Source: an optimization exercise on an open RTL-to-GDS flow (aim: small area, a short achievable clock period and few clock cycles). Production flows keep margins and buffers that such runs may drop. The RTL was checked by simulation tests, not by an equivalence proof against the original design. Not every run is shown, and edits may drop behaviour that the tests do not exercise.

**Run 1: wiring by layer**

Drawn at 1 px/micron.
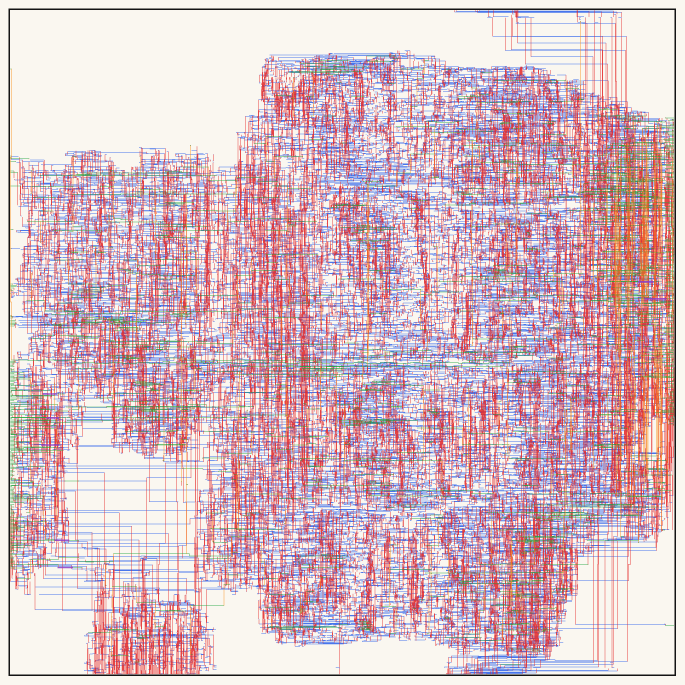
**Run 1: where the registers sit**

Drawn at 1 px/micron. Other sequential cells in the stronger grey, the rest of the logic in the fainter grey.
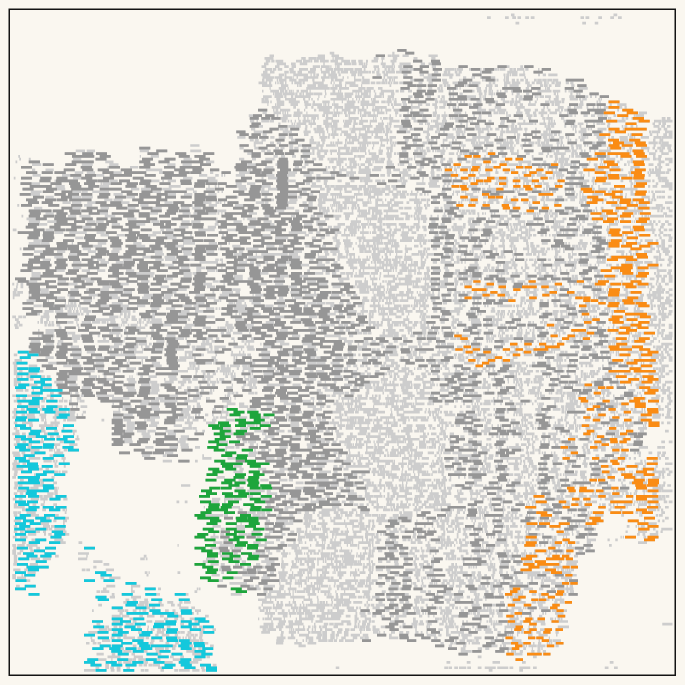
**Run 1: placement by cell class**

Drawn at 1 px/micron. Fill, decap, tap and diode cells in grey.
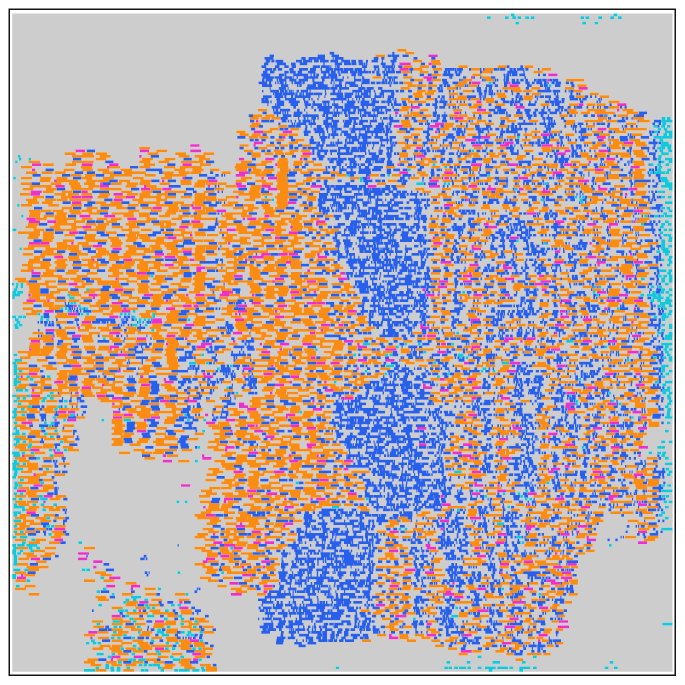
`config.mk`:
```
export PLATFORM = sky130hd
export DESIGN_NAME = nzaa_layer
export DESIGN_NICKNAME = nzaa_layer
export VERILOG_FILES = /design/flow/design.v
export SDC_FILE = /design/flow/constraint.sdc
export NUM_CORES = 4
export LEC_CHECK = 0
export CAP_MARGIN = 20
export CORE_MARGIN = 2
export CORE_UTILIZATION = 40
export PLACE_DENSITY = 0.6
export SLEW_MARGIN = 20
```
`constraint.sdc`:
```
create_clock -name core_clock -period 10.0 [get_ports {clk}]
set_input_delay 2.0000 -clock core_clock [delete_from_list [all_inputs] [get_ports {clk}]]
set_output_delay 2.0000 -clock core_clock [all_outputs]
set_load 0.01 [all_outputs]
```
`design.v`:
```
module multiple(a,b,product,clk,rst,en,done);
  input[15:0] a;
  input[15:0] b;
  input clk;
  input rst;
  input en;
  output done;
  output reg [31:0] product;
  reg[31:0] tmp_p;
  reg[1:0] current_state;
  reg[1:0] next_state;
  parameter IDLE = 2'b00, MUL = 2'b01, CPS = 2'b10, OUT = 2'b11;
  assign done = (current_state == OUT);
  always @(posedge clk or negedge rst)
    begin
      if (!rst)
        current_state <= IDLE;
      else
        current_state <= next_state;
    end
  always @(current_state,en)
    begin
      next_state = IDLE;
      case (current_state)
        IDLE:
          if (en)
            next_state = MUL;
          else
            next_state = IDLE;
        MUL:
          next_state = CPS;
        CPS:
          next_state = OUT;
        OUT:
          next_state = IDLE;
      endcase
    end
  always @(posedge clk or negedge rst)
    begin
      if (!rst)
        begin
          tmp_p <= 32'h00000000;
          product <= 32'h00000000;
        end
      else
        begin
          case (next_state)
            MUL:
              begin
                tmp_p <= a[14:0]*b[14:0];
              end
            CPS:
              begin
                tmp_p[31] <= a[15] ^ b[15];
              end
            OUT:
              product <= tmp_p;
            default: ;
          endcase
        end
    end
  endmodule
module adder (a,b,cin,cout,sum,clk,rst,en,done);
  input [31:0] a,b;
  input cin;
  input clk;
  input rst;
  input en;
  output cout;
  output done;
  output reg [31:0] sum;
  reg[31:0] c_a;
  reg[31:0] c_b;
  reg sig;
  reg [2:0] current_state;
  reg [2:0] next_state;
  reg [31:0] c_sum;
  parameter IDLE = 3'b000, CPS1 = 3'b001, ADD = 3'b010, CPS2 = 3'b011, OUT = 3'b100;
  assign cout = sig;
  assign done = (current_state == OUT);
  always @(posedge clk or negedge rst)
    begin
      if(!rst)
        current_state <= IDLE;
      else
        current_state <= next_state;
    end
  always @(current_state,en)
    begin
      next_state = IDLE;
      case (current_state)
        IDLE:
          begin
            if (en)
              next_state = CPS1;
            else
              next_state = IDLE;
          end
        CPS1: next_state = ADD;
        ADD:  next_state = CPS2;
        CPS2: next_state = OUT;
        OUT:  next_state = IDLE;
        default: next_state = IDLE;
      endcase
    end
  always @(posedge clk or negedge rst)
    begin
      if (!rst)
        begin
          sum <= 32'h0;
          c_a <= 32'h0;
          c_b <= 32'h0;
          c_sum <= 32'h0;
          sig <= 1'b0;
        end
      else
        begin
          case (next_state)
              CPS1:  
                begin
                  if (a[31])
                    c_a <= 1'b1 + {1'b1,~a[30:0]};
                  else c_a <= a;
                  if (b[31])
                    c_b <= 1'b1 + {1'b1,~b[30:0]};
                  else c_b <= b;
                end
              ADD:
                begin
                  {sig,c_sum} <= c_a + c_b + cin;
                end
              CPS2:  
                begin
                  if (c_sum[31])
                    sum <= 1'b1 + {1'b1,~c_sum[30:0]};
                  else sum <= c_sum;
                end
              default: ;
            endcase
        end
    end
  endmodule
module fifo (clk,rst,r_en,w_en,data_in,data_out,fifo_empty,fifo_full);
  parameter CAP_WIDTH = 2;
  parameter D_WIDTH = 36;
  input clk;
  input rst;
  input r_en;
  input w_en;
  input[D_WIDTH-1:0] data_in;
  output reg[D_WIDTH-1:0] data_out;
  output wire fifo_empty;
  output wire fifo_full;
  reg[CAP_WIDTH-1:0] read_ptr,write_ptr;
  reg[CAP_WIDTH:0] counter;
  reg[D_WIDTH-1:0] data_mem [2**CAP_WIDTH-1:0];
  wire do_w = w_en && !fifo_full;
  wire do_r = r_en && !fifo_empty;
  always @(posedge clk or negedge rst)
  begin
    if (!rst)
      begin
        read_ptr <= 0;
        write_ptr <= 0;
        counter <= 0;
        data_out <= 0;
      end
    else
      begin
        if (do_w)
          write_ptr <= write_ptr + 1'b1;
        if (do_r)
          begin
            data_out <= data_mem[read_ptr];
            read_ptr <= read_ptr + 1'b1;
          end
        counter <= counter + do_w - do_r;
      end
  end
  always @(posedge clk)
  begin
    if (do_w)
      data_mem[write_ptr] <= data_in;
  end
  assign fifo_empty = (counter == 0);
  assign fifo_full = (counter == 2**CAP_WIDTH);
endmodule
module process_unit(
  clk,
  rst,
  fetch_enable,    
  read_buffer_en,  
  q_data,          
  dest_data_in,    
  row_out,
  dest_data_out,
  write_en,
  busy
);
parameter IDLE = 3'b000, FETCH = 3'b001, GET = 3'b010, MUL = 3'b011, ACC = 3'b100;
input clk;
input rst;
input fetch_enable;
output read_buffer_en;
input[35:0] q_data;
input[31:0] dest_data_in;
output reg[3:0] row_out;
output[31:0] dest_data_out;
output write_en;
output busy;
reg[2:0] current_state;
reg[2:0] next_state;
reg[15:0] a_m;
reg[15:0] b_m;
reg[31:0] sum_m;
wire[31:0] product_m;
wire[31:0] sum_o;
wire cout;
wire mul_done, add_done;
reg mul_en;
assign busy = (current_state != IDLE);
assign read_buffer_en = (current_state == IDLE) && fetch_enable;
wire acc_en = (current_state == MUL) && mul_done;
assign write_en = (current_state == ACC) && add_done;
assign dest_data_out = sum_o;
always @(posedge clk or negedge rst)
begin
  if (!rst)
    current_state <= IDLE;
  else
    current_state <= next_state;
end
always @(*)
begin
  next_state = current_state;
  case (current_state)
    IDLE:  if (fetch_enable) next_state = FETCH;
    FETCH: next_state = GET;
    GET:   next_state = MUL;
    MUL:   if (mul_done) next_state = ACC;
    ACC:   if (add_done) next_state = IDLE;
    default: next_state = IDLE;
  endcase
end
always @(posedge clk or negedge rst)
begin
  if (!rst)
    begin
      a_m <= 16'h0;
      b_m <= 16'h0;
      sum_m <= 32'h0;
      row_out <= 4'h0;
      mul_en <= 1'b0;
    end
  else
    begin
      mul_en <= 1'b0;
      case (current_state)
        FETCH:
        begin
          a_m <= q_data[35:20];
          b_m <= q_data[19:4];
          row_out <= q_data[3:0];
        end
        GET:
        begin
          sum_m <= dest_data_in;
          mul_en <= 1'b1;
        end
        default: ;
      endcase
    end
end
multiple mul1 (.a(a_m),.b(b_m),.product(product_m),.clk(clk),.rst(rst),.en(mul_en),.done(mul_done));
adder add1(.a(sum_m),.b(product_m),.cin(1'b0),.cout(cout),.sum(sum_o),.clk(clk),.rst(rst),.en(acc_en),.done(add_done));
endmodule
module nzaa_layer(
  clk,
  rst_n,
  ld_en,
  ld_sel,
  ld_addr,
  ld_data,
  start,
  n_in,
  a_in,
  bias,
  need_act,
  done,
  y
);
  parameter IDLE = 3'd0, COL = 3'd1, FETCH_VZ = 3'd2, SEND = 3'd3, WAIT = 3'd4, DONE = 3'd5;
  input clk;
  input rst_n;
  input ld_en;
  input[1:0] ld_sel;      
  input[4:0] ld_addr;
  input[15:0] ld_data;
  input start;
  input[4:0] n_in;        
  input[255:0] a_in;      
  input[15:0] bias;
  input need_act;
  output reg done;
  output[255:0] y;        
  reg[15:0] v_ram [0:31];
  reg[3:0]  z_ram [0:31];
  reg[5:0]  p_ram [0:16];
  reg[31:0] acc   [0:15];
  reg[255:0] a_reg;
  reg[4:0] ncol;
  reg act;
  reg[2:0] state;
  reg[4:0] col;
  reg[5:0] k;
  reg[5:0] kend;
  reg[3:0] r;        
  reg[3:0] row;
  reg[15:0] v_r;
  wire[3:0] empty, full, pop, wr, busy;
  wire[35:0] qd0, qd1, qd2, qd3;
  wire[3:0] row0, row1, row2, row3;
  wire[31:0] wd0, wd1, wd2, wd3;
  wire[15:0] a_col = a_reg[col[3:0]*16 +: 16];
  wire[35:0] item = {a_col, v_r, row};
  wire send_ok = (state == SEND) && !full[row[1:0]];
  wire[3:0] push = send_ok ? (4'b0001 << row[1:0]) : 4'b0000;
  wire accept = start && (state == IDLE || state == DONE);
  always @(posedge clk)
  begin
    if (ld_en && ld_sel == 2'd0)
      v_ram[ld_addr] <= ld_data;
    if (ld_en && ld_sel == 2'd1)
      z_ram[ld_addr] <= ld_data[3:0];
    if (ld_en && ld_sel == 2'd2 && ld_addr <= 5'd16)
      p_ram[ld_addr] <= ld_data[5:0];
  end
  always @(posedge clk or negedge rst_n)
  begin
    if (!rst_n)
      begin
        state <= IDLE;
        done <= 1'b0;
        col <= 5'd0;
        k <= 6'd0;
        kend <= 6'd0;
        r <= 4'd15;
        row <= 4'd0;
        v_r <= 16'd0;
        ncol <= 5'd0;
        act <= 1'b0;
      end
    else
      begin
        if (accept)
          begin
            ncol <= n_in;
            act <= need_act;
            col <= 5'd0;
            done <= 1'b0;
            state <= COL;
          end
        else
          case (state)
            COL:
              if (col == ncol)
                state <= WAIT;
              else
                begin
                  k <= p_ram[col];
                  kend <= p_ram[col + 1'b1];
                  r <= 4'd15;
                  state <= FETCH_VZ;
                end
            FETCH_VZ:
              if (k == kend)
                begin
                  col <= col + 1'b1;
                  state <= COL;
                end
              else
                begin
                  row <= r + 4'd1 + z_ram[k[4:0]];
                  v_r <= v_ram[k[4:0]];
                  state <= SEND;
                end
            SEND:
              if (send_ok)
                begin
                  r <= row;
                  k <= k + 1'b1;
                  state <= FETCH_VZ;
                end
            WAIT:
              if (&empty && !(|busy))
                begin
                  done <= 1'b1;
                  state <= DONE;
                end
            default: ;
          endcase
      end
  end
  always @(posedge clk)
  begin
    if (accept)
      a_reg <= a_in;
  end
  integer i;
  always @(posedge clk)
  begin
    for (i = 0; i < 16; i = i + 1)
      begin
        if (accept)
          acc[i] <= {bias[15], 7'b0, bias[14:0], 9'b0};
        else if (wr[i % 4] && ((i % 4 == 0 ? row0 : i % 4 == 1 ? row1 : i % 4 == 2 ? row2 : row3) == i))
          acc[i] <= (i % 4 == 0 ? wd0 : i % 4 == 1 ? wd1 : i % 4 == 2 ? wd2 : wd3);
      end
  end
  genvar j;
  generate
    for (j = 0; j < 16; j = j + 1)
      begin : out
        assign y[16*j +: 16] = (act && acc[j][31]) ? 16'h0000 : {acc[j][31], acc[j][23:9]};
      end
  endgenerate
  fifo PU0_buffer(.clk(clk),.rst(rst_n),.w_en(push[0]),.data_in(item),.data_out(qd0),.fifo_full(full[0]),.fifo_empty(empty[0]),.r_en(pop[0]));
  fifo PU1_buffer(.clk(clk),.rst(rst_n),.w_en(push[1]),.data_in(item),.data_out(qd1),.fifo_full(full[1]),.fifo_empty(empty[1]),.r_en(pop[1]));
  fifo PU2_buffer(.clk(clk),.rst(rst_n),.w_en(push[2]),.data_in(item),.data_out(qd2),.fifo_full(full[2]),.fifo_empty(empty[2]),.r_en(pop[2]));
  fifo PU3_buffer(.clk(clk),.rst(rst_n),.w_en(push[3]),.data_in(item),.data_out(qd3),.fifo_full(full[3]),.fifo_empty(empty[3]),.r_en(pop[3]));
  process_unit PU0(.clk(clk),.rst(rst_n),.fetch_enable(~empty[0]),.read_buffer_en(pop[0]),.q_data(qd0),.dest_data_in(acc[{row0[3:2], 2'd0}]),.row_out(row0),.dest_data_out(wd0),.write_en(wr[0]),.busy(busy[0]));
  process_unit PU1(.clk(clk),.rst(rst_n),.fetch_enable(~empty[1]),.read_buffer_en(pop[1]),.q_data(qd1),.dest_data_in(acc[{row1[3:2], 2'd1}]),.row_out(row1),.dest_data_out(wd1),.write_en(wr[1]),.busy(busy[1]));
  process_unit PU2(.clk(clk),.rst(rst_n),.fetch_enable(~empty[2]),.read_buffer_en(pop[2]),.q_data(qd2),.dest_data_in(acc[{row2[3:2], 2'd2}]),.row_out(row2),.dest_data_out(wd2),.write_en(wr[2]),.busy(busy[2]));
  process_unit PU3(.clk(clk),.rst(rst_n),.fetch_enable(~empty[3]),.read_buffer_en(pop[3]),.q_data(qd3),.dest_data_in(acc[{row3[3:2], 2'd3}]),.row_out(row3),.dest_data_out(wd3),.write_en(wr[3]),.busy(busy[3]));
endmodule
```
`run.sh`:
```
#!/bin/bash
# synth_recipe.tcl (not shown) runs the flow's synth.tcl, then flattens the netlist and writes it again
# the make line also repeats each setting of config.mk as NAME=value (left out here)
make -C /OpenROAD-flow-scripts/flow DESIGN_CONFIG=/design/flow/config.mk WORK_HOME=/design/flow/orfs CLKGATE_MAP_FILE= SYNTH_SCRIPT=/design/flow/synth_recipe.tcl finish
```
==> run summary, run 1 <==
Cell variety after synth=between 80 and 90; post-route insts no fill=~20000; NumNets Final=around 16000; vias in the first global route=approximately 110k; CTS Hold Bufs=0; post-synthesis mux area share=between 10% and 20%; Synth Cell Area=174500 sq um; TNS Setup=0 ps; most frequent cells in the layout=2036 x nand2_1, 1830 x edfxtp_1, 1265 x dfrtp_1, 953 x inv_1, 762 x and2_1; critical-path maximum fanout=16; CP Data Required Time=10810 ps; largest net degree at the start of global routing=170; Top FF cell, synth=edfxtp_1; delay-heaviest family, CP=adder cells; clock buffer depth=4; asr flop ratio synth=between 30% and 40%; final hold vios=0; final setup margin=3176 ps; Synth Area in Compound Gates=between 6 and 7%; 1st-iter DRT viols=around 8200; cts bufs inserted=between 300 and 400; Slew headroom=15.95%; DP Area=186500 sq um; pre-CTS setup slack=3178 ps; critical path launch point type=flop; Max Clk Rate=roughly 150 MHz; drt first pass iters=5; Final ANT Viol Nets=0; area share of fa/ha/maj cells after synthesis=11.82%; endpoint type of the worst setup path=flop; Min Hold Slack=between 400 and 500 ps; RSZ-0062 raised after global routing=false; P&R area growth vs syn=13.80%; skew final=approximately 50 ps; min-delay worst type=flop to flop; Syn. warnings=7; CTS root buf=clkbuf_16; gr ovfl total=0; Final setup viols=0; Max-Cap Viols=0; status=complete, no violations; dpl cells=~20000
Testbench counts for the RTL of run 1, summed over its fixed seeds: cycles 24,210.
About 'wiring by layer':
Red shows M2, wire length 208 mm. Purple shows M5, wire length 101 microns. Green shows M3, wire length 24.7 mm. Orange shows M4, wire length 14100 microns. Blue shows M1, wire length 208 mm.
GRT Util Overall: 20.38%
Vias: 107115
WL/cell: 22.30 microns
drt total wl: 454800 microns

About 'where the registers sit':
Green shows PU0_buffer.data_mem, sequential cells 144. Cyan shows a_reg, sequential cells 256, where lower left. Orange shows acc, sequential cells 512, where a vertical strip on the right.
Storage cell area: 92430 sq um

About 'placement by cell class':
Orange shows registers, cells 3377, share of their area 48%. Cyan shows remaining buffers and delay cells, cells 738, share of their area 3.7%. Magenta shows clock drivers and dummy loads, cells 663, share of their area 6.3%. Blue shows remaining logic cells, cells 9863, share of their area 42%.
Site Rows: 242
Layout Utilization: 45.71%
fin area: 198600 sq um
core area: 434500 sq um

## run 1: per-layer routing
layer  global-route usage (%)  routed length (microns)  up-vias
met5                        0                      101        -
met4                    5.877                    14070       14
met3                    3.076                    24730      591
met2                    32.19                   207800     2719
met1                    29.21                   208100    54211
li1                         -                        -    49580
## run 1: worst max path at each step
stage | end | slack [ps] | depth (start not counted)
after floorplan | a_reg[0] | 2940 | 7
after global placement | PU0.mul1.tmp_p[26] | 3180 | 23
after detailed placement | PU0.mul1.tmp_p[26] | 3180 | 23
after CTS | PU0.mul1.tmp_p[26] | 3150 | 23
after global routing | PU0.mul1.tmp_p[26] | 2740 | 23
final | PU0.mul1.tmp_p[26] | 3180 | 23
## run 1: cell usage after synthesis, drive strengths merged, types with 8 or more instances
master  instances  area share [%]
and3           28            0.10
o22ai           9           0.032
dfrtp        1287              18
and2          778             2.8
a221oi         27            0.14
o41ai          50            0.26
nand3          76            0.22
a21o          112            0.48
nor3           70            0.20
or4            77            0.34
nand2b         46            0.17
nand2        2042             4.4
a21boi         10           0.043
mux2i         170            0.98
xor2          422             2.1
or2            28            0.10
nor3b          26            0.11
xnor2         166            0.83
nor2b          52            0.19
o211ai         25            0.11
or3            59            0.21
clkbuf        570             1.2
fa            677             7.8
mux2          639             4.1
a211o           8           0.040
dfxtp         256             2.9
o311ai         16           0.080
o21a           28            0.12
o21bai         26            0.11
o31ai         114            0.49
edfxtp       1830              31
a21oi         638             1.8
ha            565             4.1
nand4          34            0.12
nand3b         11           0.047
buf           105            0.23
inv           955             2.1
mux4          564             7.3
nor2          522             1.1
nor4           26           0.097
a211oi         29            0.12
a22oi          20           0.086
o21ai         628             1.8
a31oi          12           0.043
## run 1: cell type report
type                    instances  area [sq um]
inverters                     956          3596
repair buffers                738          7046
multi-input cells            8907         76270
diodes                         15         37.54
fillers                     38997        235900
well taps                    5734          7174
clock buffers                 509         10340
flip-flops and latches       3377         92430
clock inverters               154          1723
**Run 1: clock nets**

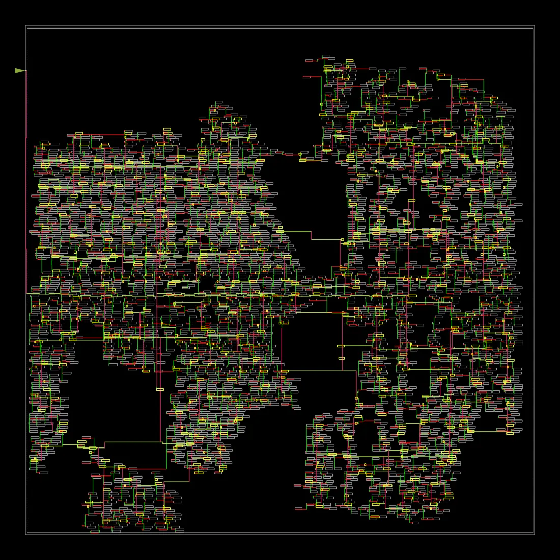

==> run 2: a larger rewrite; changed files in full <==
==> design.v <==
module multiple(a, b, product);
  input  [14:0] a;
  input  [14:0] b;
  output [29:0] product;
  assign product = a * b;
endmodule
module adder(acc, hit, sign, mag, sum);
  input  [31:0] acc;
  input         hit;
  input         sign;
  input  [29:0] mag;
  output [31:0] sum;
  wire s = hit & sign;
  wire [31:0] b = hit ? {s, s, mag ^ {30{s}}} : 32'd0;
  wire [32:0] t = {acc, 1'b1} + {b, s};
  assign sum = t[32:1];
endmodule
module process_unit(acc, act, y);
  input  [31:0] acc;
  input         act;
  output [15:0] y;
  wire neg = acc[31];
  wire [14:0] dec = acc[23:9] - {14'd0, (acc[8:0] == 9'd0)};
  wire [14:0] mag = neg ? ~dec : acc[23:9];
  assign y = (act && neg) ? 16'h0000 : {neg, mag};
endmodule
module nzaa_layer(
  clk,
  rst_n,
  ld_en,
  ld_sel,
  ld_addr,
  ld_data,
  start,
  n_in,
  a_in,
  bias,
  need_act,
  done,
  y
);
  input clk;
  input rst_n;
  input ld_en;
  input[1:0] ld_sel;      
  input[4:0] ld_addr;
  input[15:0] ld_data;
  input start;
  input[4:0] n_in;        
  input[255:0] a_in;      
  input[15:0] bias;
  input need_act;
  output reg done;
  output[255:0] y;        
  reg[15:0] v_ram [0:31];
  reg[3:0]  z_ram [0:31];
  reg[5:0]  p_ram [0:16];
  always @(posedge clk)
  begin
    if (ld_en && ld_sel == 2'd0)
      v_ram[ld_addr] <= ld_data;
    if (ld_en && ld_sel == 2'd1)
      z_ram[ld_addr] <= ld_data[3:0];
    if (ld_en && ld_sel == 2'd2 && ld_addr <= 5'd16)
      p_ram[ld_addr] <= ld_data[5:0];
  end
  reg busy;               
  reg pre;                
  reg fetching;
  reg[255:0] a_reg;
  reg[4:0] ncol;
  reg act;
  reg[15:0] breg;
  reg[2:0] g;             
  reg[3:0] pmask;         
  reg[3:0] r_prev;        
  reg[3:0] c_prev;        
  wire accept = start && !busy;
  wire[5:0] p0 = p_ram[0];
  wire[5:0] pe = p_ram[ncol];
  reg[15:0] colm;         
  integer i;
  always @(*)
    for (i = 0; i < 16; i = i + 1)
      colm[i] = (i < ncol);
  wire[4:0] kl0 = {g, 2'd0};
  wire[4:0] kl1 = {g, 2'd1};
  wire[4:0] kl2 = {g, 2'd2};
  wire[4:0] kl3 = {g, 2'd3};
  wire[19:0] kk = {kl3, kl2, kl1, kl0};
  reg[3:0]  lv;           
  reg[3:0]  first;        
  reg[15:0] col;          
  reg[15:0] row;
  reg[3:0]  ep, iss;
  reg[3:0]  rp, cp, cnt, zk;
  reg[4:0]  kx;
  reg cs, cf, blk;
  integer l, m;
  always @(*)
  begin
    rp = r_prev;
    cp = c_prev;
    blk = 1'b0;
    for (l = 0; l < 4; l = l + 1)
      begin
        kx = kk[5*l +: 5];
        lv[l] = ({1'b0, kx} >= p0) && ({1'b0, kx} < pe);
        first[l] = ({1'b0, kx} == p0);
        cnt = 4'd0;
        for (i = 1; i < 16; i = i + 1)
          if (colm[i] && p_ram[i] <= {1'b0, kx})
            cnt = cnt + 4'd1;
        col[4*l +: 4] = cnt;
        cs = first[l] || (cnt != cp);
        zk = z_ram[kx];
        row[4*l +: 4] = cs ? zk : rp + 4'd1 + zk;
        rp = row[4*l +: 4];
        cp = cnt;
      end
    ep = pmask & lv;
    for (l = 0; l < 4; l = l + 1)
      begin
        cf = 1'b0;
        for (m = 0; m < l; m = m + 1)
          if (ep[m] && row[4*m +: 4] == row[4*l +: 4])
            cf = 1'b1;
        blk = blk | (ep[l] & cf);
        iss[l] = ep[l] & ~blk;
      end
  end
  wire grp_done = (ep & ~iss) == 4'd0;
  wire[5:0] nk = {g + 3'd1, 2'd0} + (g == 3'd7 ? 6'd32 : 6'd0);
  wire last_grp = (nk >= pe);
  wire emit_last = fetching && grp_done && last_grp;
  always @(posedge clk or negedge rst_n)
  begin
    if (!rst_n)
      begin
        busy <= 1'b0;
        pre <= 1'b0;
        fetching <= 1'b0;
        done <= 1'b0;
        g <= 3'd0;
        pmask <= 4'd0;
        r_prev <= 4'd0;
        c_prev <= 4'd0;
        ncol <= 5'd0;
        act <= 1'b0;
      end
    else
      begin
        pre <= accept;
        if (accept)
          begin
            busy <= 1'b1;
            done <= 1'b0;
            fetching <= 1'b1;
            ncol <= (n_in > 5'd16) ? 5'd16 : n_in;
            act <= need_act;
            g <= p_ram[0][5] ? 3'd7 : p_ram[0][4:2];
            pmask <= 4'hf;
          end
        else
          begin
            if (fetching)
              begin
                if (grp_done)
                  begin
                    g <= g + 3'd1;
                    pmask <= 4'hf;
                    r_prev <= row[15:12];
                    c_prev <= col[15:12];
                    if (last_grp)
                      fetching <= 1'b0;
                  end
                else
                  pmask <= ep & ~iss;
              end
            if (plast)
              begin
                busy <= 1'b0;
                done <= 1'b1;
              end
          end
      end
  end
  always @(posedge clk)
  begin
    if (accept)
      begin
        a_reg <= a_in;
        breg <= bias;
      end
  end
  reg[3:0] mvld;
  reg mlast;
  reg[59:0] ma, mb;
  reg[3:0] ms;
  reg[15:0] mr;
  reg[15:0] al, vl;
  always @(posedge clk or negedge rst_n)
  begin
    if (!rst_n)
      begin
        mvld <= 4'd0;
        mlast <= 1'b0;
      end
    else
      begin
        mvld <= fetching ? iss : 4'd0;
        mlast <= emit_last;
      end
  end
  always @(posedge clk)
  begin
    for (l = 0; l < 4; l = l + 1)
      begin
        al = a_reg[16*col[4*l +: 4] +: 16];
        vl = v_ram[kk[5*l +: 5]];
        ma[15*l +: 15] <= al[14:0];
        mb[15*l +: 15] <= vl[14:0];
        ms[l] <= al[15] ^ vl[15];
      end
    mr <= row;
  end
  reg[3:0] pvld;
  reg plast;
  reg[119:0] pp;
  reg[3:0] ps;
  reg[15:0] pr;
  wire[29:0] prod0, prod1, prod2, prod3;
  multiple mul0(.a(ma[14:0]),  .b(mb[14:0]),  .product(prod0));
  multiple mul1(.a(ma[29:15]), .b(mb[29:15]), .product(prod1));
  multiple mul2(.a(ma[44:30]), .b(mb[44:30]), .product(prod2));
  multiple mul3(.a(ma[59:45]), .b(mb[59:45]), .product(prod3));
  always @(posedge clk or negedge rst_n)
  begin
    if (!rst_n)
      begin
        pvld <= 4'd0;
        plast <= 1'b0;
      end
    else
      begin
        pvld <= mvld;
        plast <= mlast;
      end
  end
  always @(posedge clk)
  begin
    pp <= {prod3, prod2, prod1, prod0};
    ps <= ms;
    pr <= mr;
  end
  wire[31:0] bmag = {8'd0, breg[14:0], 9'd0};
  wire[31:0] btc = breg[15] ? (~bmag + 32'd1) : bmag;
  reg[31:0] acc [0:15];
  genvar j;
  generate
    for (j = 0; j < 16; j = j + 1)
      begin : rows
        wire[3:0] h;
        assign h[0] = pvld[0] && pr[3:0]   == j;
        assign h[1] = pvld[1] && pr[7:4]   == j;
        assign h[2] = pvld[2] && pr[11:8]  == j;
        assign h[3] = pvld[3] && pr[15:12] == j;
        wire hit = |h;
        wire sg = |(h & ps);
        wire[29:0] mg = ({30{h[0]}} & pp[29:0]) | ({30{h[1]}} & pp[59:30]) |
                        ({30{h[2]}} & pp[89:60]) | ({30{h[3]}} & pp[119:90]);
        wire[31:0] sum;
        adder add(.acc(acc[j]), .hit(hit), .sign(sg), .mag(mg), .sum(sum));
        always @(posedge clk)
          acc[j] <= pre ? btc : sum;
        process_unit outc(.acc(acc[j]), .act(act), .y(y[16*j +: 16]));
      end
  endgenerate
endmodule
**Run 2: clock nets**

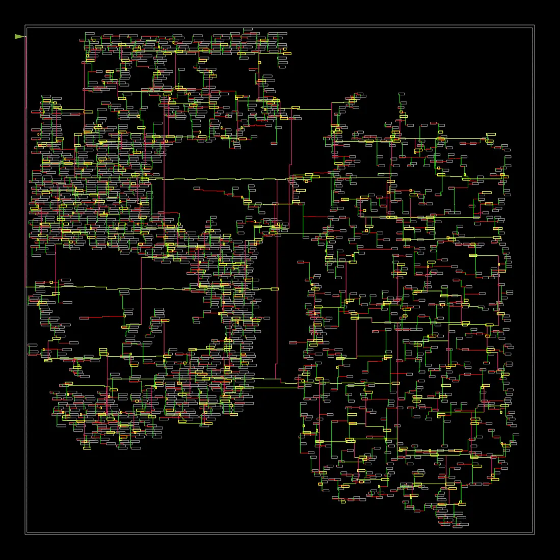
seq_cells: 1931
clock sink total: 1931

**Run 2: placement by cell class**

Drawn at 1 px/micron. Fill, decap, tap and diode cells in grey.
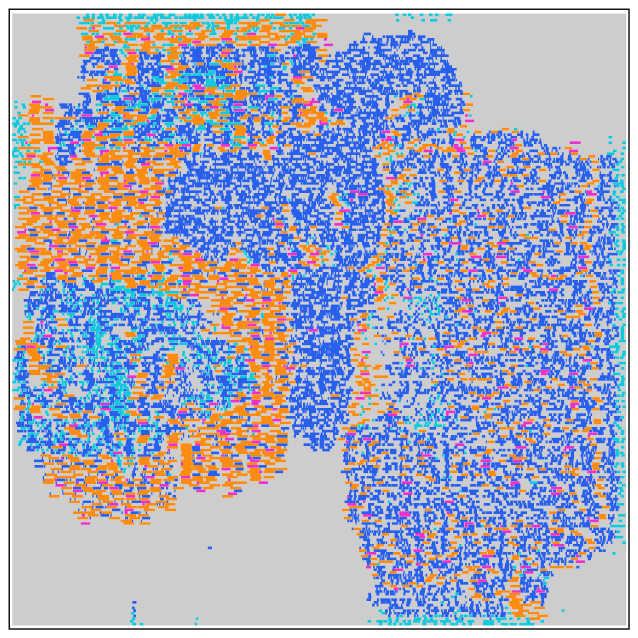
Cyan shows remaining buffers and delay cells, cells 1665, share of their area 8.9%. Magenta shows clock drivers and dummy loads, cells 415, share of their area 4.3%. Blue shows remaining logic cells, cells 12232, share of their area 58%. Orange shows registers, cells 1931, share of their area 29%.
core area: 375500 sq um
Seq/total area: 27.68%
Layout Utilization: 48.02%

==> run 2 against run 1 <==
The layout now fails its checks (setup timing). Worst hold slack got worse by 140 ps. Register-to-register slack worse by 7000 ps. Area after synthesis is 14% lower. Clock skew increased by 130 ps. Cell area shrank 9.2%. Core utilization grew 2.3 points. Critical path depth up 59. Die area fell by 13%. Sequential share of layout area down 19 points. Via count up 18%. Non-clock buffer count grew 927. Critical path type unchanged.
==> run summary, run 2 <==
P&R area growth vs syn=19.51%; critical path launch point type=flop; fin area=around 180000 sq um; vias in the first global route=about 120k; most frequent cells in the layout=1263 x nand2_1, 1120 x inv_1, 1104 x edfxtp_1, 1000 x ha_1, 951 x buf_4; area leader, netlist=edfxtp_1; final hold vios=0; Max Clk Rate=between 70 and 80 MHz; Site Rows=about 230; status=complete, but fails checks; min-delay worst type=flop to flop; Syn. warnings=3; WL/cell=around 26 microns; cts bufs inserted=224; Post-synth top cells=1313 x nand2_1, 1144 x inv_1, 1104 x edfxtp_1, 1047 x ha_1, 951 x xnor2_1; drt total wl=560400 microns; Slew headroom=20.26%; crit path capture=c_prev[0]; RSZ-0062 raised after global routing=true; Final setup viols=100; Final ANT Viol Nets=0; Max-Cap Viols=0; Cell variety after synth=a little over 100; filler cell count in the final layout=between 30000 and 40000; final setup margin=-3812 ps; drt first pass iters=10; Storage cell area=between 40000 and 50000 sq um; Layout Check Failures=setup timing; endpoint type of the worst setup path=flop; skew final=approximately 180 ps; Top FF cell, synth=edfxtp_1; top-count cell post-synth=nand2_1; CP Data Required Time=between 10000 and 15000 ps; GRT Util Overall=between 20 and 30%; area used by multi-input combinational logic=just under 100000 sq um; CTS root buf=clkbuf_16; Synth Cell Area=~150000 sq um; NumNets Final=~18000; largest cells by area after synthesis=edfxtp_1 22%, dfxtp_1 11%, fa_1 9.1%
Testbench counts for the RTL of run 2, summed over its fixed seeds: cycles 2,370.
**Run 2: supply network**

Drawn at 0.5 px/micron. Pins as bars on the die edge.
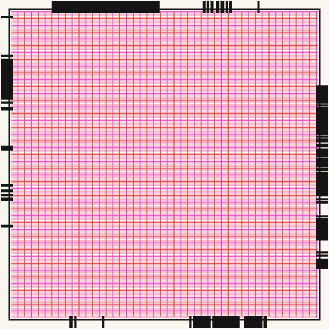
Magenta shows VSS. Red shows VDD.
45 straps on met5. The core has 225 rows. 45 straps on met4. 226 met1 rails follow the rows.
die width: 618.2 microns
Die H: 618.2 microns

-- run 2: cell count changes in the layout (fill, tap and decap cells not counted), sizes merged, moves of 596 or more --
cell	change
dfrtp	-1252
buf	+908
xnor2	+796
nand2	-729
edfxtp	-726
mux2	-596
-- run 2: what timing repair did --
item / in CTS / in global routing
endpoints found under the setup margin: 98 / 100
pin swaps: 205 / 174
setup buffers: 193 / 85
cloned: 32 / 12
gates resized for setup: 436 / 278
-- run 2: critical path: cells and delay by family (launching register included) --
family                   cells  cell delay, ps
AND/OR/NAND/NOR              5             920
AO/OA/AOI/OAI                6            1240
multiplexers                 6            1570
adder cells (fa/ha/maj)      5            1700
XOR/XNOR                     6            1230
buffers and inverters       54            6720
flip-flops                   1             430
-- run 2: kinds of logic (layout without fill, tap and decap cells) --
logic type               Yosys count  after routing  synth area share (%)
AO/OA/AOI/OAI                   3741           3741                 17.34
AND/OR/NAND/NOR                 3666           3666                 11.97
buffers and inverters           2176           3241                 5.428
flip-flops                      1931           1931                 33.06
adder cells (fa/ha/maj)         1735           1735                 17.81
XOR/XNOR                        1262           1262                 7.704
multiplexers                     577            577                 6.685
other                              1            100              0.002485
-- run 2: area by class of cell --
| class | count | area share, % |
|---|---|---|
| antenna | 10 | 0.01388 |
| sequential | 1931 | 27.68 |
| inverter | 1161 | 2.434 |
| timing repair buffer | 1665 | 8.610 |
| multi-input combinational | 11071 | 53.63 |
| clock inverter | 128 | 0.7999 |
| tap | 4994 | 3.465 |
| clock buffer | 287 | 3.374 |
-- run 2: layer usage --
layer / share of wire [%] / vias to the layer above / track usage, %
met5: 0.052 / - / 0.1894
met1: 40 / 62035 / 36.91
li1: - / 56530 / -
met4: 6.2 / 18 / 14.41
met2: 43 / 6432 / 42.90
met3: 10 / 1606 / 7.475
-- run 2: stage by stage --
stage	util [%]	worst slack (ps)	TNS (ps)	cells
floorplan	-	-4439	-312920	15178
global placement	44.29	-3935	-182000	20529
detailed placement	44.30	-4045	-191540	20531
CTS	47.44	-3388	-103690	21163
global route	48.02	-4293	-161860	21240
finish	48.02	-3812	-123200	21247
**Run 2: where the registers sit**

Drawn at 1 px/micron. Other sequential cells in the stronger grey, the rest of the logic in the fainter grey.
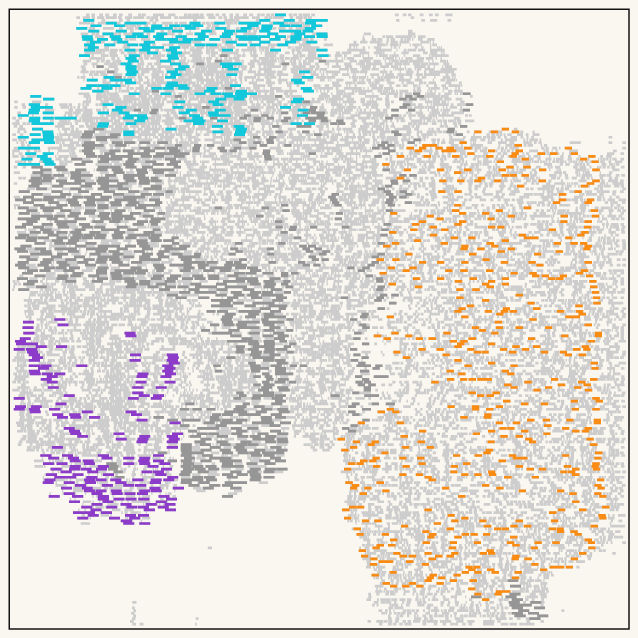

==> run 3: a larger rewrite; changed files in full <==
==> design.v <==
module multiple(a, s1, s2, ng, sum, carry);
  input  [14:0] a;
  input  [7:0] s1;
  input  [7:0] s2;
  input  [7:0] ng;
  output [29:0] sum;
  output [29:0] carry;
  wire pp_0_0 = ((s1[0] & a[0]) | (s2[0] & 1'b0)) ^ ng[0];
  wire pp_0_1 = ((s1[0] & a[1]) | (s2[0] & a[0])) ^ ng[0];
  wire pp_0_2 = ((s1[0] & a[2]) | (s2[0] & a[1])) ^ ng[0];
  wire pp_0_3 = ((s1[0] & a[3]) | (s2[0] & a[2])) ^ ng[0];
  wire pp_0_4 = ((s1[0] & a[4]) | (s2[0] & a[3])) ^ ng[0];
  wire pp_0_5 = ((s1[0] & a[5]) | (s2[0] & a[4])) ^ ng[0];
  wire pp_0_6 = ((s1[0] & a[6]) | (s2[0] & a[5])) ^ ng[0];
  wire pp_0_7 = ((s1[0] & a[7]) | (s2[0] & a[6])) ^ ng[0];
  wire pp_0_8 = ((s1[0] & a[8]) | (s2[0] & a[7])) ^ ng[0];
  wire pp_0_9 = ((s1[0] & a[9]) | (s2[0] & a[8])) ^ ng[0];
  wire pp_0_10 = ((s1[0] & a[10]) | (s2[0] & a[9])) ^ ng[0];
  wire pp_0_11 = ((s1[0] & a[11]) | (s2[0] & a[10])) ^ ng[0];
  wire pp_0_12 = ((s1[0] & a[12]) | (s2[0] & a[11])) ^ ng[0];
  wire pp_0_13 = ((s1[0] & a[13]) | (s2[0] & a[12])) ^ ng[0];
  wire pp_0_14 = ((s1[0] & a[14]) | (s2[0] & a[13])) ^ ng[0];
  wire pp_0_15 = ((s1[0] & 1'b0) | (s2[0] & a[14])) ^ ng[0];
  wire pp_1_0 = ((s1[1] & a[0]) | (s2[1] & 1'b0)) ^ ng[1];
  wire pp_1_1 = ((s1[1] & a[1]) | (s2[1] & a[0])) ^ ng[1];
  wire pp_1_2 = ((s1[1] & a[2]) | (s2[1] & a[1])) ^ ng[1];
  wire pp_1_3 = ((s1[1] & a[3]) | (s2[1] & a[2])) ^ ng[1];
  wire pp_1_4 = ((s1[1] & a[4]) | (s2[1] & a[3])) ^ ng[1];
  wire pp_1_5 = ((s1[1] & a[5]) | (s2[1] & a[4])) ^ ng[1];
  wire pp_1_6 = ((s1[1] & a[6]) | (s2[1] & a[5])) ^ ng[1];
  wire pp_1_7 = ((s1[1] & a[7]) | (s2[1] & a[6])) ^ ng[1];
  wire pp_1_8 = ((s1[1] & a[8]) | (s2[1] & a[7])) ^ ng[1];
  wire pp_1_9 = ((s1[1] & a[9]) | (s2[1] & a[8])) ^ ng[1];
  wire pp_1_10 = ((s1[1] & a[10]) | (s2[1] & a[9])) ^ ng[1];
  wire pp_1_11 = ((s1[1] & a[11]) | (s2[1] & a[10])) ^ ng[1];
  wire pp_1_12 = ((s1[1] & a[12]) | (s2[1] & a[11])) ^ ng[1];
  wire pp_1_13 = ((s1[1] & a[13]) | (s2[1] & a[12])) ^ ng[1];
  wire pp_1_14 = ((s1[1] & a[14]) | (s2[1] & a[13])) ^ ng[1];
  wire pp_1_15 = ((s1[1] & 1'b0) | (s2[1] & a[14])) ^ ng[1];
  wire pp_2_0 = ((s1[2] & a[0]) | (s2[2] & 1'b0)) ^ ng[2];
  wire pp_2_1 = ((s1[2] & a[1]) | (s2[2] & a[0])) ^ ng[2];
  wire pp_2_2 = ((s1[2] & a[2]) | (s2[2] & a[1])) ^ ng[2];
  wire pp_2_3 = ((s1[2] & a[3]) | (s2[2] & a[2])) ^ ng[2];
  wire pp_2_4 = ((s1[2] & a[4]) | (s2[2] & a[3])) ^ ng[2];
  wire pp_2_5 = ((s1[2] & a[5]) | (s2[2] & a[4])) ^ ng[2];
  wire pp_2_6 = ((s1[2] & a[6]) | (s2[2] & a[5])) ^ ng[2];
  wire pp_2_7 = ((s1[2] & a[7]) | (s2[2] & a[6])) ^ ng[2];
  wire pp_2_8 = ((s1[2] & a[8]) | (s2[2] & a[7])) ^ ng[2];
  wire pp_2_9 = ((s1[2] & a[9]) | (s2[2] & a[8])) ^ ng[2];
  wire pp_2_10 = ((s1[2] & a[10]) | (s2[2] & a[9])) ^ ng[2];
  wire pp_2_11 = ((s1[2] & a[11]) | (s2[2] & a[10])) ^ ng[2];
  wire pp_2_12 = ((s1[2] & a[12]) | (s2[2] & a[11])) ^ ng[2];
  wire pp_2_13 = ((s1[2] & a[13]) | (s2[2] & a[12])) ^ ng[2];
  wire pp_2_14 = ((s1[2] & a[14]) | (s2[2] & a[13])) ^ ng[2];
  wire pp_2_15 = ((s1[2] & 1'b0) | (s2[2] & a[14])) ^ ng[2];
  wire pp_3_0 = ((s1[3] & a[0]) | (s2[3] & 1'b0)) ^ ng[3];
  wire pp_3_1 = ((s1[3] & a[1]) | (s2[3] & a[0])) ^ ng[3];
  wire pp_3_2 = ((s1[3] & a[2]) | (s2[3] & a[1])) ^ ng[3];
  wire pp_3_3 = ((s1[3] & a[3]) | (s2[3] & a[2])) ^ ng[3];
  wire pp_3_4 = ((s1[3] & a[4]) | (s2[3] & a[3])) ^ ng[3];
  wire pp_3_5 = ((s1[3] & a[5]) | (s2[3] & a[4])) ^ ng[3];
  wire pp_3_6 = ((s1[3] & a[6]) | (s2[3] & a[5])) ^ ng[3];
  wire pp_3_7 = ((s1[3] & a[7]) | (s2[3] & a[6])) ^ ng[3];
  wire pp_3_8 = ((s1[3] & a[8]) | (s2[3] & a[7])) ^ ng[3];
  wire pp_3_9 = ((s1[3] & a[9]) | (s2[3] & a[8])) ^ ng[3];
  wire pp_3_10 = ((s1[3] & a[10]) | (s2[3] & a[9])) ^ ng[3];
  wire pp_3_11 = ((s1[3] & a[11]) | (s2[3] & a[10])) ^ ng[3];
  wire pp_3_12 = ((s1[3] & a[12]) | (s2[3] & a[11])) ^ ng[3];
  wire pp_3_13 = ((s1[3] & a[13]) | (s2[3] & a[12])) ^ ng[3];
  wire pp_3_14 = ((s1[3] & a[14]) | (s2[3] & a[13])) ^ ng[3];
  wire pp_3_15 = ((s1[3] & 1'b0) | (s2[3] & a[14])) ^ ng[3];
  wire pp_4_0 = ((s1[4] & a[0]) | (s2[4] & 1'b0)) ^ ng[4];
  wire pp_4_1 = ((s1[4] & a[1]) | (s2[4] & a[0])) ^ ng[4];
  wire pp_4_2 = ((s1[4] & a[2]) | (s2[4] & a[1])) ^ ng[4];
  wire pp_4_3 = ((s1[4] & a[3]) | (s2[4] & a[2])) ^ ng[4];
  wire pp_4_4 = ((s1[4] & a[4]) | (s2[4] & a[3])) ^ ng[4];
  wire pp_4_5 = ((s1[4] & a[5]) | (s2[4] & a[4])) ^ ng[4];
  wire pp_4_6 = ((s1[4] & a[6]) | (s2[4] & a[5])) ^ ng[4];
  wire pp_4_7 = ((s1[4] & a[7]) | (s2[4] & a[6])) ^ ng[4];
  wire pp_4_8 = ((s1[4] & a[8]) | (s2[4] & a[7])) ^ ng[4];
  wire pp_4_9 = ((s1[4] & a[9]) | (s2[4] & a[8])) ^ ng[4];
  wire pp_4_10 = ((s1[4] & a[10]) | (s2[4] & a[9])) ^ ng[4];
  wire pp_4_11 = ((s1[4] & a[11]) | (s2[4] & a[10])) ^ ng[4];
  wire pp_4_12 = ((s1[4] & a[12]) | (s2[4] & a[11])) ^ ng[4];
  wire pp_4_13 = ((s1[4] & a[13]) | (s2[4] & a[12])) ^ ng[4];
  wire pp_4_14 = ((s1[4] & a[14]) | (s2[4] & a[13])) ^ ng[4];
  wire pp_4_15 = ((s1[4] & 1'b0) | (s2[4] & a[14])) ^ ng[4];
  wire pp_5_0 = ((s1[5] & a[0]) | (s2[5] & 1'b0)) ^ ng[5];
  wire pp_5_1 = ((s1[5] & a[1]) | (s2[5] & a[0])) ^ ng[5];
  wire pp_5_2 = ((s1[5] & a[2]) | (s2[5] & a[1])) ^ ng[5];
  wire pp_5_3 = ((s1[5] & a[3]) | (s2[5] & a[2])) ^ ng[5];
  wire pp_5_4 = ((s1[5] & a[4]) | (s2[5] & a[3])) ^ ng[5];
  wire pp_5_5 = ((s1[5] & a[5]) | (s2[5] & a[4])) ^ ng[5];
  wire pp_5_6 = ((s1[5] & a[6]) | (s2[5] & a[5])) ^ ng[5];
  wire pp_5_7 = ((s1[5] & a[7]) | (s2[5] & a[6])) ^ ng[5];
  wire pp_5_8 = ((s1[5] & a[8]) | (s2[5] & a[7])) ^ ng[5];
  wire pp_5_9 = ((s1[5] & a[9]) | (s2[5] & a[8])) ^ ng[5];
  wire pp_5_10 = ((s1[5] & a[10]) | (s2[5] & a[9])) ^ ng[5];
  wire pp_5_11 = ((s1[5] & a[11]) | (s2[5] & a[10])) ^ ng[5];
  wire pp_5_12 = ((s1[5] & a[12]) | (s2[5] & a[11])) ^ ng[5];
  wire pp_5_13 = ((s1[5] & a[13]) | (s2[5] & a[12])) ^ ng[5];
  wire pp_5_14 = ((s1[5] & a[14]) | (s2[5] & a[13])) ^ ng[5];
  wire pp_5_15 = ((s1[5] & 1'b0) | (s2[5] & a[14])) ^ ng[5];
  wire pp_6_0 = ((s1[6] & a[0]) | (s2[6] & 1'b0)) ^ ng[6];
  wire pp_6_1 = ((s1[6] & a[1]) | (s2[6] & a[0])) ^ ng[6];
  wire pp_6_2 = ((s1[6] & a[2]) | (s2[6] & a[1])) ^ ng[6];
  wire pp_6_3 = ((s1[6] & a[3]) | (s2[6] & a[2])) ^ ng[6];
  wire pp_6_4 = ((s1[6] & a[4]) | (s2[6] & a[3])) ^ ng[6];
  wire pp_6_5 = ((s1[6] & a[5]) | (s2[6] & a[4])) ^ ng[6];
  wire pp_6_6 = ((s1[6] & a[6]) | (s2[6] & a[5])) ^ ng[6];
  wire pp_6_7 = ((s1[6] & a[7]) | (s2[6] & a[6])) ^ ng[6];
  wire pp_6_8 = ((s1[6] & a[8]) | (s2[6] & a[7])) ^ ng[6];
  wire pp_6_9 = ((s1[6] & a[9]) | (s2[6] & a[8])) ^ ng[6];
  wire pp_6_10 = ((s1[6] & a[10]) | (s2[6] & a[9])) ^ ng[6];
  wire pp_6_11 = ((s1[6] & a[11]) | (s2[6] & a[10])) ^ ng[6];
  wire pp_6_12 = ((s1[6] & a[12]) | (s2[6] & a[11])) ^ ng[6];
  wire pp_6_13 = ((s1[6] & a[13]) | (s2[6] & a[12])) ^ ng[6];
  wire pp_6_14 = ((s1[6] & a[14]) | (s2[6] & a[13])) ^ ng[6];
  wire pp_6_15 = ((s1[6] & 1'b0) | (s2[6] & a[14])) ^ ng[6];
  wire pp_7_0 = ((s1[7] & a[0]) | (s2[7] & 1'b0)) ^ ng[7];
  wire pp_7_1 = ((s1[7] & a[1]) | (s2[7] & a[0])) ^ ng[7];
  wire pp_7_2 = ((s1[7] & a[2]) | (s2[7] & a[1])) ^ ng[7];
  wire pp_7_3 = ((s1[7] & a[3]) | (s2[7] & a[2])) ^ ng[7];
  wire pp_7_4 = ((s1[7] & a[4]) | (s2[7] & a[3])) ^ ng[7];
  wire pp_7_5 = ((s1[7] & a[5]) | (s2[7] & a[4])) ^ ng[7];
  wire pp_7_6 = ((s1[7] & a[6]) | (s2[7] & a[5])) ^ ng[7];
  wire pp_7_7 = ((s1[7] & a[7]) | (s2[7] & a[6])) ^ ng[7];
  wire pp_7_8 = ((s1[7] & a[8]) | (s2[7] & a[7])) ^ ng[7];
  wire pp_7_9 = ((s1[7] & a[9]) | (s2[7] & a[8])) ^ ng[7];
  wire pp_7_10 = ((s1[7] & a[10]) | (s2[7] & a[9])) ^ ng[7];
  wire pp_7_11 = ((s1[7] & a[11]) | (s2[7] & a[10])) ^ ng[7];
  wire pp_7_12 = ((s1[7] & a[12]) | (s2[7] & a[11])) ^ ng[7];
  wire pp_7_13 = ((s1[7] & a[13]) | (s2[7] & a[12])) ^ ng[7];
  wire pp_7_14 = ((s1[7] & a[14]) | (s2[7] & a[13])) ^ ng[7];
  wire pp_7_15 = ((s1[7] & 1'b0) | (s2[7] & a[14])) ^ ng[7];
  wire hs1 = pp_0_10 ^ pp_1_8;
  wire hc2 = pp_0_10 & pp_1_8;
  wire hs3 = pp_0_11 ^ pp_1_9;
  wire hc4 = pp_0_11 & pp_1_9;
  wire fs5 = pp_0_12 ^ pp_1_10 ^ pp_2_8;
  wire fc6 = (pp_0_12 & pp_1_10) | (pp_0_12 & pp_2_8) | (pp_1_10 & pp_2_8);
  wire hs7 = pp_3_6 ^ pp_4_4;
  wire hc8 = pp_3_6 & pp_4_4;
  wire fs9 = pp_0_13 ^ pp_1_11 ^ pp_2_9;
  wire fc10 = (pp_0_13 & pp_1_11) | (pp_0_13 & pp_2_9) | (pp_1_11 & pp_2_9);
  wire hs11 = pp_3_7 ^ pp_4_5;
  wire hc12 = pp_3_7 & pp_4_5;
  wire fs13 = pp_0_14 ^ pp_1_12 ^ pp_2_10;
  wire fc14 = (pp_0_14 & pp_1_12) | (pp_0_14 & pp_2_10) | (pp_1_12 & pp_2_10);
  wire fs15 = pp_3_8 ^ pp_4_6 ^ pp_5_4;
  wire fc16 = (pp_3_8 & pp_4_6) | (pp_3_8 & pp_5_4) | (pp_4_6 & pp_5_4);
  wire hs17 = pp_6_2 ^ pp_7_0;
  wire hc18 = pp_6_2 & pp_7_0;
  wire fs19 = pp_0_15 ^ pp_1_13 ^ pp_2_11;
  wire fc20 = (pp_0_15 & pp_1_13) | (pp_0_15 & pp_2_11) | (pp_1_13 & pp_2_11);
  wire fs21 = pp_3_9 ^ pp_4_7 ^ pp_5_5;
  wire fc22 = (pp_3_9 & pp_4_7) | (pp_3_9 & pp_5_5) | (pp_4_7 & pp_5_5);
  wire hs23 = pp_6_3 ^ pp_7_1;
  wire hc24 = pp_6_3 & pp_7_1;
  wire fs25 = ~ng[0] ^ pp_1_14 ^ pp_2_12;
  wire fc26 = (~ng[0] & pp_1_14) | (~ng[0] & pp_2_12) | (pp_1_14 & pp_2_12);
  wire fs27 = pp_3_10 ^ pp_4_8 ^ pp_5_6;
  wire fc28 = (pp_3_10 & pp_4_8) | (pp_3_10 & pp_5_6) | (pp_4_8 & pp_5_6);
  wire fs29 = pp_6_4 ^ pp_7_2 ^ 1'b1;
  wire fc30 = (pp_6_4 & pp_7_2) | (pp_6_4 & 1'b1) | (pp_7_2 & 1'b1);
  wire fs31 = pp_1_15 ^ pp_2_13 ^ pp_3_11;
  wire fc32 = (pp_1_15 & pp_2_13) | (pp_1_15 & pp_3_11) | (pp_2_13 & pp_3_11);
  wire fs33 = pp_4_9 ^ pp_5_7 ^ pp_6_5;
  wire fc34 = (pp_4_9 & pp_5_7) | (pp_4_9 & pp_6_5) | (pp_5_7 & pp_6_5);
  wire hs35 = pp_7_3 ^ 1'b1;
  wire hc36 = pp_7_3 & 1'b1;
  wire fs37 = ~ng[1] ^ pp_2_14 ^ pp_3_12;
  wire fc38 = (~ng[1] & pp_2_14) | (~ng[1] & pp_3_12) | (pp_2_14 & pp_3_12);
  wire fs39 = pp_4_10 ^ pp_5_8 ^ pp_6_6;
  wire fc40 = (pp_4_10 & pp_5_8) | (pp_4_10 & pp_6_6) | (pp_5_8 & pp_6_6);
  wire fs41 = pp_2_15 ^ pp_3_13 ^ pp_4_11;
  wire fc42 = (pp_2_15 & pp_3_13) | (pp_2_15 & pp_4_11) | (pp_3_13 & pp_4_11);
  wire hs43 = pp_5_9 ^ pp_6_7;
  wire hc44 = pp_5_9 & pp_6_7;
  wire fs45 = ~ng[2] ^ pp_3_14 ^ pp_4_12;
  wire fc46 = (~ng[2] & pp_3_14) | (~ng[2] & pp_4_12) | (pp_3_14 & pp_4_12);
  wire hs47 = pp_3_15 ^ pp_4_13;
  wire hc48 = pp_3_15 & pp_4_13;
  wire hs49 = pp_0_6 ^ pp_1_4;
  wire hc50 = pp_0_6 & pp_1_4;
  wire hs51 = pp_0_7 ^ pp_1_5;
  wire hc52 = pp_0_7 & pp_1_5;
  wire fs53 = pp_0_8 ^ pp_1_6 ^ pp_2_4;
  wire fc54 = (pp_0_8 & pp_1_6) | (pp_0_8 & pp_2_4) | (pp_1_6 & pp_2_4);
  wire hs55 = pp_3_2 ^ pp_4_0;
  wire hc56 = pp_3_2 & pp_4_0;
  wire fs57 = pp_0_9 ^ pp_1_7 ^ pp_2_5;
  wire fc58 = (pp_0_9 & pp_1_7) | (pp_0_9 & pp_2_5) | (pp_1_7 & pp_2_5);
  wire hs59 = pp_3_3 ^ pp_4_1;
  wire hc60 = pp_3_3 & pp_4_1;
  wire fs61 = hs1 ^ pp_2_6 ^ pp_3_4;
  wire fc62 = (hs1 & pp_2_6) | (hs1 & pp_3_4) | (pp_2_6 & pp_3_4);
  wire fs63 = pp_4_2 ^ pp_5_0 ^ ng[5];
  wire fc64 = (pp_4_2 & pp_5_0) | (pp_4_2 & ng[5]) | (pp_5_0 & ng[5]);
  wire fs65 = hc2 ^ hs3 ^ pp_2_7;
  wire fc66 = (hc2 & hs3) | (hc2 & pp_2_7) | (hs3 & pp_2_7);
  wire fs67 = pp_3_5 ^ pp_4_3 ^ pp_5_1;
  wire fc68 = (pp_3_5 & pp_4_3) | (pp_3_5 & pp_5_1) | (pp_4_3 & pp_5_1);
  wire fs69 = hc4 ^ fs5 ^ hs7;
  wire fc70 = (hc4 & fs5) | (hc4 & hs7) | (fs5 & hs7);
  wire fs71 = pp_5_2 ^ pp_6_0 ^ ng[6];
  wire fc72 = (pp_5_2 & pp_6_0) | (pp_5_2 & ng[6]) | (pp_6_0 & ng[6]);
  wire fs73 = fc6 ^ hc8 ^ fs9;
  wire fc74 = (fc6 & hc8) | (fc6 & fs9) | (hc8 & fs9);
  wire fs75 = hs11 ^ pp_5_3 ^ pp_6_1;
  wire fc76 = (hs11 & pp_5_3) | (hs11 & pp_6_1) | (pp_5_3 & pp_6_1);
  wire fs77 = fc10 ^ hc12 ^ fs13;
  wire fc78 = (fc10 & hc12) | (fc10 & fs13) | (hc12 & fs13);
  wire fs79 = fs15 ^ hs17 ^ ng[7];
  wire fc80 = (fs15 & hs17) | (fs15 & ng[7]) | (hs17 & ng[7]);
  wire fs81 = fc14 ^ fc16 ^ hc18;
  wire fc82 = (fc14 & fc16) | (fc14 & hc18) | (fc16 & hc18);
  wire fs83 = fs19 ^ fs21 ^ hs23;
  wire fc84 = (fs19 & fs21) | (fs19 & hs23) | (fs21 & hs23);
  wire fs85 = fc20 ^ fc22 ^ hc24;
  wire fc86 = (fc20 & fc22) | (fc20 & hc24) | (fc22 & hc24);
  wire fs87 = fs25 ^ fs27 ^ fs29;
  wire fc88 = (fs25 & fs27) | (fs25 & fs29) | (fs27 & fs29);
  wire fs89 = fc26 ^ fc28 ^ fc30;
  wire fc90 = (fc26 & fc28) | (fc26 & fc30) | (fc28 & fc30);
  wire fs91 = fs31 ^ fs33 ^ hs35;
  wire fc92 = (fs31 & fs33) | (fs31 & hs35) | (fs33 & hs35);
  wire fs93 = fc32 ^ fc34 ^ hc36;
  wire fc94 = (fc32 & fc34) | (fc32 & hc36) | (fc34 & hc36);
  wire fs95 = fs37 ^ fs39 ^ pp_7_4;
  wire fc96 = (fs37 & fs39) | (fs37 & pp_7_4) | (fs39 & pp_7_4);
  wire fs97 = fc38 ^ fc40 ^ fs41;
  wire fc98 = (fc38 & fc40) | (fc38 & fs41) | (fc40 & fs41);
  wire fs99 = hs43 ^ pp_7_5 ^ 1'b1;
  wire fc100 = (hs43 & pp_7_5) | (hs43 & 1'b1) | (pp_7_5 & 1'b1);
  wire fs101 = fc42 ^ hc44 ^ fs45;
  wire fc102 = (fc42 & hc44) | (fc42 & fs45) | (hc44 & fs45);
  wire fs103 = pp_5_10 ^ pp_6_8 ^ pp_7_6;
  wire fc104 = (pp_5_10 & pp_6_8) | (pp_5_10 & pp_7_6) | (pp_6_8 & pp_7_6);
  wire fs105 = fc46 ^ hs47 ^ pp_5_11;
  wire fc106 = (fc46 & hs47) | (fc46 & pp_5_11) | (hs47 & pp_5_11);
  wire fs107 = pp_6_9 ^ pp_7_7 ^ 1'b1;
  wire fc108 = (pp_6_9 & pp_7_7) | (pp_6_9 & 1'b1) | (pp_7_7 & 1'b1);
  wire fs109 = hc48 ^ ~ng[3] ^ pp_4_14;
  wire fc110 = (hc48 & ~ng[3]) | (hc48 & pp_4_14) | (~ng[3] & pp_4_14);
  wire fs111 = pp_5_12 ^ pp_6_10 ^ pp_7_8;
  wire fc112 = (pp_5_12 & pp_6_10) | (pp_5_12 & pp_7_8) | (pp_6_10 & pp_7_8);
  wire fs113 = pp_4_15 ^ pp_5_13 ^ pp_6_11;
  wire fc114 = (pp_4_15 & pp_5_13) | (pp_4_15 & pp_6_11) | (pp_5_13 & pp_6_11);
  wire hs115 = pp_7_9 ^ 1'b1;
  wire hc116 = pp_7_9 & 1'b1;
  wire fs117 = ~ng[4] ^ pp_5_14 ^ pp_6_12;
  wire fc118 = (~ng[4] & pp_5_14) | (~ng[4] & pp_6_12) | (pp_5_14 & pp_6_12);
  wire hs119 = pp_5_15 ^ pp_6_13;
  wire hc120 = pp_5_15 & pp_6_13;
  wire hs121 = pp_0_4 ^ pp_1_2;
  wire hc122 = pp_0_4 & pp_1_2;
  wire hs123 = pp_0_5 ^ pp_1_3;
  wire hc124 = pp_0_5 & pp_1_3;
  wire fs125 = hs49 ^ pp_2_2 ^ pp_3_0;
  wire fc126 = (hs49 & pp_2_2) | (hs49 & pp_3_0) | (pp_2_2 & pp_3_0);
  wire fs127 = hc50 ^ hs51 ^ pp_2_3;
  wire fc128 = (hc50 & hs51) | (hc50 & pp_2_3) | (hs51 & pp_2_3);
  wire fs129 = hc52 ^ fs53 ^ hs55;
  wire fc130 = (hc52 & fs53) | (hc52 & hs55) | (fs53 & hs55);
  wire fs131 = fc54 ^ hc56 ^ fs57;
  wire fc132 = (fc54 & hc56) | (fc54 & fs57) | (hc56 & fs57);
  wire fs133 = fc58 ^ hc60 ^ fs61;
  wire fc134 = (fc58 & hc60) | (fc58 & fs61) | (hc60 & fs61);
  wire fs135 = fc62 ^ fc64 ^ fs65;
  wire fc136 = (fc62 & fc64) | (fc62 & fs65) | (fc64 & fs65);
  wire fs137 = fc66 ^ fc68 ^ fs69;
  wire fc138 = (fc66 & fc68) | (fc66 & fs69) | (fc68 & fs69);
  wire fs139 = fc70 ^ fc72 ^ fs73;
  wire fc140 = (fc70 & fc72) | (fc70 & fs73) | (fc72 & fs73);
  wire fs141 = fc74 ^ fc76 ^ fs77;
  wire fc142 = (fc74 & fc76) | (fc74 & fs77) | (fc76 & fs77);
  wire fs143 = fc78 ^ fc80 ^ fs81;
  wire fc144 = (fc78 & fc80) | (fc78 & fs81) | (fc80 & fs81);
  wire fs145 = fc82 ^ fc84 ^ fs85;
  wire fc146 = (fc82 & fc84) | (fc82 & fs85) | (fc84 & fs85);
  wire fs147 = fc86 ^ fc88 ^ fs89;
  wire fc148 = (fc86 & fc88) | (fc86 & fs89) | (fc88 & fs89);
  wire fs149 = fc90 ^ fc92 ^ fs93;
  wire fc150 = (fc90 & fc92) | (fc90 & fs93) | (fc92 & fs93);
  wire fs151 = fc94 ^ fc96 ^ fs97;
  wire fc152 = (fc94 & fc96) | (fc94 & fs97) | (fc96 & fs97);
  wire fs153 = fc98 ^ fc100 ^ fs101;
  wire fc154 = (fc98 & fc100) | (fc98 & fs101) | (fc100 & fs101);
  wire fs155 = fc102 ^ fc104 ^ fs105;
  wire fc156 = (fc102 & fc104) | (fc102 & fs105) | (fc104 & fs105);
  wire fs157 = fc106 ^ fc108 ^ fs109;
  wire fc158 = (fc106 & fc108) | (fc106 & fs109) | (fc108 & fs109);
  wire fs159 = fc110 ^ fc112 ^ fs113;
  wire fc160 = (fc110 & fc112) | (fc110 & fs113) | (fc112 & fs113);
  wire fs161 = fc114 ^ hc116 ^ fs117;
  wire fc162 = (fc114 & hc116) | (fc114 & fs117) | (hc116 & fs117);
  wire fs163 = fc118 ^ hs119 ^ pp_7_11;
  wire fc164 = (fc118 & hs119) | (fc118 & pp_7_11) | (hs119 & pp_7_11);
  wire fs165 = hc120 ^ ~ng[5] ^ pp_6_14;
  wire fc166 = (hc120 & ~ng[5]) | (hc120 & pp_6_14) | (~ng[5] & pp_6_14);
  wire hs167 = pp_6_15 ^ pp_7_13;
  wire hc168 = pp_6_15 & pp_7_13;
  wire hs169 = pp_0_2 ^ pp_1_0;
  wire hc170 = pp_0_2 & pp_1_0;
  wire hs171 = pp_0_3 ^ pp_1_1;
  wire hc172 = pp_0_3 & pp_1_1;
  wire fs173 = hs121 ^ pp_2_0 ^ ng[2];
  wire fc174 = (hs121 & pp_2_0) | (hs121 & ng[2]) | (pp_2_0 & ng[2]);
  wire fs175 = hc122 ^ hs123 ^ pp_2_1;
  wire fc176 = (hc122 & hs123) | (hc122 & pp_2_1) | (hs123 & pp_2_1);
  wire fs177 = hc124 ^ fs125 ^ ng[3];
  wire fc178 = (hc124 & fs125) | (hc124 & ng[3]) | (fs125 & ng[3]);
  wire fs179 = fc126 ^ fs127 ^ pp_3_1;
  wire fc180 = (fc126 & fs127) | (fc126 & pp_3_1) | (fs127 & pp_3_1);
  wire fs181 = fc128 ^ fs129 ^ ng[4];
  wire fc182 = (fc128 & fs129) | (fc128 & ng[4]) | (fs129 & ng[4]);
  wire fs183 = fc130 ^ fs131 ^ hs59;
  wire fc184 = (fc130 & fs131) | (fc130 & hs59) | (fs131 & hs59);
  wire fs185 = fc132 ^ fs133 ^ fs63;
  wire fc186 = (fc132 & fs133) | (fc132 & fs63) | (fs133 & fs63);
  wire fs187 = fc134 ^ fs135 ^ fs67;
  wire fc188 = (fc134 & fs135) | (fc134 & fs67) | (fs135 & fs67);
  wire fs189 = fc136 ^ fs137 ^ fs71;
  wire fc190 = (fc136 & fs137) | (fc136 & fs71) | (fs137 & fs71);
  wire fs191 = fc138 ^ fs139 ^ fs75;
  wire fc192 = (fc138 & fs139) | (fc138 & fs75) | (fs139 & fs75);
  wire fs193 = fc140 ^ fs141 ^ fs79;
  wire fc194 = (fc140 & fs141) | (fc140 & fs79) | (fs141 & fs79);
  wire fs195 = fc142 ^ fs143 ^ fs83;
  wire fc196 = (fc142 & fs143) | (fc142 & fs83) | (fs143 & fs83);
  wire fs197 = fc144 ^ fs145 ^ fs87;
  wire fc198 = (fc144 & fs145) | (fc144 & fs87) | (fs145 & fs87);
  wire fs199 = fc146 ^ fs147 ^ fs91;
  wire fc200 = (fc146 & fs147) | (fc146 & fs91) | (fs147 & fs91);
  wire fs201 = fc148 ^ fs149 ^ fs95;
  wire fc202 = (fc148 & fs149) | (fc148 & fs95) | (fs149 & fs95);
  wire fs203 = fc150 ^ fs151 ^ fs99;
  wire fc204 = (fc150 & fs151) | (fc150 & fs99) | (fs151 & fs99);
  wire fs205 = fc152 ^ fs153 ^ fs103;
  wire fc206 = (fc152 & fs153) | (fc152 & fs103) | (fs153 & fs103);
  wire fs207 = fc154 ^ fs155 ^ fs107;
  wire fc208 = (fc154 & fs155) | (fc154 & fs107) | (fs155 & fs107);
  wire fs209 = fc156 ^ fs157 ^ fs111;
  wire fc210 = (fc156 & fs157) | (fc156 & fs111) | (fs157 & fs111);
  wire fs211 = fc158 ^ fs159 ^ hs115;
  wire fc212 = (fc158 & fs159) | (fc158 & hs115) | (fs159 & hs115);
  wire fs213 = fc160 ^ fs161 ^ pp_7_10;
  wire fc214 = (fc160 & fs161) | (fc160 & pp_7_10) | (fs161 & pp_7_10);
  wire fs215 = fc162 ^ fs163 ^ 1'b1;
  wire fc216 = (fc162 & fs163) | (fc162 & 1'b1) | (fs163 & 1'b1);
  wire fs217 = fc164 ^ fs165 ^ pp_7_12;
  wire fc218 = (fc164 & fs165) | (fc164 & pp_7_12) | (fs165 & pp_7_12);
  wire fs219 = fc166 ^ hs167 ^ 1'b1;
  wire fc220 = (fc166 & hs167) | (fc166 & 1'b1) | (hs167 & 1'b1);
  wire fs221 = hc168 ^ ~ng[6] ^ pp_7_14;
  wire fc222 = (hc168 & ~ng[6]) | (hc168 & pp_7_14) | (~ng[6] & pp_7_14);
  wire hs223 = pp_7_15 ^ 1'b1;
  wire hc224 = pp_7_15 & 1'b1;
  assign sum[0] = pp_0_0;
  assign carry[0] = ng[0];
  assign sum[1] = pp_0_1;
  assign carry[1] = 1'b0;
  assign sum[2] = hs169;
  assign carry[2] = ng[1];
  assign sum[3] = hc170;
  assign carry[3] = hs171;
  assign sum[4] = hc172;
  assign carry[4] = fs173;
  assign sum[5] = fc174;
  assign carry[5] = fs175;
  assign sum[6] = fc176;
  assign carry[6] = fs177;
  assign sum[7] = fc178;
  assign carry[7] = fs179;
  assign sum[8] = fc180;
  assign carry[8] = fs181;
  assign sum[9] = fc182;
  assign carry[9] = fs183;
  assign sum[10] = fc184;
  assign carry[10] = fs185;
  assign sum[11] = fc186;
  assign carry[11] = fs187;
  assign sum[12] = fc188;
  assign carry[12] = fs189;
  assign sum[13] = fc190;
  assign carry[13] = fs191;
  assign sum[14] = fc192;
  assign carry[14] = fs193;
  assign sum[15] = fc194;
  assign carry[15] = fs195;
  assign sum[16] = fc196;
  assign carry[16] = fs197;
  assign sum[17] = fc198;
  assign carry[17] = fs199;
  assign sum[18] = fc200;
  assign carry[18] = fs201;
  assign sum[19] = fc202;
  assign carry[19] = fs203;
  assign sum[20] = fc204;
  assign carry[20] = fs205;
  assign sum[21] = fc206;
  assign carry[21] = fs207;
  assign sum[22] = fc208;
  assign carry[22] = fs209;
  assign sum[23] = fc210;
  assign carry[23] = fs211;
  assign sum[24] = fc212;
  assign carry[24] = fs213;
  assign sum[25] = fc214;
  assign carry[25] = fs215;
  assign sum[26] = fc216;
  assign carry[26] = fs217;
  assign sum[27] = fc218;
  assign carry[27] = fs219;
  assign sum[28] = fc220;
  assign carry[28] = fs221;
  assign sum[29] = fc222;
  assign carry[29] = hs223;
endmodule
module adder(acc, hit, sign, mag, sum);
  input  [31:0] acc;
  input         hit;
  input         sign;
  input  [29:0] mag;
  output [31:0] sum;
  wire s = hit & sign;
  wire [31:0] b = hit ? {s, s, mag ^ {30{s}}} : 32'd0;
  wire [32:0] t = {acc, 1'b1} + {b, s};
  assign sum = t[32:1];
endmodule
module process_unit(acc, act, y);
  input  [31:0] acc;
  input         act;
  output [15:0] y;
  wire neg = acc[31];
  wire [14:0] dec = acc[23:9] - {14'd0, (acc[8:0] == 9'd0)};
  wire [14:0] mag = neg ? ~dec : acc[23:9];
  assign y = (act && neg) ? 16'h0000 : {neg, mag};
endmodule
module nzaa_layer(
  clk,
  rst_n,
  ld_en,
  ld_sel,
  ld_addr,
  ld_data,
  start,
  n_in,
  a_in,
  bias,
  need_act,
  done,
  y
);
  input clk;
  input rst_n;
  input ld_en;
  input[1:0] ld_sel;      
  input[4:0] ld_addr;
  input[15:0] ld_data;
  input start;
  input[4:0] n_in;        
  input[255:0] a_in;      
  input[15:0] bias;
  input need_act;
  output reg done;
  output[255:0] y;        
  reg[15:0] v_ram [0:31];
  reg[3:0]  zp_ram [0:31];    
  reg[5:0]  p_ram [0:16];
  always @(posedge clk)
  begin
    if (ld_en && ld_sel == 2'd0)
      v_ram[ld_addr] <= ld_data;
    if (ld_en && ld_sel == 2'd1)
      zp_ram[ld_addr] <= ld_data[3:0] + 4'd1;
    if (ld_en && ld_sel == 2'd2 && ld_addr <= 5'd16)
      p_ram[ld_addr] <= ld_data[5:0];
  end
  integer i, l, m;
  reg[3:0] ecol [0:31];
  reg[31:0] ecs;
  reg[127:0] ec;          
  reg[3:0] c1;
  reg[15:0] lo;
  reg run;
  integer e, ei, e2;
  always @(*)
    for (e = 0; e < 32; e = e + 1)
      begin
        run = 1'b1;
        lo = 16'd0;
        for (ei = 1; ei < 16; ei = ei + 1)
          begin
            run = run && (p_ram[ei] <= e);
            lo[ei] = run;
          end
        c1[3] = lo[8];
        c1[2] = (lo[4] & ~lo[8]) | lo[12];
        c1[1] = (lo[2] & ~lo[4]) | (lo[6] & ~lo[8]) | (lo[10] & ~lo[12]) | lo[14];
        c1[0] = (lo[1] & ~lo[2]) | (lo[3] & ~lo[4]) | (lo[5] & ~lo[6]) | (lo[7] & ~lo[8]) |
                (lo[9] & ~lo[10]) | (lo[11] & ~lo[12]) | (lo[13] & ~lo[14]) | lo[15];
        ec[4*e +: 4] = c1;
      end
  always @(posedge clk)
    for (e2 = 0; e2 < 32; e2 = e2 + 1)
      begin
        ecol[e2] <= ec[4*e2 +: 4];
        ecs[e2] <= (p_ram[0] == e2) || (e2 > 0 && ec[4*e2 +: 4] != ec[4*((e2 + 31) % 32) +: 4]);
      end
  reg busy;               
  reg pre;                
  reg fetching;
  reg[255:0] a_reg;
  reg act;
  reg[15:0] breg;
  reg[5:0] pe;            
  reg[2:0] g;             
  reg[7:0] gsel;          
  reg[3:0] r_last;        
  reg hold;               
  reg plast;
  wire accept = start && !busy;
  wire[4:0] n_cl = (n_in > 5'd16) ? 5'd16 : n_in;
  wire[5:0] p0 = p_ram[0];
  reg[3:0]  lv, cs;
  reg[15:0] zp, rr;
  reg[63:0] al_all, vl_all;
  reg[3:0]  c;
  reg[4:0]  kx;
  reg[5:0]  feq_n;
  reg[95:0] bs_all;       
  reg[15:0] vb;
  reg[3:0]  z01, z12, z23, z012, z123, z0123;
  always @(*)
  begin
    for (l = 0; l < 4; l = l + 1)
      begin
        kx = {g, l[1:0]};
        lv[l] = ({1'b0, kx} >= p0) && ({1'b0, kx} < pe);
        cs[l] = 1'b0;
        zp[4*l +: 4] = 4'd0;
        c = 4'd0;
        vl_all[16*l +: 16] = 16'd0;
        for (i = 0; i < 8; i = i + 1)
          if (gsel[i])
            begin
              cs[l] = cs[l] | ecs[4*i + l];
              zp[4*l +: 4] = zp[4*l +: 4] | zp_ram[4*i + l];
              c = c | ecol[4*i + l];
              vl_all[16*l +: 16] = vl_all[16*l +: 16] | v_ram[4*i + l];
            end
        al_all[16*l +: 16] = a_reg[16*c +: 16];
        vb = {vl_all[16*l +: 15], 1'b0};
        for (i = 0; i < 8; i = i + 1)
          begin
            bs_all[24*l + i]      = vb[2*i + 1] ^ vb[2*i];
            bs_all[24*l + 8 + i]  = (i == 7) ? (vb[15] & vb[14]) :
                                    (vb[2*i + 2] & ~vb[2*i + 1] & ~vb[2*i]) | (~vb[2*i + 2] & vb[2*i + 1] & vb[2*i]);
            bs_all[24*l + 16 + i] = (i == 7) ? 1'b0 : vb[2*i + 2];
          end
      end
    z01 = zp[3:0] + zp[7:4];
    z12 = zp[7:4] + zp[11:8];
    z23 = zp[11:8] + zp[15:12];
    z012 = z01 + zp[11:8];
    z123 = z12 + zp[15:12];
    z0123 = z01 + z23;
    rr[3:0]   = cs[0] ? zp[3:0] : r_last + zp[3:0];
    rr[7:4]   = cs[1] ? zp[7:4] : cs[0] ? z01 : r_last + z01;
    rr[11:8]  = cs[2] ? zp[11:8] : cs[1] ? z12 : cs[0] ? z012 : r_last + z012;
    rr[15:12] = cs[3] ? zp[15:12] : cs[2] ? z23 : cs[1] ? z123 : cs[0] ? z0123 : r_last + z0123;
    feq_n[0] = (rr[3:0] == rr[7:4]);
    feq_n[1] = (rr[3:0] == rr[11:8]);
    feq_n[2] = (rr[7:4] == rr[11:8]);
    feq_n[3] = (rr[3:0] == rr[15:12]);
    feq_n[4] = (rr[7:4] == rr[15:12]);
    feq_n[5] = (rr[11:8] == rr[15:12]);
  end
  wire[5:0] nk = {g + 3'd1, 2'd0} + (g == 3'd7 ? 6'd32 : 6'd0);
  wire last_grp = (nk >= pe);
  reg[3:0] pm;            
  reg flast;              
  reg[59:0] fa;
  reg[95:0] fb;
  reg[3:0] fs;
  reg[15:0] frr;
  reg[5:0] feq;           
  reg[3:0] iss;
  reg blk;
  always @(*)
  begin
    iss[0] = pm[0];
    blk = pm[1] & pm[0] & feq[0];
    iss[1] = pm[1] & ~blk;
    blk = blk | (pm[2] & ((pm[0] & feq[1]) | (pm[1] & feq[2])));
    iss[2] = pm[2] & ~blk;
    blk = blk | (pm[3] & ((pm[0] & feq[3]) | (pm[1] & feq[4]) | (pm[2] & feq[5])));
    iss[3] = pm[3] & ~blk;
    hold = (pm & ~iss) != 4'd0;
  end
  wire fadv = fetching && !accept;    
  always @(posedge clk or negedge rst_n)
  begin
    if (!rst_n)
      begin
        busy <= 1'b0;
        pre <= 1'b0;
        fetching <= 1'b0;
        done <= 1'b0;
        g <= 3'd0;
        gsel <= 8'd0;
        r_last <= 4'd0;
        act <= 1'b0;
        pm <= 4'd0;
        flast <= 1'b0;
      end
    else
      begin
        pre <= accept;
        if (accept)
          begin
            busy <= 1'b1;
            done <= 1'b0;
            fetching <= 1'b1;
            act <= need_act;
            g <= p_ram[0][5] ? 3'd7 : p_ram[0][4:2];
            gsel <= p_ram[0][5] ? 8'h80 : (8'd1 << p_ram[0][4:2]);
          end
        else if (plast)
          begin
            busy <= 1'b0;
            done <= 1'b1;
          end
        if (hold)
          pm <= pm & ~iss;
        else
          begin
            pm <= fadv ? lv : 4'd0;
            flast <= fadv && last_grp;
            if (fadv)
              begin
                g <= g + 3'd1;
                gsel <= {gsel[6:0], gsel[7]};
                r_last <= rr[15:12];
                if (last_grp)
                  fetching <= 1'b0;
              end
          end
      end
  end
  always @(posedge clk)
  begin
    if (!busy)
      begin
        a_reg <= a_in;
        breg <= bias;
        pe <= p_ram[n_cl];
      end
    if (!hold)
      begin
        for (l = 0; l < 4; l = l + 1)
          begin
            fa[15*l +: 15] <= al_all[16*l +: 15];
            fs[l] <= al_all[16*l + 15] ^ vl_all[16*l + 15];
          end
        fb <= bs_all;
        frr <= rr;
        feq <= feq_n;
      end
  end
  wire[29:0] ms0, mc0, ms1, mc1, ms2, mc2, ms3, mc3;
  multiple mul0(.a(fa[14:0]),  .s1(fb[7:0]),   .s2(fb[15:8]),  .ng(fb[23:16]), .sum(ms0), .carry(mc0));
  multiple mul1(.a(fa[29:15]), .s1(fb[31:24]), .s2(fb[39:32]), .ng(fb[47:40]), .sum(ms1), .carry(mc1));
  multiple mul2(.a(fa[44:30]), .s1(fb[55:48]), .s2(fb[63:56]), .ng(fb[71:64]), .sum(ms2), .carry(mc2));
  multiple mul3(.a(fa[59:45]), .s1(fb[79:72]), .s2(fb[87:80]), .ng(fb[95:88]), .sum(ms3), .carry(mc3));
  reg[3:0] mvld;
  reg mlast;
  reg[119:0] msum, mcar;
  reg[3:0] msg;
  reg[15:0] mrow;
  always @(posedge clk or negedge rst_n)
  begin
    if (!rst_n)
      begin
        mvld <= 4'd0;
        mlast <= 1'b0;
      end
    else
      begin
        mvld <= iss;
        mlast <= flast && !hold;
      end
  end
  always @(posedge clk)
  begin
    msum <= {ms3, ms2, ms1, ms0};
    mcar <= {mc3, mc2, mc1, mc0};
    msg <= fs;
    mrow <= frr;
  end
  reg[3:0] pvld;
  reg[119:0] pp;
  reg[3:0] ps;
  reg[63:0] phit;         
  always @(posedge clk or negedge rst_n)
  begin
    if (!rst_n)
      begin
        plast <= 1'b0;
        phit <= 64'd0;
      end
    else
      begin
        plast <= mlast;
        for (l = 0; l < 4; l = l + 1)
          for (i = 0; i < 16; i = i + 1)
            phit[16*l + i] <= mvld[l] && (mrow[4*l +: 4] == ((i + 1) % 16));
      end
  end
  always @(posedge clk)
  begin
    for (l = 0; l < 4; l = l + 1)
      pp[30*l +: 30] <= msum[30*l +: 30] + mcar[30*l +: 30];
    ps <= msg;
  end
  wire[31:0] bmag = {8'd0, breg[14:0], 9'd0};
  wire[31:0] btc = breg[15] ? (~bmag + 32'd1) : bmag;
  reg[31:0] acc [0:15];
  genvar j;
  generate
    for (j = 0; j < 16; j = j + 1)
      begin : rows
        wire[3:0] h = {phit[48 + j], phit[32 + j], phit[16 + j], phit[j]};
        wire hit = |h;
        wire sg = |(h & ps);
        wire[29:0] mg = ({30{h[0]}} & pp[29:0]) | ({30{h[1]}} & pp[59:30]) |
                        ({30{h[2]}} & pp[89:60]) | ({30{h[3]}} & pp[119:90]);
        wire[31:0] sum;
        adder add(.acc(acc[j]), .hit(hit), .sign(sg), .mag(mg), .sum(sum));
        always @(posedge clk)
          acc[j] <= pre ? btc : sum;
        process_unit outc(.acc(acc[j]), .act(act), .y(y[16*j +: 16]));
      end
  endgenerate
endmodule
**Run 3: where the registers sit**

Drawn at 1 px/micron. Other sequential cells in the stronger grey, the rest of the logic in the fainter grey.
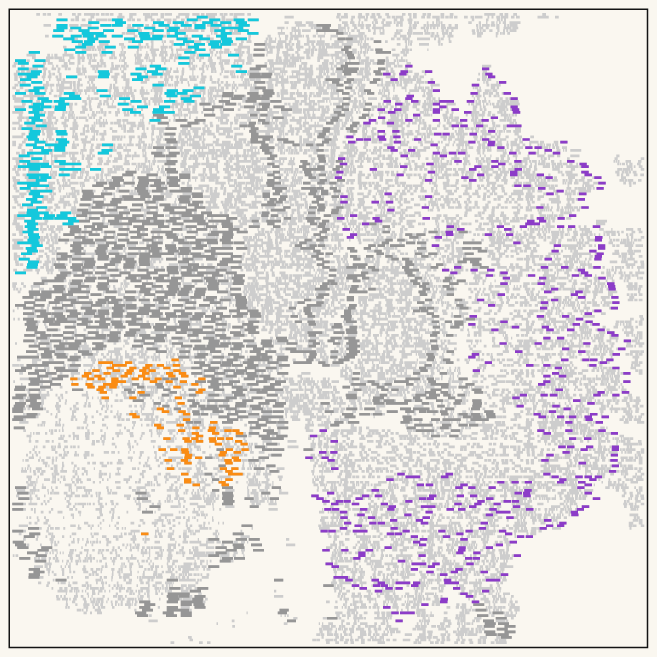
Orange shows ecol, sequential cells 128. Purple shows acc, sequential cells 512. Cyan shows a_reg, sequential cells 256, where upper left.
Seq/total area: 33.04%
Layout Utilization: 45.12%

**Run 3: clock nets**

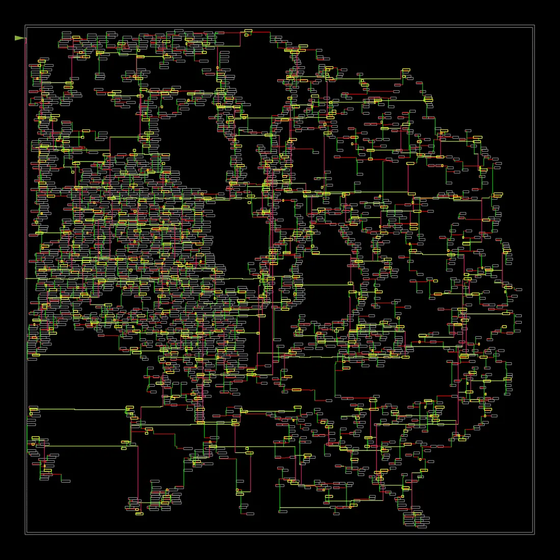
clock latency on the worst-skew pair: 980 ps
seq_cells: 2345
cts bufs inserted: 284
skew final: 115.0 ps

==> run 3 against run 2 <==
Now clean on timing, DRC and antenna. Critical path depth shrank 67. Core utilization shrank 2.9 points. Largest cell class unchanged. Routed wire length grew 22%. Register-to-register slack gained 8000 ps. Clock skew shrank 66 ps. Via count grew 14%. Area after synthesis grew 6.1%. Fmax grew 93%. Critical endpoint is now y[254].
==> run summary, run 3 <==
share of post-route cells with drive strength above 1=between 6 and 7%; CTS resizes=0; Setup Fix Bufs, Post-CTS=0; WP data arrival=5140 ps; 1st-iter DRT viols=19897; Min Hold Slack=approximately 300 ps; Die H=~640 microns; TNS Setup=0 ps; Post-synth EDFFs=~1200; final hold vios=0; post-route insts no fill=roughly 23000; most frequent cells in the layout=1373 x nand2_1, 1307 x xnor2_1, 1198 x edfxtp_1, 1042 x dfxtp_1, 1013 x a21oi_1; dpl cells=22060; RSZ-0062 raised after global routing=false; Max-Cap Viols=0; reg2reg start=phit[6]; kind of critical path=flop to primary output; Reg clk slew, reported paths=~60 ps; min-delay worst type=flop to flop; drt first pass iters=14; gr ovfl total=0; critical path launch point type=flop; DP Area=170300 sq um; NumNets Final=roughly 19000; endpoint type of the worst setup path=primary output; sequential-to-total area share from yosys stat=between 30 and 40%; Cell variety after synth=93; fin area=between 150000 and 200000 sq um; CTS Hold Bufs=0; CTS root buf=clkbuf_16; drt total wl=around 680000 microns; Syn. warnings=5; Post-synth top cells=1391 x nand2_1, 1308 x xnor2_1, 1231 x clkbuf_1, 1198 x edfxtp_1, 1052 x dfxtp_1; asr flop ratio synth=4.051%; Final ANT Viol Nets=0; HPWL Detailed=between 400000 and 500000 microns; WL/cell=between 30 and 40 microns; largest net degree at the start of global routing=roughly 190; Max Clk Rate=between 100 and 150 MHz; Initial Util=about two fifths; area leader, netlist=edfxtp_1; Gate Count Post-Synth=17232; Vias=between 100k and 150k; crit path capture=y[254]; vias in the first global route=133753; pre-CTS setup slack=around 3800 ps; P&R area growth vs syn=12.36%; syn avg cell area=slightly above 9 sq um; critical-path maximum fanout=4; top-count cell post-synth=nand2_1; clock sink total=around 2300; clock buffer depth=4; Slew headroom=14.31%; Synth Cell Area=roughly 160000 sq um; GRT Util Overall=between 30% and 40%; Top FF cell, synth=edfxtp_1; status=complete, no violations; CTS tree=done; DIE AREA=around 410000 sq um; r2r worst-path depth=14; final setup margin=2862 ps; CP Data Required Time=around 8000 ps; antenna violations before repair=34; actual slew at the worst max-slew pin=between 1000 and 1500 ps; Final setup viols=0; Synth top area share=about 22%; die width=between 600 and 700 microns; largest cells by area after synthesis=edfxtp_1 22%, dfxtp_1 13%, xnor2_1 7.2%
Testbench counts for the RTL of run 3, summed over its fixed seeds: cycles 2,562.
**Run 3: placement by cell class**

Drawn at 1 px/micron. Fill, decap, tap and diode cells in grey.
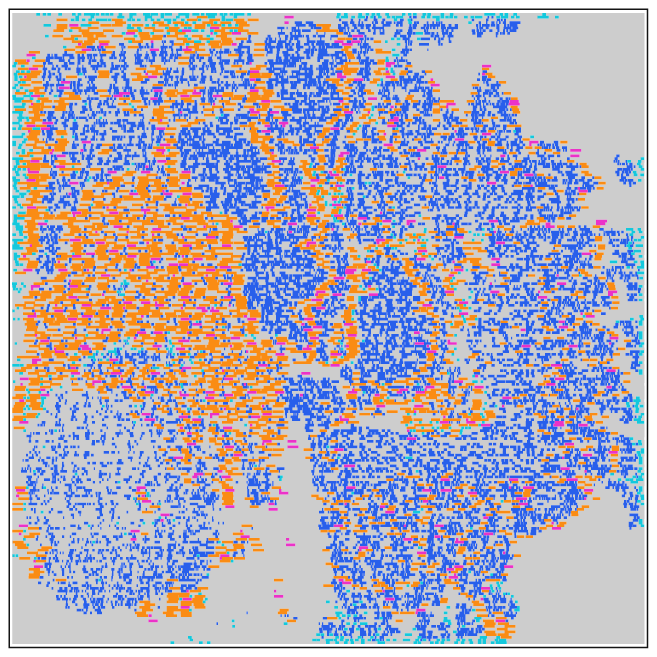
Magenta shows clock drivers and dummy loads, cells 521, share of their area 5.5%. Cyan shows remaining buffers and delay cells, cells 950, share of their area 4.9%. Orange shows registers, cells 2345, share of their area 34%. Blue shows remaining logic cells, cells 13500, share of their area 55%.
Site Rows: 232
core area: 398800 sq um

-- run 3: area by class of cell --
type	instances	area (sq um)
Timing Repair Buffer	950	8533
Fill cell	38296	218900
Tap cell	5265	6588
Clock buffer	371	7913
Inverter	764	2877
Multi-Input combinational cell	12736	92850
Antenna cell	28	70.07
Clock inverter	150	1673
Sequential cell	2345	59460
-- run 3: per-layer routing --
metal	global-route usage, %	share of wire [%]
met1	41.28	39
met2	48.43	43
met3	9.127	11
met4	18.36	6.9
met5	0.6617	0.076
-- run 3: kinds of logic after synthesis --
logic type	Yosys count	share of synthesized area, %
simple gates	3987	11.99
buf+inv	2151	5.051
flops	2345	37.09
mux	132	0.9624
xor+xnor	1680	9.195
fa+ha+maj	1140	10.50
compound gates	5797	25.22
-- run 3: worst min path at each step --
stage / endpoint / from / depth (start not counted)
2_1_floorplan: ps[0] / msg[0] / 0
3_3_place_gp: ps[1] / msg[1] / 0
5_1_grt: msg[0] / fs[0] / 0
6_report: msg[0] / fs[0] / 0
4_1_cts: msg[0] / fs[0] / 0
3_5_place_dp: ps[1] / msg[1] / 0
-- run 3: worst max-delay path: stages (launching register included) --
cell and delay, ps:
dfxtp_1 320, nor4_1 250, nand2_1 110, nor4_1 270
ha_1 260, ha_1 180, inv_1 60, or3_1 340
or3_1 340, or3_1 350, or3_1 360, or3_1 380
o41ai_1 290, nand2_1 90, o21ai_0 80, clkdlybuf4s50_1 560
-- run 3: stage by stage --
| step | utilization, % |
|---|---|
| global route | 45.11 |
| global placement | 42.70 |
| CTS | 45.10 |
| detailed placement | 42.70 |
| finish | 45.12 |
| floorplan | - |
**Run 3: supply network**

Drawn at 0.5 px/micron. Pins as bars on the die edge.
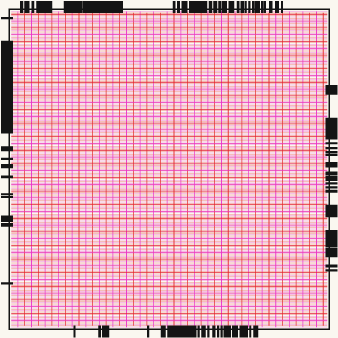

==> run 3 -> run 4 <==
--- a/design.v
+++ b/design.v
@@ -430,12 +430,38 @@
   assign sum = t[32:1];
 endmodule
-module process_unit(acc, act, y);
+module process_unit(acc, lo, grp, nz, act, y);
   input  [31:0] acc;
+  input         lo;
+  input  [2:0]  grp;
+  input         nz;
   input         act;
   output [15:0] y;
   wire neg = acc[31];
-  wire [14:0] dec = acc[23:9] - {14'd0, (acc[8:0] == 9'd0)};
-  wire [14:0] mag = neg ? ~dec : acc[23:9];
-  assign y = (act && neg) ? 16'h0000 : {neg, mag};
+  wire zero = act & (neg | nz);
+  wire [3:0] below = {lo | grp[0] | grp[1] | grp[2], lo | grp[0] | grp[1], lo | grp[0], lo};
+  wire [14:0] mag;
+  genvar k, i;
+  generate
+    for (k = 0; k < 4; k = k + 1)
+      begin : g
+        for (i = 0; i < 4; i = i + 1)
+          begin : b
+            if (4*k + i < 15)
+              begin : o
+                wire part;
+                if (i == 0)
+                  begin : p0
+                    assign part = 1'b0;
+                  end
+                else
+                  begin : pn
+                    assign part = |acc[9 + 4*k +: i];
+                  end
+                assign mag[4*k + i] = acc[9 + 4*k + i] ^ (neg & (below[k] | part));
+              end
+          end
+      end
+  endgenerate
+  assign y = zero ? 16'h0000 : {neg | nz, mag};
 endmodule
 module nzaa_layer(
@@ -522,7 +548,12 @@
   reg hold;               
   reg plast;
+  reg pw;                 
   wire accept = start && !busy;
   wire[4:0] n_cl = (n_in > 5'd16) ? 5'd16 : n_in;
   wire[5:0] p0 = p_ram[0];
+  wire[2:0] g0 = p0[5] ? 3'd7 : p0[4:2];
+  wire[255:0] a_src = busy ? a_reg : a_in;
+  wire[5:0] pe_src = busy ? pe : p_ram[n_cl];
+  wire fadv = busy ? fetching : (start && !pw);    
   reg[3:0]  lv, cs;
   reg[15:0] zp, rr;
@@ -539,5 +570,5 @@
       begin
         kx = {g, l[1:0]};
-        lv[l] = ({1'b0, kx} >= p0) && ({1'b0, kx} < pe);
+        lv[l] = ({1'b0, kx} >= p0) && ({1'b0, kx} < pe_src);
         cs[l] = 1'b0;
         zp[4*l +: 4] = 4'd0;
@@ -552,5 +583,5 @@
               vl_all[16*l +: 16] = vl_all[16*l +: 16] | v_ram[4*i + l];
             end
-        al_all[16*l +: 16] = a_reg[16*c +: 16];
+        al_all[16*l +: 16] = a_src[16*c +: 16];
         vb = {vl_all[16*l +: 15], 1'b0};
         for (i = 0; i < 8; i = i + 1)
@@ -580,5 +611,5 @@
   end
   wire[5:0] nk = {g + 3'd1, 2'd0} + (g == 3'd7 ? 6'd32 : 6'd0);
-  wire last_grp = (nk >= pe);
+  wire last_grp = (g == 3'd7) || (busy && nk >= pe);
   reg[3:0] pm;            
   reg flast;              
@@ -601,5 +632,4 @@
     hold = (pm & ~iss) != 4'd0;
   end
-  wire fadv = fetching && !accept;    
   always @(posedge clk or negedge rst_n)
   begin
@@ -616,16 +646,15 @@
         pm <= 4'd0;
         flast <= 1'b0;
+        pw <= 1'b1;             
       end
     else
       begin
         pre <= accept;
+        pw <= ld_en && ld_sel == 2'd2 && ld_addr <= 5'd16;
         if (accept)
           begin
             busy <= 1'b1;
             done <= 1'b0;
-            fetching <= 1'b1;
             act <= need_act;
-            g <= p_ram[0][5] ? 3'd7 : p_ram[0][4:2];
-            gsel <= p_ram[0][5] ? 8'h80 : (8'd1 << p_ram[0][4:2]);
           end
         else if (plast)
@@ -641,11 +670,17 @@
             flast <= fadv && last_grp;
             if (fadv)
-              begin
-                g <= g + 3'd1;
-                gsel <= {gsel[6:0], gsel[7]};
-                r_last <= rr[15:12];
-                if (last_grp)
-                  fetching <= 1'b0;
-              end
+              r_last <= rr[15:12];
+          end
+        if (fadv && !hold)
+          begin
+            g <= last_grp ? g0 : g + 3'd1;
+            gsel <= last_grp ? (8'd1 << g0) : {gsel[6:0], gsel[7]};
+            fetching <= !last_grp;
+          end
+        else if (!busy)
+          begin
+            g <= g0;
+            gsel <= 8'd1 << g0;
+            fetching <= accept;
           end
       end
@@ -676,30 +711,4 @@
   multiple mul2(.a(fa[44:30]), .s1(fb[55:48]), .s2(fb[63:56]), .ng(fb[71:64]), .sum(ms2), .carry(mc2));
   multiple mul3(.a(fa[59:45]), .s1(fb[79:72]), .s2(fb[87:80]), .ng(fb[95:88]), .sum(ms3), .carry(mc3));
-  reg[3:0] mvld;
-  reg mlast;
-  reg[119:0] msum, mcar;
-  reg[3:0] msg;
-  reg[15:0] mrow;
-  always @(posedge clk or negedge rst_n)
-  begin
-    if (!rst_n)
-      begin
-        mvld <= 4'd0;
-        mlast <= 1'b0;
-      end
-    else
-      begin
-        mvld <= iss;
-        mlast <= flast && !hold;
-      end
-  end
-  always @(posedge clk)
-  begin
-    msum <= {ms3, ms2, ms1, ms0};
-    mcar <= {mc3, mc2, mc1, mc0};
-    msg <= fs;
-    mrow <= frr;
-  end
-  reg[3:0] pvld;
   reg[119:0] pp;
   reg[3:0] ps;
@@ -714,19 +723,21 @@
     else
       begin
-        plast <= mlast;
+        plast <= flast && !hold;
         for (l = 0; l < 4; l = l + 1)
           for (i = 0; i < 16; i = i + 1)
-            phit[16*l + i] <= mvld[l] && (mrow[4*l +: 4] == ((i + 1) % 16));
+            phit[16*l + i] <= iss[l] && (frr[4*l +: 4] == ((i + 1) % 16));
       end
   end
   always @(posedge clk)
   begin
-    for (l = 0; l < 4; l = l + 1)
-      pp[30*l +: 30] <= msum[30*l +: 30] + mcar[30*l +: 30];
-    ps <= msg;
+    pp <= {ms3 + mc3, ms2 + mc2, ms1 + mc1, ms0 + mc0};
+    ps <= fs;
   end
   wire[31:0] bmag = {8'd0, breg[14:0], 9'd0};
   wire[31:0] btc = breg[15] ? (~bmag + 32'd1) : bmag;
   reg[31:0] acc [0:15];
+  reg[15:0] nz;
+  reg[15:0] lo9;          
+  reg[47:0] grp;          
   genvar j;
   generate
@@ -741,6 +752,11 @@
         adder add(.acc(acc[j]), .hit(hit), .sign(sg), .mag(mg), .sum(sum));
         always @(posedge clk)
-          acc[j] <= pre ? btc : sum;
-        process_unit outc(.acc(acc[j]), .act(act), .y(y[16*j +: 16]));
+          begin
+            acc[j] <= pre ? btc : sum;
+            nz[j] <= pre ? (breg == 16'h8000) : (nz[j] & ~hit);
+            lo9[j] <= pre ? 1'b0 : |sum[8:0];
+            grp[3*j +: 3] <= pre ? {|btc[20:17], |btc[16:13], |btc[12:9]} : {|sum[20:17], |sum[16:13], |sum[12:9]};
+          end
+        process_unit outc(.acc(acc[j]), .lo(lo9[j]), .grp(grp[3*j +: 3]), .nz(nz[j]), .act(act), .y(y[16*j +: 16]));
       end
   endgenerate
**Run 4: supply network**

Drawn at 0.5 px/micron. Pins as bars on the die edge.
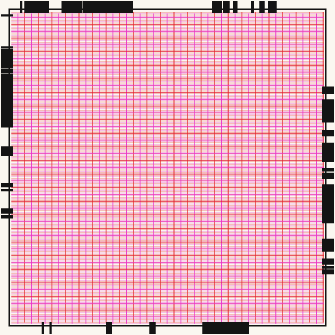
Magenta shows VSS. Red shows VDD.
46 straps on met4. 562 signal pins sit on the boundary. 45 straps on met5. The core has 229 rows. 230 met1 rails follow the rows.
core area: 389700 sq um
die width: 630.0 microns

**Run 4: wiring by layer**

Drawn at 1 px/micron.
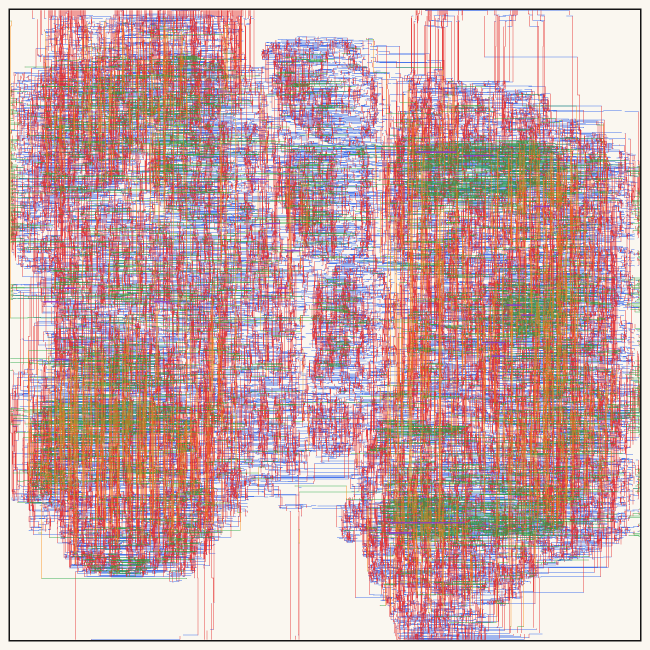
Green shows M3, wire length 75.0 mm. Blue shows M1, wire length 268 mm. Purple shows M5, wire length 339 microns. Orange shows M4, wire length 47.6 mm. Red shows M2, wire length 279 mm.
GRT Util Overall: 32.32%
drt total wl: 669200 microns
WL/cell: 29.37 microns
Vias: 143551

==> run 4 against run 3 <==
Die area fell by 2.1%. Still clean on timing, DRC and antenna. Critical endpoint is now acc[6][29]. Non-clock buffer count rose by 19.
==> run summary, run 4 <==
status=complete, no violations; NumNets Final=~19000; dpl cells=22298; sequential-to-total area share from yosys stat=about a third; P&R area growth vs syn=11.99%; XOR/XNOR Fraction of Synth Area=a little over a tenth; Synth Area in Compound Gates=about 25%; asr flop ratio synth=under 10%; filler cell count in the final layout=~38000; Gate Count Post-Synth=between 15000 and 20000; critical path launch point type=flop; delay-heaviest family, CP=compound AO/OA/AOI/OAI gates; CP bufs+invs=0; 1st-iter DRT viols=18679; drt first pass iters=13; Synth top area share=17.93%; Site Rows=229; main combinational cell family by area after synthesis=compound AO/OA/AOI/OAI gates; post-route insts no fill=about 23000; Final ANT Viol Nets=0; TNS Setup=0 ps; Final setup viols=0; endpoint type of the worst setup path=flop; Post-synth EDFFs=around 940; gr ovfl total=0; Initial Util=approximately two fifths; Cell variety after synth=roughly 110; CP Data Required Time=about 11000 ps; Setup Fix Bufs, Post-CTS=0; clock buffer depth=4; final hold vios=0; top-count cell post-synth=xnor2_1; post-synthesis mux area share=roughly 2.4%; critical-path maximum fanout=34; Synth Cell Area=between 150000 and 200000 sq um; pre-CTS setup slack=between 3000 and 4000 ps; CTS Hold Bufs=0; DIE AREA=roughly 400000 sq um; CTS root buf=clkbuf_16; CTS tree=done; DP Area=around 170000 sq um; clock sink total=2165; most frequent cells in the layout=1391 x xnor2_1, 1314 x nand2_1, 1249 x nor2_1, 1098 x dfxtp_1, 1044 x a21oi_1; syn avg cell area=8.936 sq um; largest cells by area after synthesis=edfxtp_1 18%, dfxtp_1 15%, xnor2_1 7.8%; kind of critical path=flop to flop; Slew headroom=12.35%; Min Hold Slack=approximately 340 ps; post-synthesis simple-gate area fraction=a little under an eighth; Syn. warnings=5; share of post-route cells with drive strength above 1=~7.2%; max incr delay on CP=1120 ps; cts bufs inserted=242; Top FF cell, synth=dfxtp_1; largest net degree at the start of global routing=150; Max-Cap Viols=0; antenna violations before repair=62; Reg clk slew, reported paths=60 ps; skew final=88.09 ps; area used by multi-input combinational logic=95490 sq um; actual slew at the worst max-slew pin=1313 ps; Max Clk Rate=around 160 MHz; slowest CP cell=dfrtp_1
Testbench counts for the RTL of run 4, summed over its fixed seeds: cycles 2,210.
**Run 4: where the registers sit**

Drawn at 1 px/micron. Other sequential cells in the stronger grey, the rest of the logic in the fainter grey.
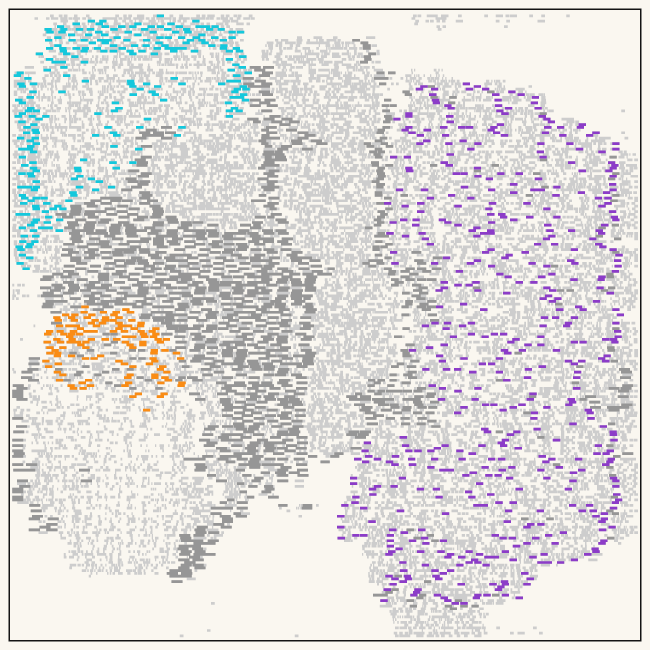
Orange shows ecol, sequential cells 128, where middle left. Purple shows acc, sequential cells 512. Cyan shows a_reg, sequential cells 256, where upper left.
Another 1269 sequential cells are not coloured.
Layout Utilization: 45.05%
Storage cell area: 53260 sq um
Seq/total area: 30.34%

==> run 4: path summary, 6_finish.rpt <==
kind	endpoint	slack, ps	cells past startpoint
max	acc[6][29]	3620	15
min	ps[1]	340	0
max reg2reg	acc[6][29]	3620	15
min reg2reg	ps[1]	340	0
max in group asynchronous	phit[49]	7600	2
min in group asynchronous	gsel[7]	960	1
==> run 4: worst register-to-register path, stage by stage (launching register included) <==
cell and delay (ps):
dfrtp_1 1120, a22oi_1 290, nand2_2 850, xnor2_1 260
fa_1 490, a21oi_1 200, o21ai_0 160, a2111oi_0 790
o41ai_1 220, a211oi_1 470, o31ai_1 200, o41ai_1 650
o21bai_1 110, a21oi_1 190, xor2_1 150, o21ai_0 80
==> run 4: kinds of logic (layout without fill, tap and decap cells) <==
family,Yosys count,count (layout)
mux,342,342
fa+ha+maj,1104,1104
xor+xnor,1906,1906
other cells,0,33
compound gates,5764,5764
simple gates,4062,4062
buf+inv,2200,2210
flops,2165,2165
==> run 4: cell type report <==
cell class                 count  area share [%]
clock inverter               148           1.084
clock buffer                 304           3.780
sequential                  2165           30.34
timing repair buffer         969           4.963
antenna                       33         0.04704
inverter                     789           1.690
multi-input combinational  13178           54.39
tap                         5197           3.704
==> run 4: per-layer routing <==
layer	wire, microns	global-route usage (%)	share of wire [%]
met3	74960	9.363	11
met1	267700	41.87	40
met4	47570	19.53	7.1
met2	278600	47.42	42
met5	338	0.2536	0.051
**Run 4: clock nets**

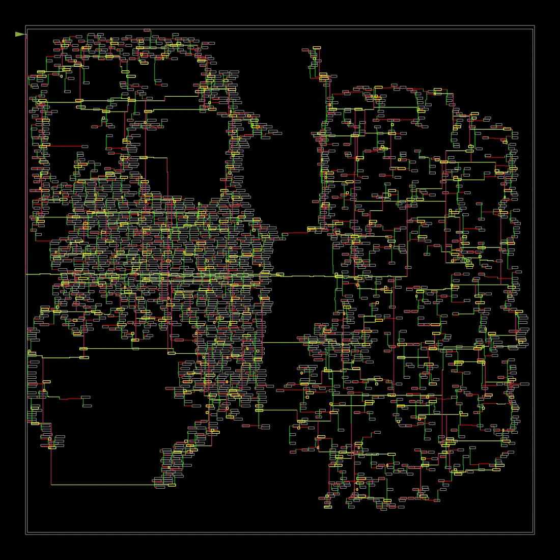

==> run 4 -> run 5 <==
--- a/config.mk
+++ b/config.mk
@@ -10,3 +10,4 @@
 export CORE_UTILIZATION = 40
 export PLACE_DENSITY = 0.6
+export SETUP_SLACK_MARGIN = 4.4
 export SLEW_MARGIN = 20
**Run 5: clock nets**

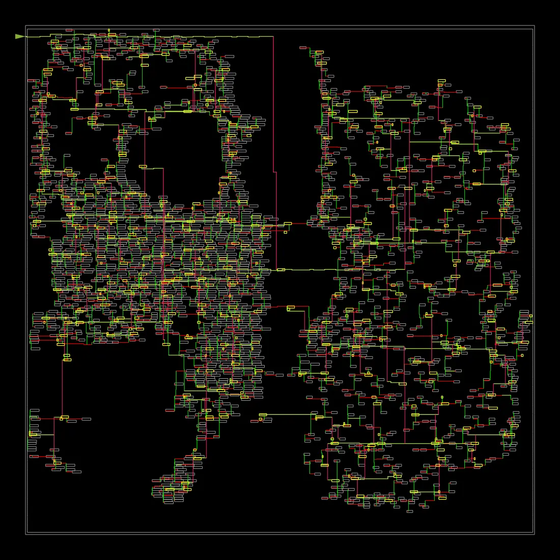
clock latency on the worst-skew pair: 960 ps

**Run 5: where the registers sit**

Drawn at 1 px/micron. Other sequential cells in the stronger grey, the rest of the logic in the fainter grey.
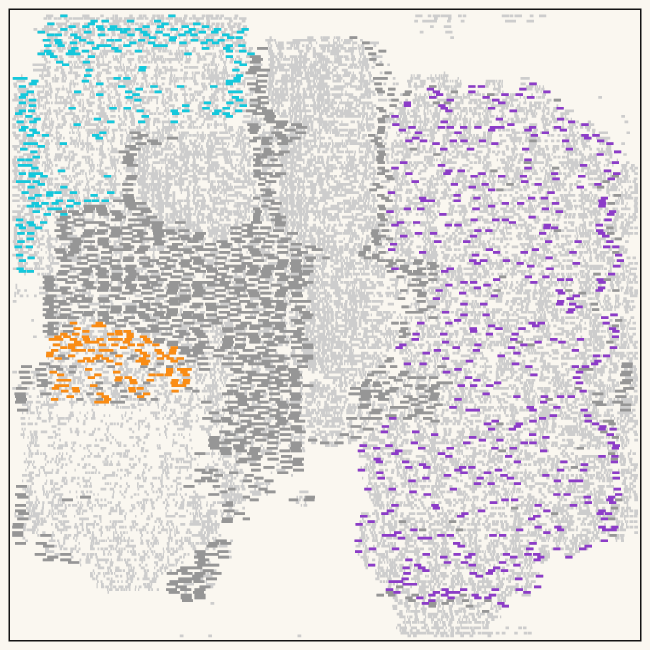
Purple shows acc, sequential cells 512. Cyan shows a_reg, sequential cells 256, where upper left. Orange shows ecol, sequential cells 128, where middle left.
Storage cell area: 53250 sq um
Seq/total area: 29.71%

**Run 5: supply network**

Drawn at 0.5 px/micron. Pins as bars on the die edge.
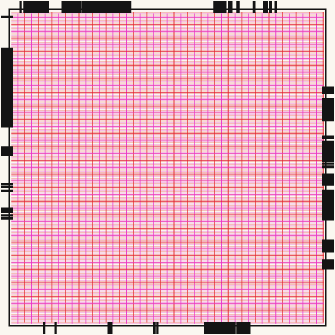
Magenta shows VSS. Red shows VDD.
The core has 229 rows. 562 signal pins sit on the boundary. 230 met1 rails follow the rows. 46 straps on met4. 45 straps on met5.
Die H: 630.0 microns

==> run 5 against run 4 <==
Worst hold slack got worse by 11 ps. Count of clock-buffer cells in the layout rose by 34. Via count rose by 1.7%. Critical path depth fell by 4. Core utilization rose by 0.95 points. Highest routed layer unchanged.
==> run summary, run 5 <==
gr ovfl total=0; GRT Util Overall=approximately 33%; endpoint type of the worst setup path=flop; Seq cells post-synth=2165; Gate Count Post-Synth=17543; kind of critical path=flop to flop; die width=between 600 and 700 microns; post-route insts no fill=between 20000 and 25000; clock sink total=around 2200; status=complete, no violations; CTS root buf=clkbuf_16; area used by multi-input combinational logic=between 90000 and 100000 sq um; TNS Setup=0 ps; H-tree levels=5; Final setup viols=0; Post-synth top cells=1392 x xnor2_1, 1333 x nand2_1, 1268 x nor2_1, 1194 x clkbuf_1, 1138 x dfxtp_1; Slew headroom=9.981%; Post-synth EDFFs=~940; IO buf count=approximately 560; dpl cells=roughly 22000; drt total wl=~680000 microns; most frequent cells in the layout=1391 x xnor2_1, 1317 x nand2_1, 1239 x nor2_1, 1107 x dfxtp_1, 1039 x a21oi_1; Initial Util=about 40%; largest net degree at the start of global routing=roughly 130; met2 wire length=284400 microns; max-slew violations=0; critical-path maximum fanout=62; CP Data Required Time=around 11000 ps; share of post-route cells with drive strength above 1=9.339%; Syn. warnings=5; Site Rows=roughly 230; vias in the first global route=~130k; crit path time final=5592 ps; Max-Cap Viols=0; critical path launch point type=flop; M1 WL=~270000 microns; GPL Wtd Cong=roughly 1.1; antenna violations before repair=between 70 and 80; cts bufs inserted=between 200 and 300; CTS Hold Bufs=0; period utilisation layout=a little under three fifths; Layout Utilization=46.00%; DRC=0; actual slew at the worst max-slew pin=1336 ps; r2r endpoint=fa[44]; WP data arrival=just over 6000 ps; DP Area=around 170000 sq um; skew final=58.35 ps; HPWL Detailed=~480000 microns; clock buffer depth=4; top-count cell post-synth=xnor2_1; filler cell count in the final layout=roughly 37000; largest cells by area after synthesis=edfxtp_1 18%, dfxtp_1 15%, xnor2_1 7.8%; Hold EP=ps[2]; core area=around 400000 sq um; WL met3=~77000 microns; NumNets Final=19146; Top FF cell, synth=dfxtp_1; Cell variety after synth=111; Synth Cell Area=156800 sq um; Reg clk slew, reported paths=~60 ps; Top Layer Used=met5; Max Clk Rate=around 180 MHz; Hold Startpoint=fs[2]; most common cell after layout, fill and taps aside=xnor2_1; R2R Setup Slk=approximately 4400 ps; first-pass GRT wire length=964000 microns; P&R area growth vs syn=14.35%; sequential-to-total area share from yosys stat=approximately a third; Vias=roughly 150k; WL/cell=approximately 29 microns; final hold vios=0; io pins=562; syn avg cell area=about 8.9 sq um; DIE AREA=between 300000 and 400000 sq um; CTS tree=done; asr flop ratio synth=4.203%; reg2reg start=gsel[1]; r2r worst-path depth=11; hold depth=0; Synth top area share=17.93%; Final ANT Viol Nets=0; drt via density=roughly 6.3; min-delay worst type=flop to flop; RSZ-0062 raised after global routing=true; drt first pass iters=10; 1st-iter DRT viols=19258; area leader, netlist=edfxtp_1; fin area=179300 sq um
[run 5: final cells by class]
type | instances | area share [%]
diodes | 39 | 0.05444
clock buffers | 338 | 4.011
clock inverters | 133 | 0.8341
inverters | 789 | 1.672
multi-input cells | 13178 | 53.41
flip-flops and latches | 2165 | 29.71
well taps | 5197 | 3.627
repair buffers | 1344 | 6.688
[run 5: how the worst max path moves through the flow]
stage / startpoint / to / depth (start not counted) / slack [ps]
global route: fa[40] / pp[88] / 20 / 4220
detailed placement: n_in[4] / pm[2] / 13 / 3330
global placement: n_in[4] / pm[2] / 13 / 3370
finish: gsel[1] / fa[44] / 11 / 4410
CTS: act / y[19] / 4 / 4400
floorplan: fb[18] / pp[28] / 20 / 4430
[run 5: what timing repair did]
action,in CTS,in global routing
endpoints found under the hold margin,0,0
gates resized for setup,17,62
setup buffers,214,171
pin swaps,0,5
endpoints found under the setup margin,78,152
[run 5: cell families (layout without fill, tap and decap cells)]
group,Yosys count,count (layout),share of synthesized area [%]
AO/OA/AOI/OAI,5764,5764,25.36
AND/OR/NAND/NOR,4062,4062,11.95
buffers and inverters,2200,2604,5.294
flip-flops,2165,2165,33.92
XOR/XNOR,1906,1906,10.65
adder cells (fa/ha/maj),1104,1104,10.44
multiplexers,342,342,2.392
other,0,39,0
[run 5: layer usage]
metal / vias to the layer above / track usage, %
li1: 64605 / -
met1: 70207 / 42.69
met2: 9009 / 48.42
met3: 2149 / 9.104
met4: 53 / 19.52
met5: - / 0.4710
[run 5: worst max-delay path, cell delays in order, from the launching register on]
cell     delay [ps]
dfrtp_4         840
buf_4           490
buf_4           620
a22oi_1         230
nand4_1         150
buf_4           600
buf_6           530
nor2_1          100
a21oi_1         120
o21ai_0         140
o21ai_0         810
o21ai_0         470
[run 5: per-stage QoR]
step	hold WS, ps	setup slack, ps
6_report	331.1	4408
5_1_grt	342.2	4220
4_1_cts	328.7	4401
3_5_place_dp	333.3	3327
3_3_place_gp	328.1	3370
2_1_floorplan	323.3	4431

==> screenshots <==
Wiring by layer.
Drawn at 1 px/micron.
Plate I
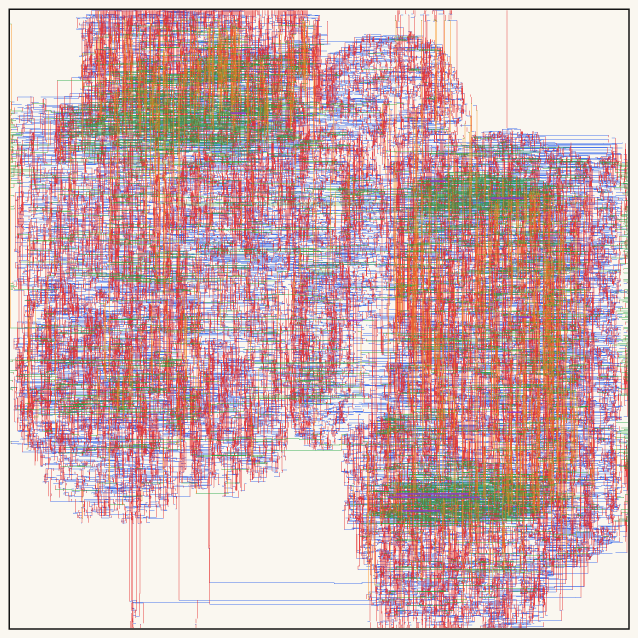
Plate II
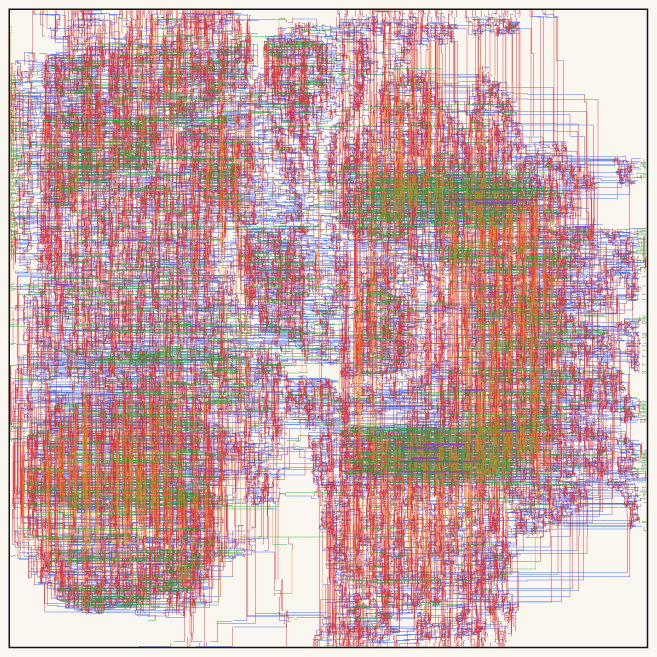
Plate I -> run 2
Plate II -> run 3
The one with the most wire is Plate II.

## static timing again, ports no longer ideal
How much do the figures lean on ideal ports? The routed layouts below were timed once more, with nothing changed but the port constraints.
Step 1, drivers: a clkbuf_16 drives clk and a buf_2 each remaining input, both assumed.
Step 2 moves the port delays by t, midway between the first and last clock arrival at a register: inputs arrive t later, outputs are due t later. That takes back most of the time a late clock gives input paths.
a / b / c = ideal ports / drivers / drivers and shift; a / b = the first two.
run | shift t [ns] | slack for setup (ns) | hold slack, ns | worst setup path after step 2
run 1 | 1.030 | 3.176 / 3.176 / 3.176 | 0.450 / 0.450 / 0.450 | register to register
run 2 | 1.028 | -3.812 / -3.812 / -3.812 | 0.306 / 0.306 / 0.306 | register to register
run 3 | 1.038 | 2.862 / 2.743 / 3.781 | 0.297 / 0.297 / 0.297 | register to output
run 4 | 1.103 | 3.625 / 3.625 / 2.988 | 0.342 / 0.342 / 0.342 | input to register
run 5 | 1.053 | 4.408 / 4.408 / 3.783 | 0.331 / 0.331 / 0.331 | input to register
The setup slack of run 4, which loses most, moves by 0.000 ns with the drivers and by -0.637 ns with both steps.
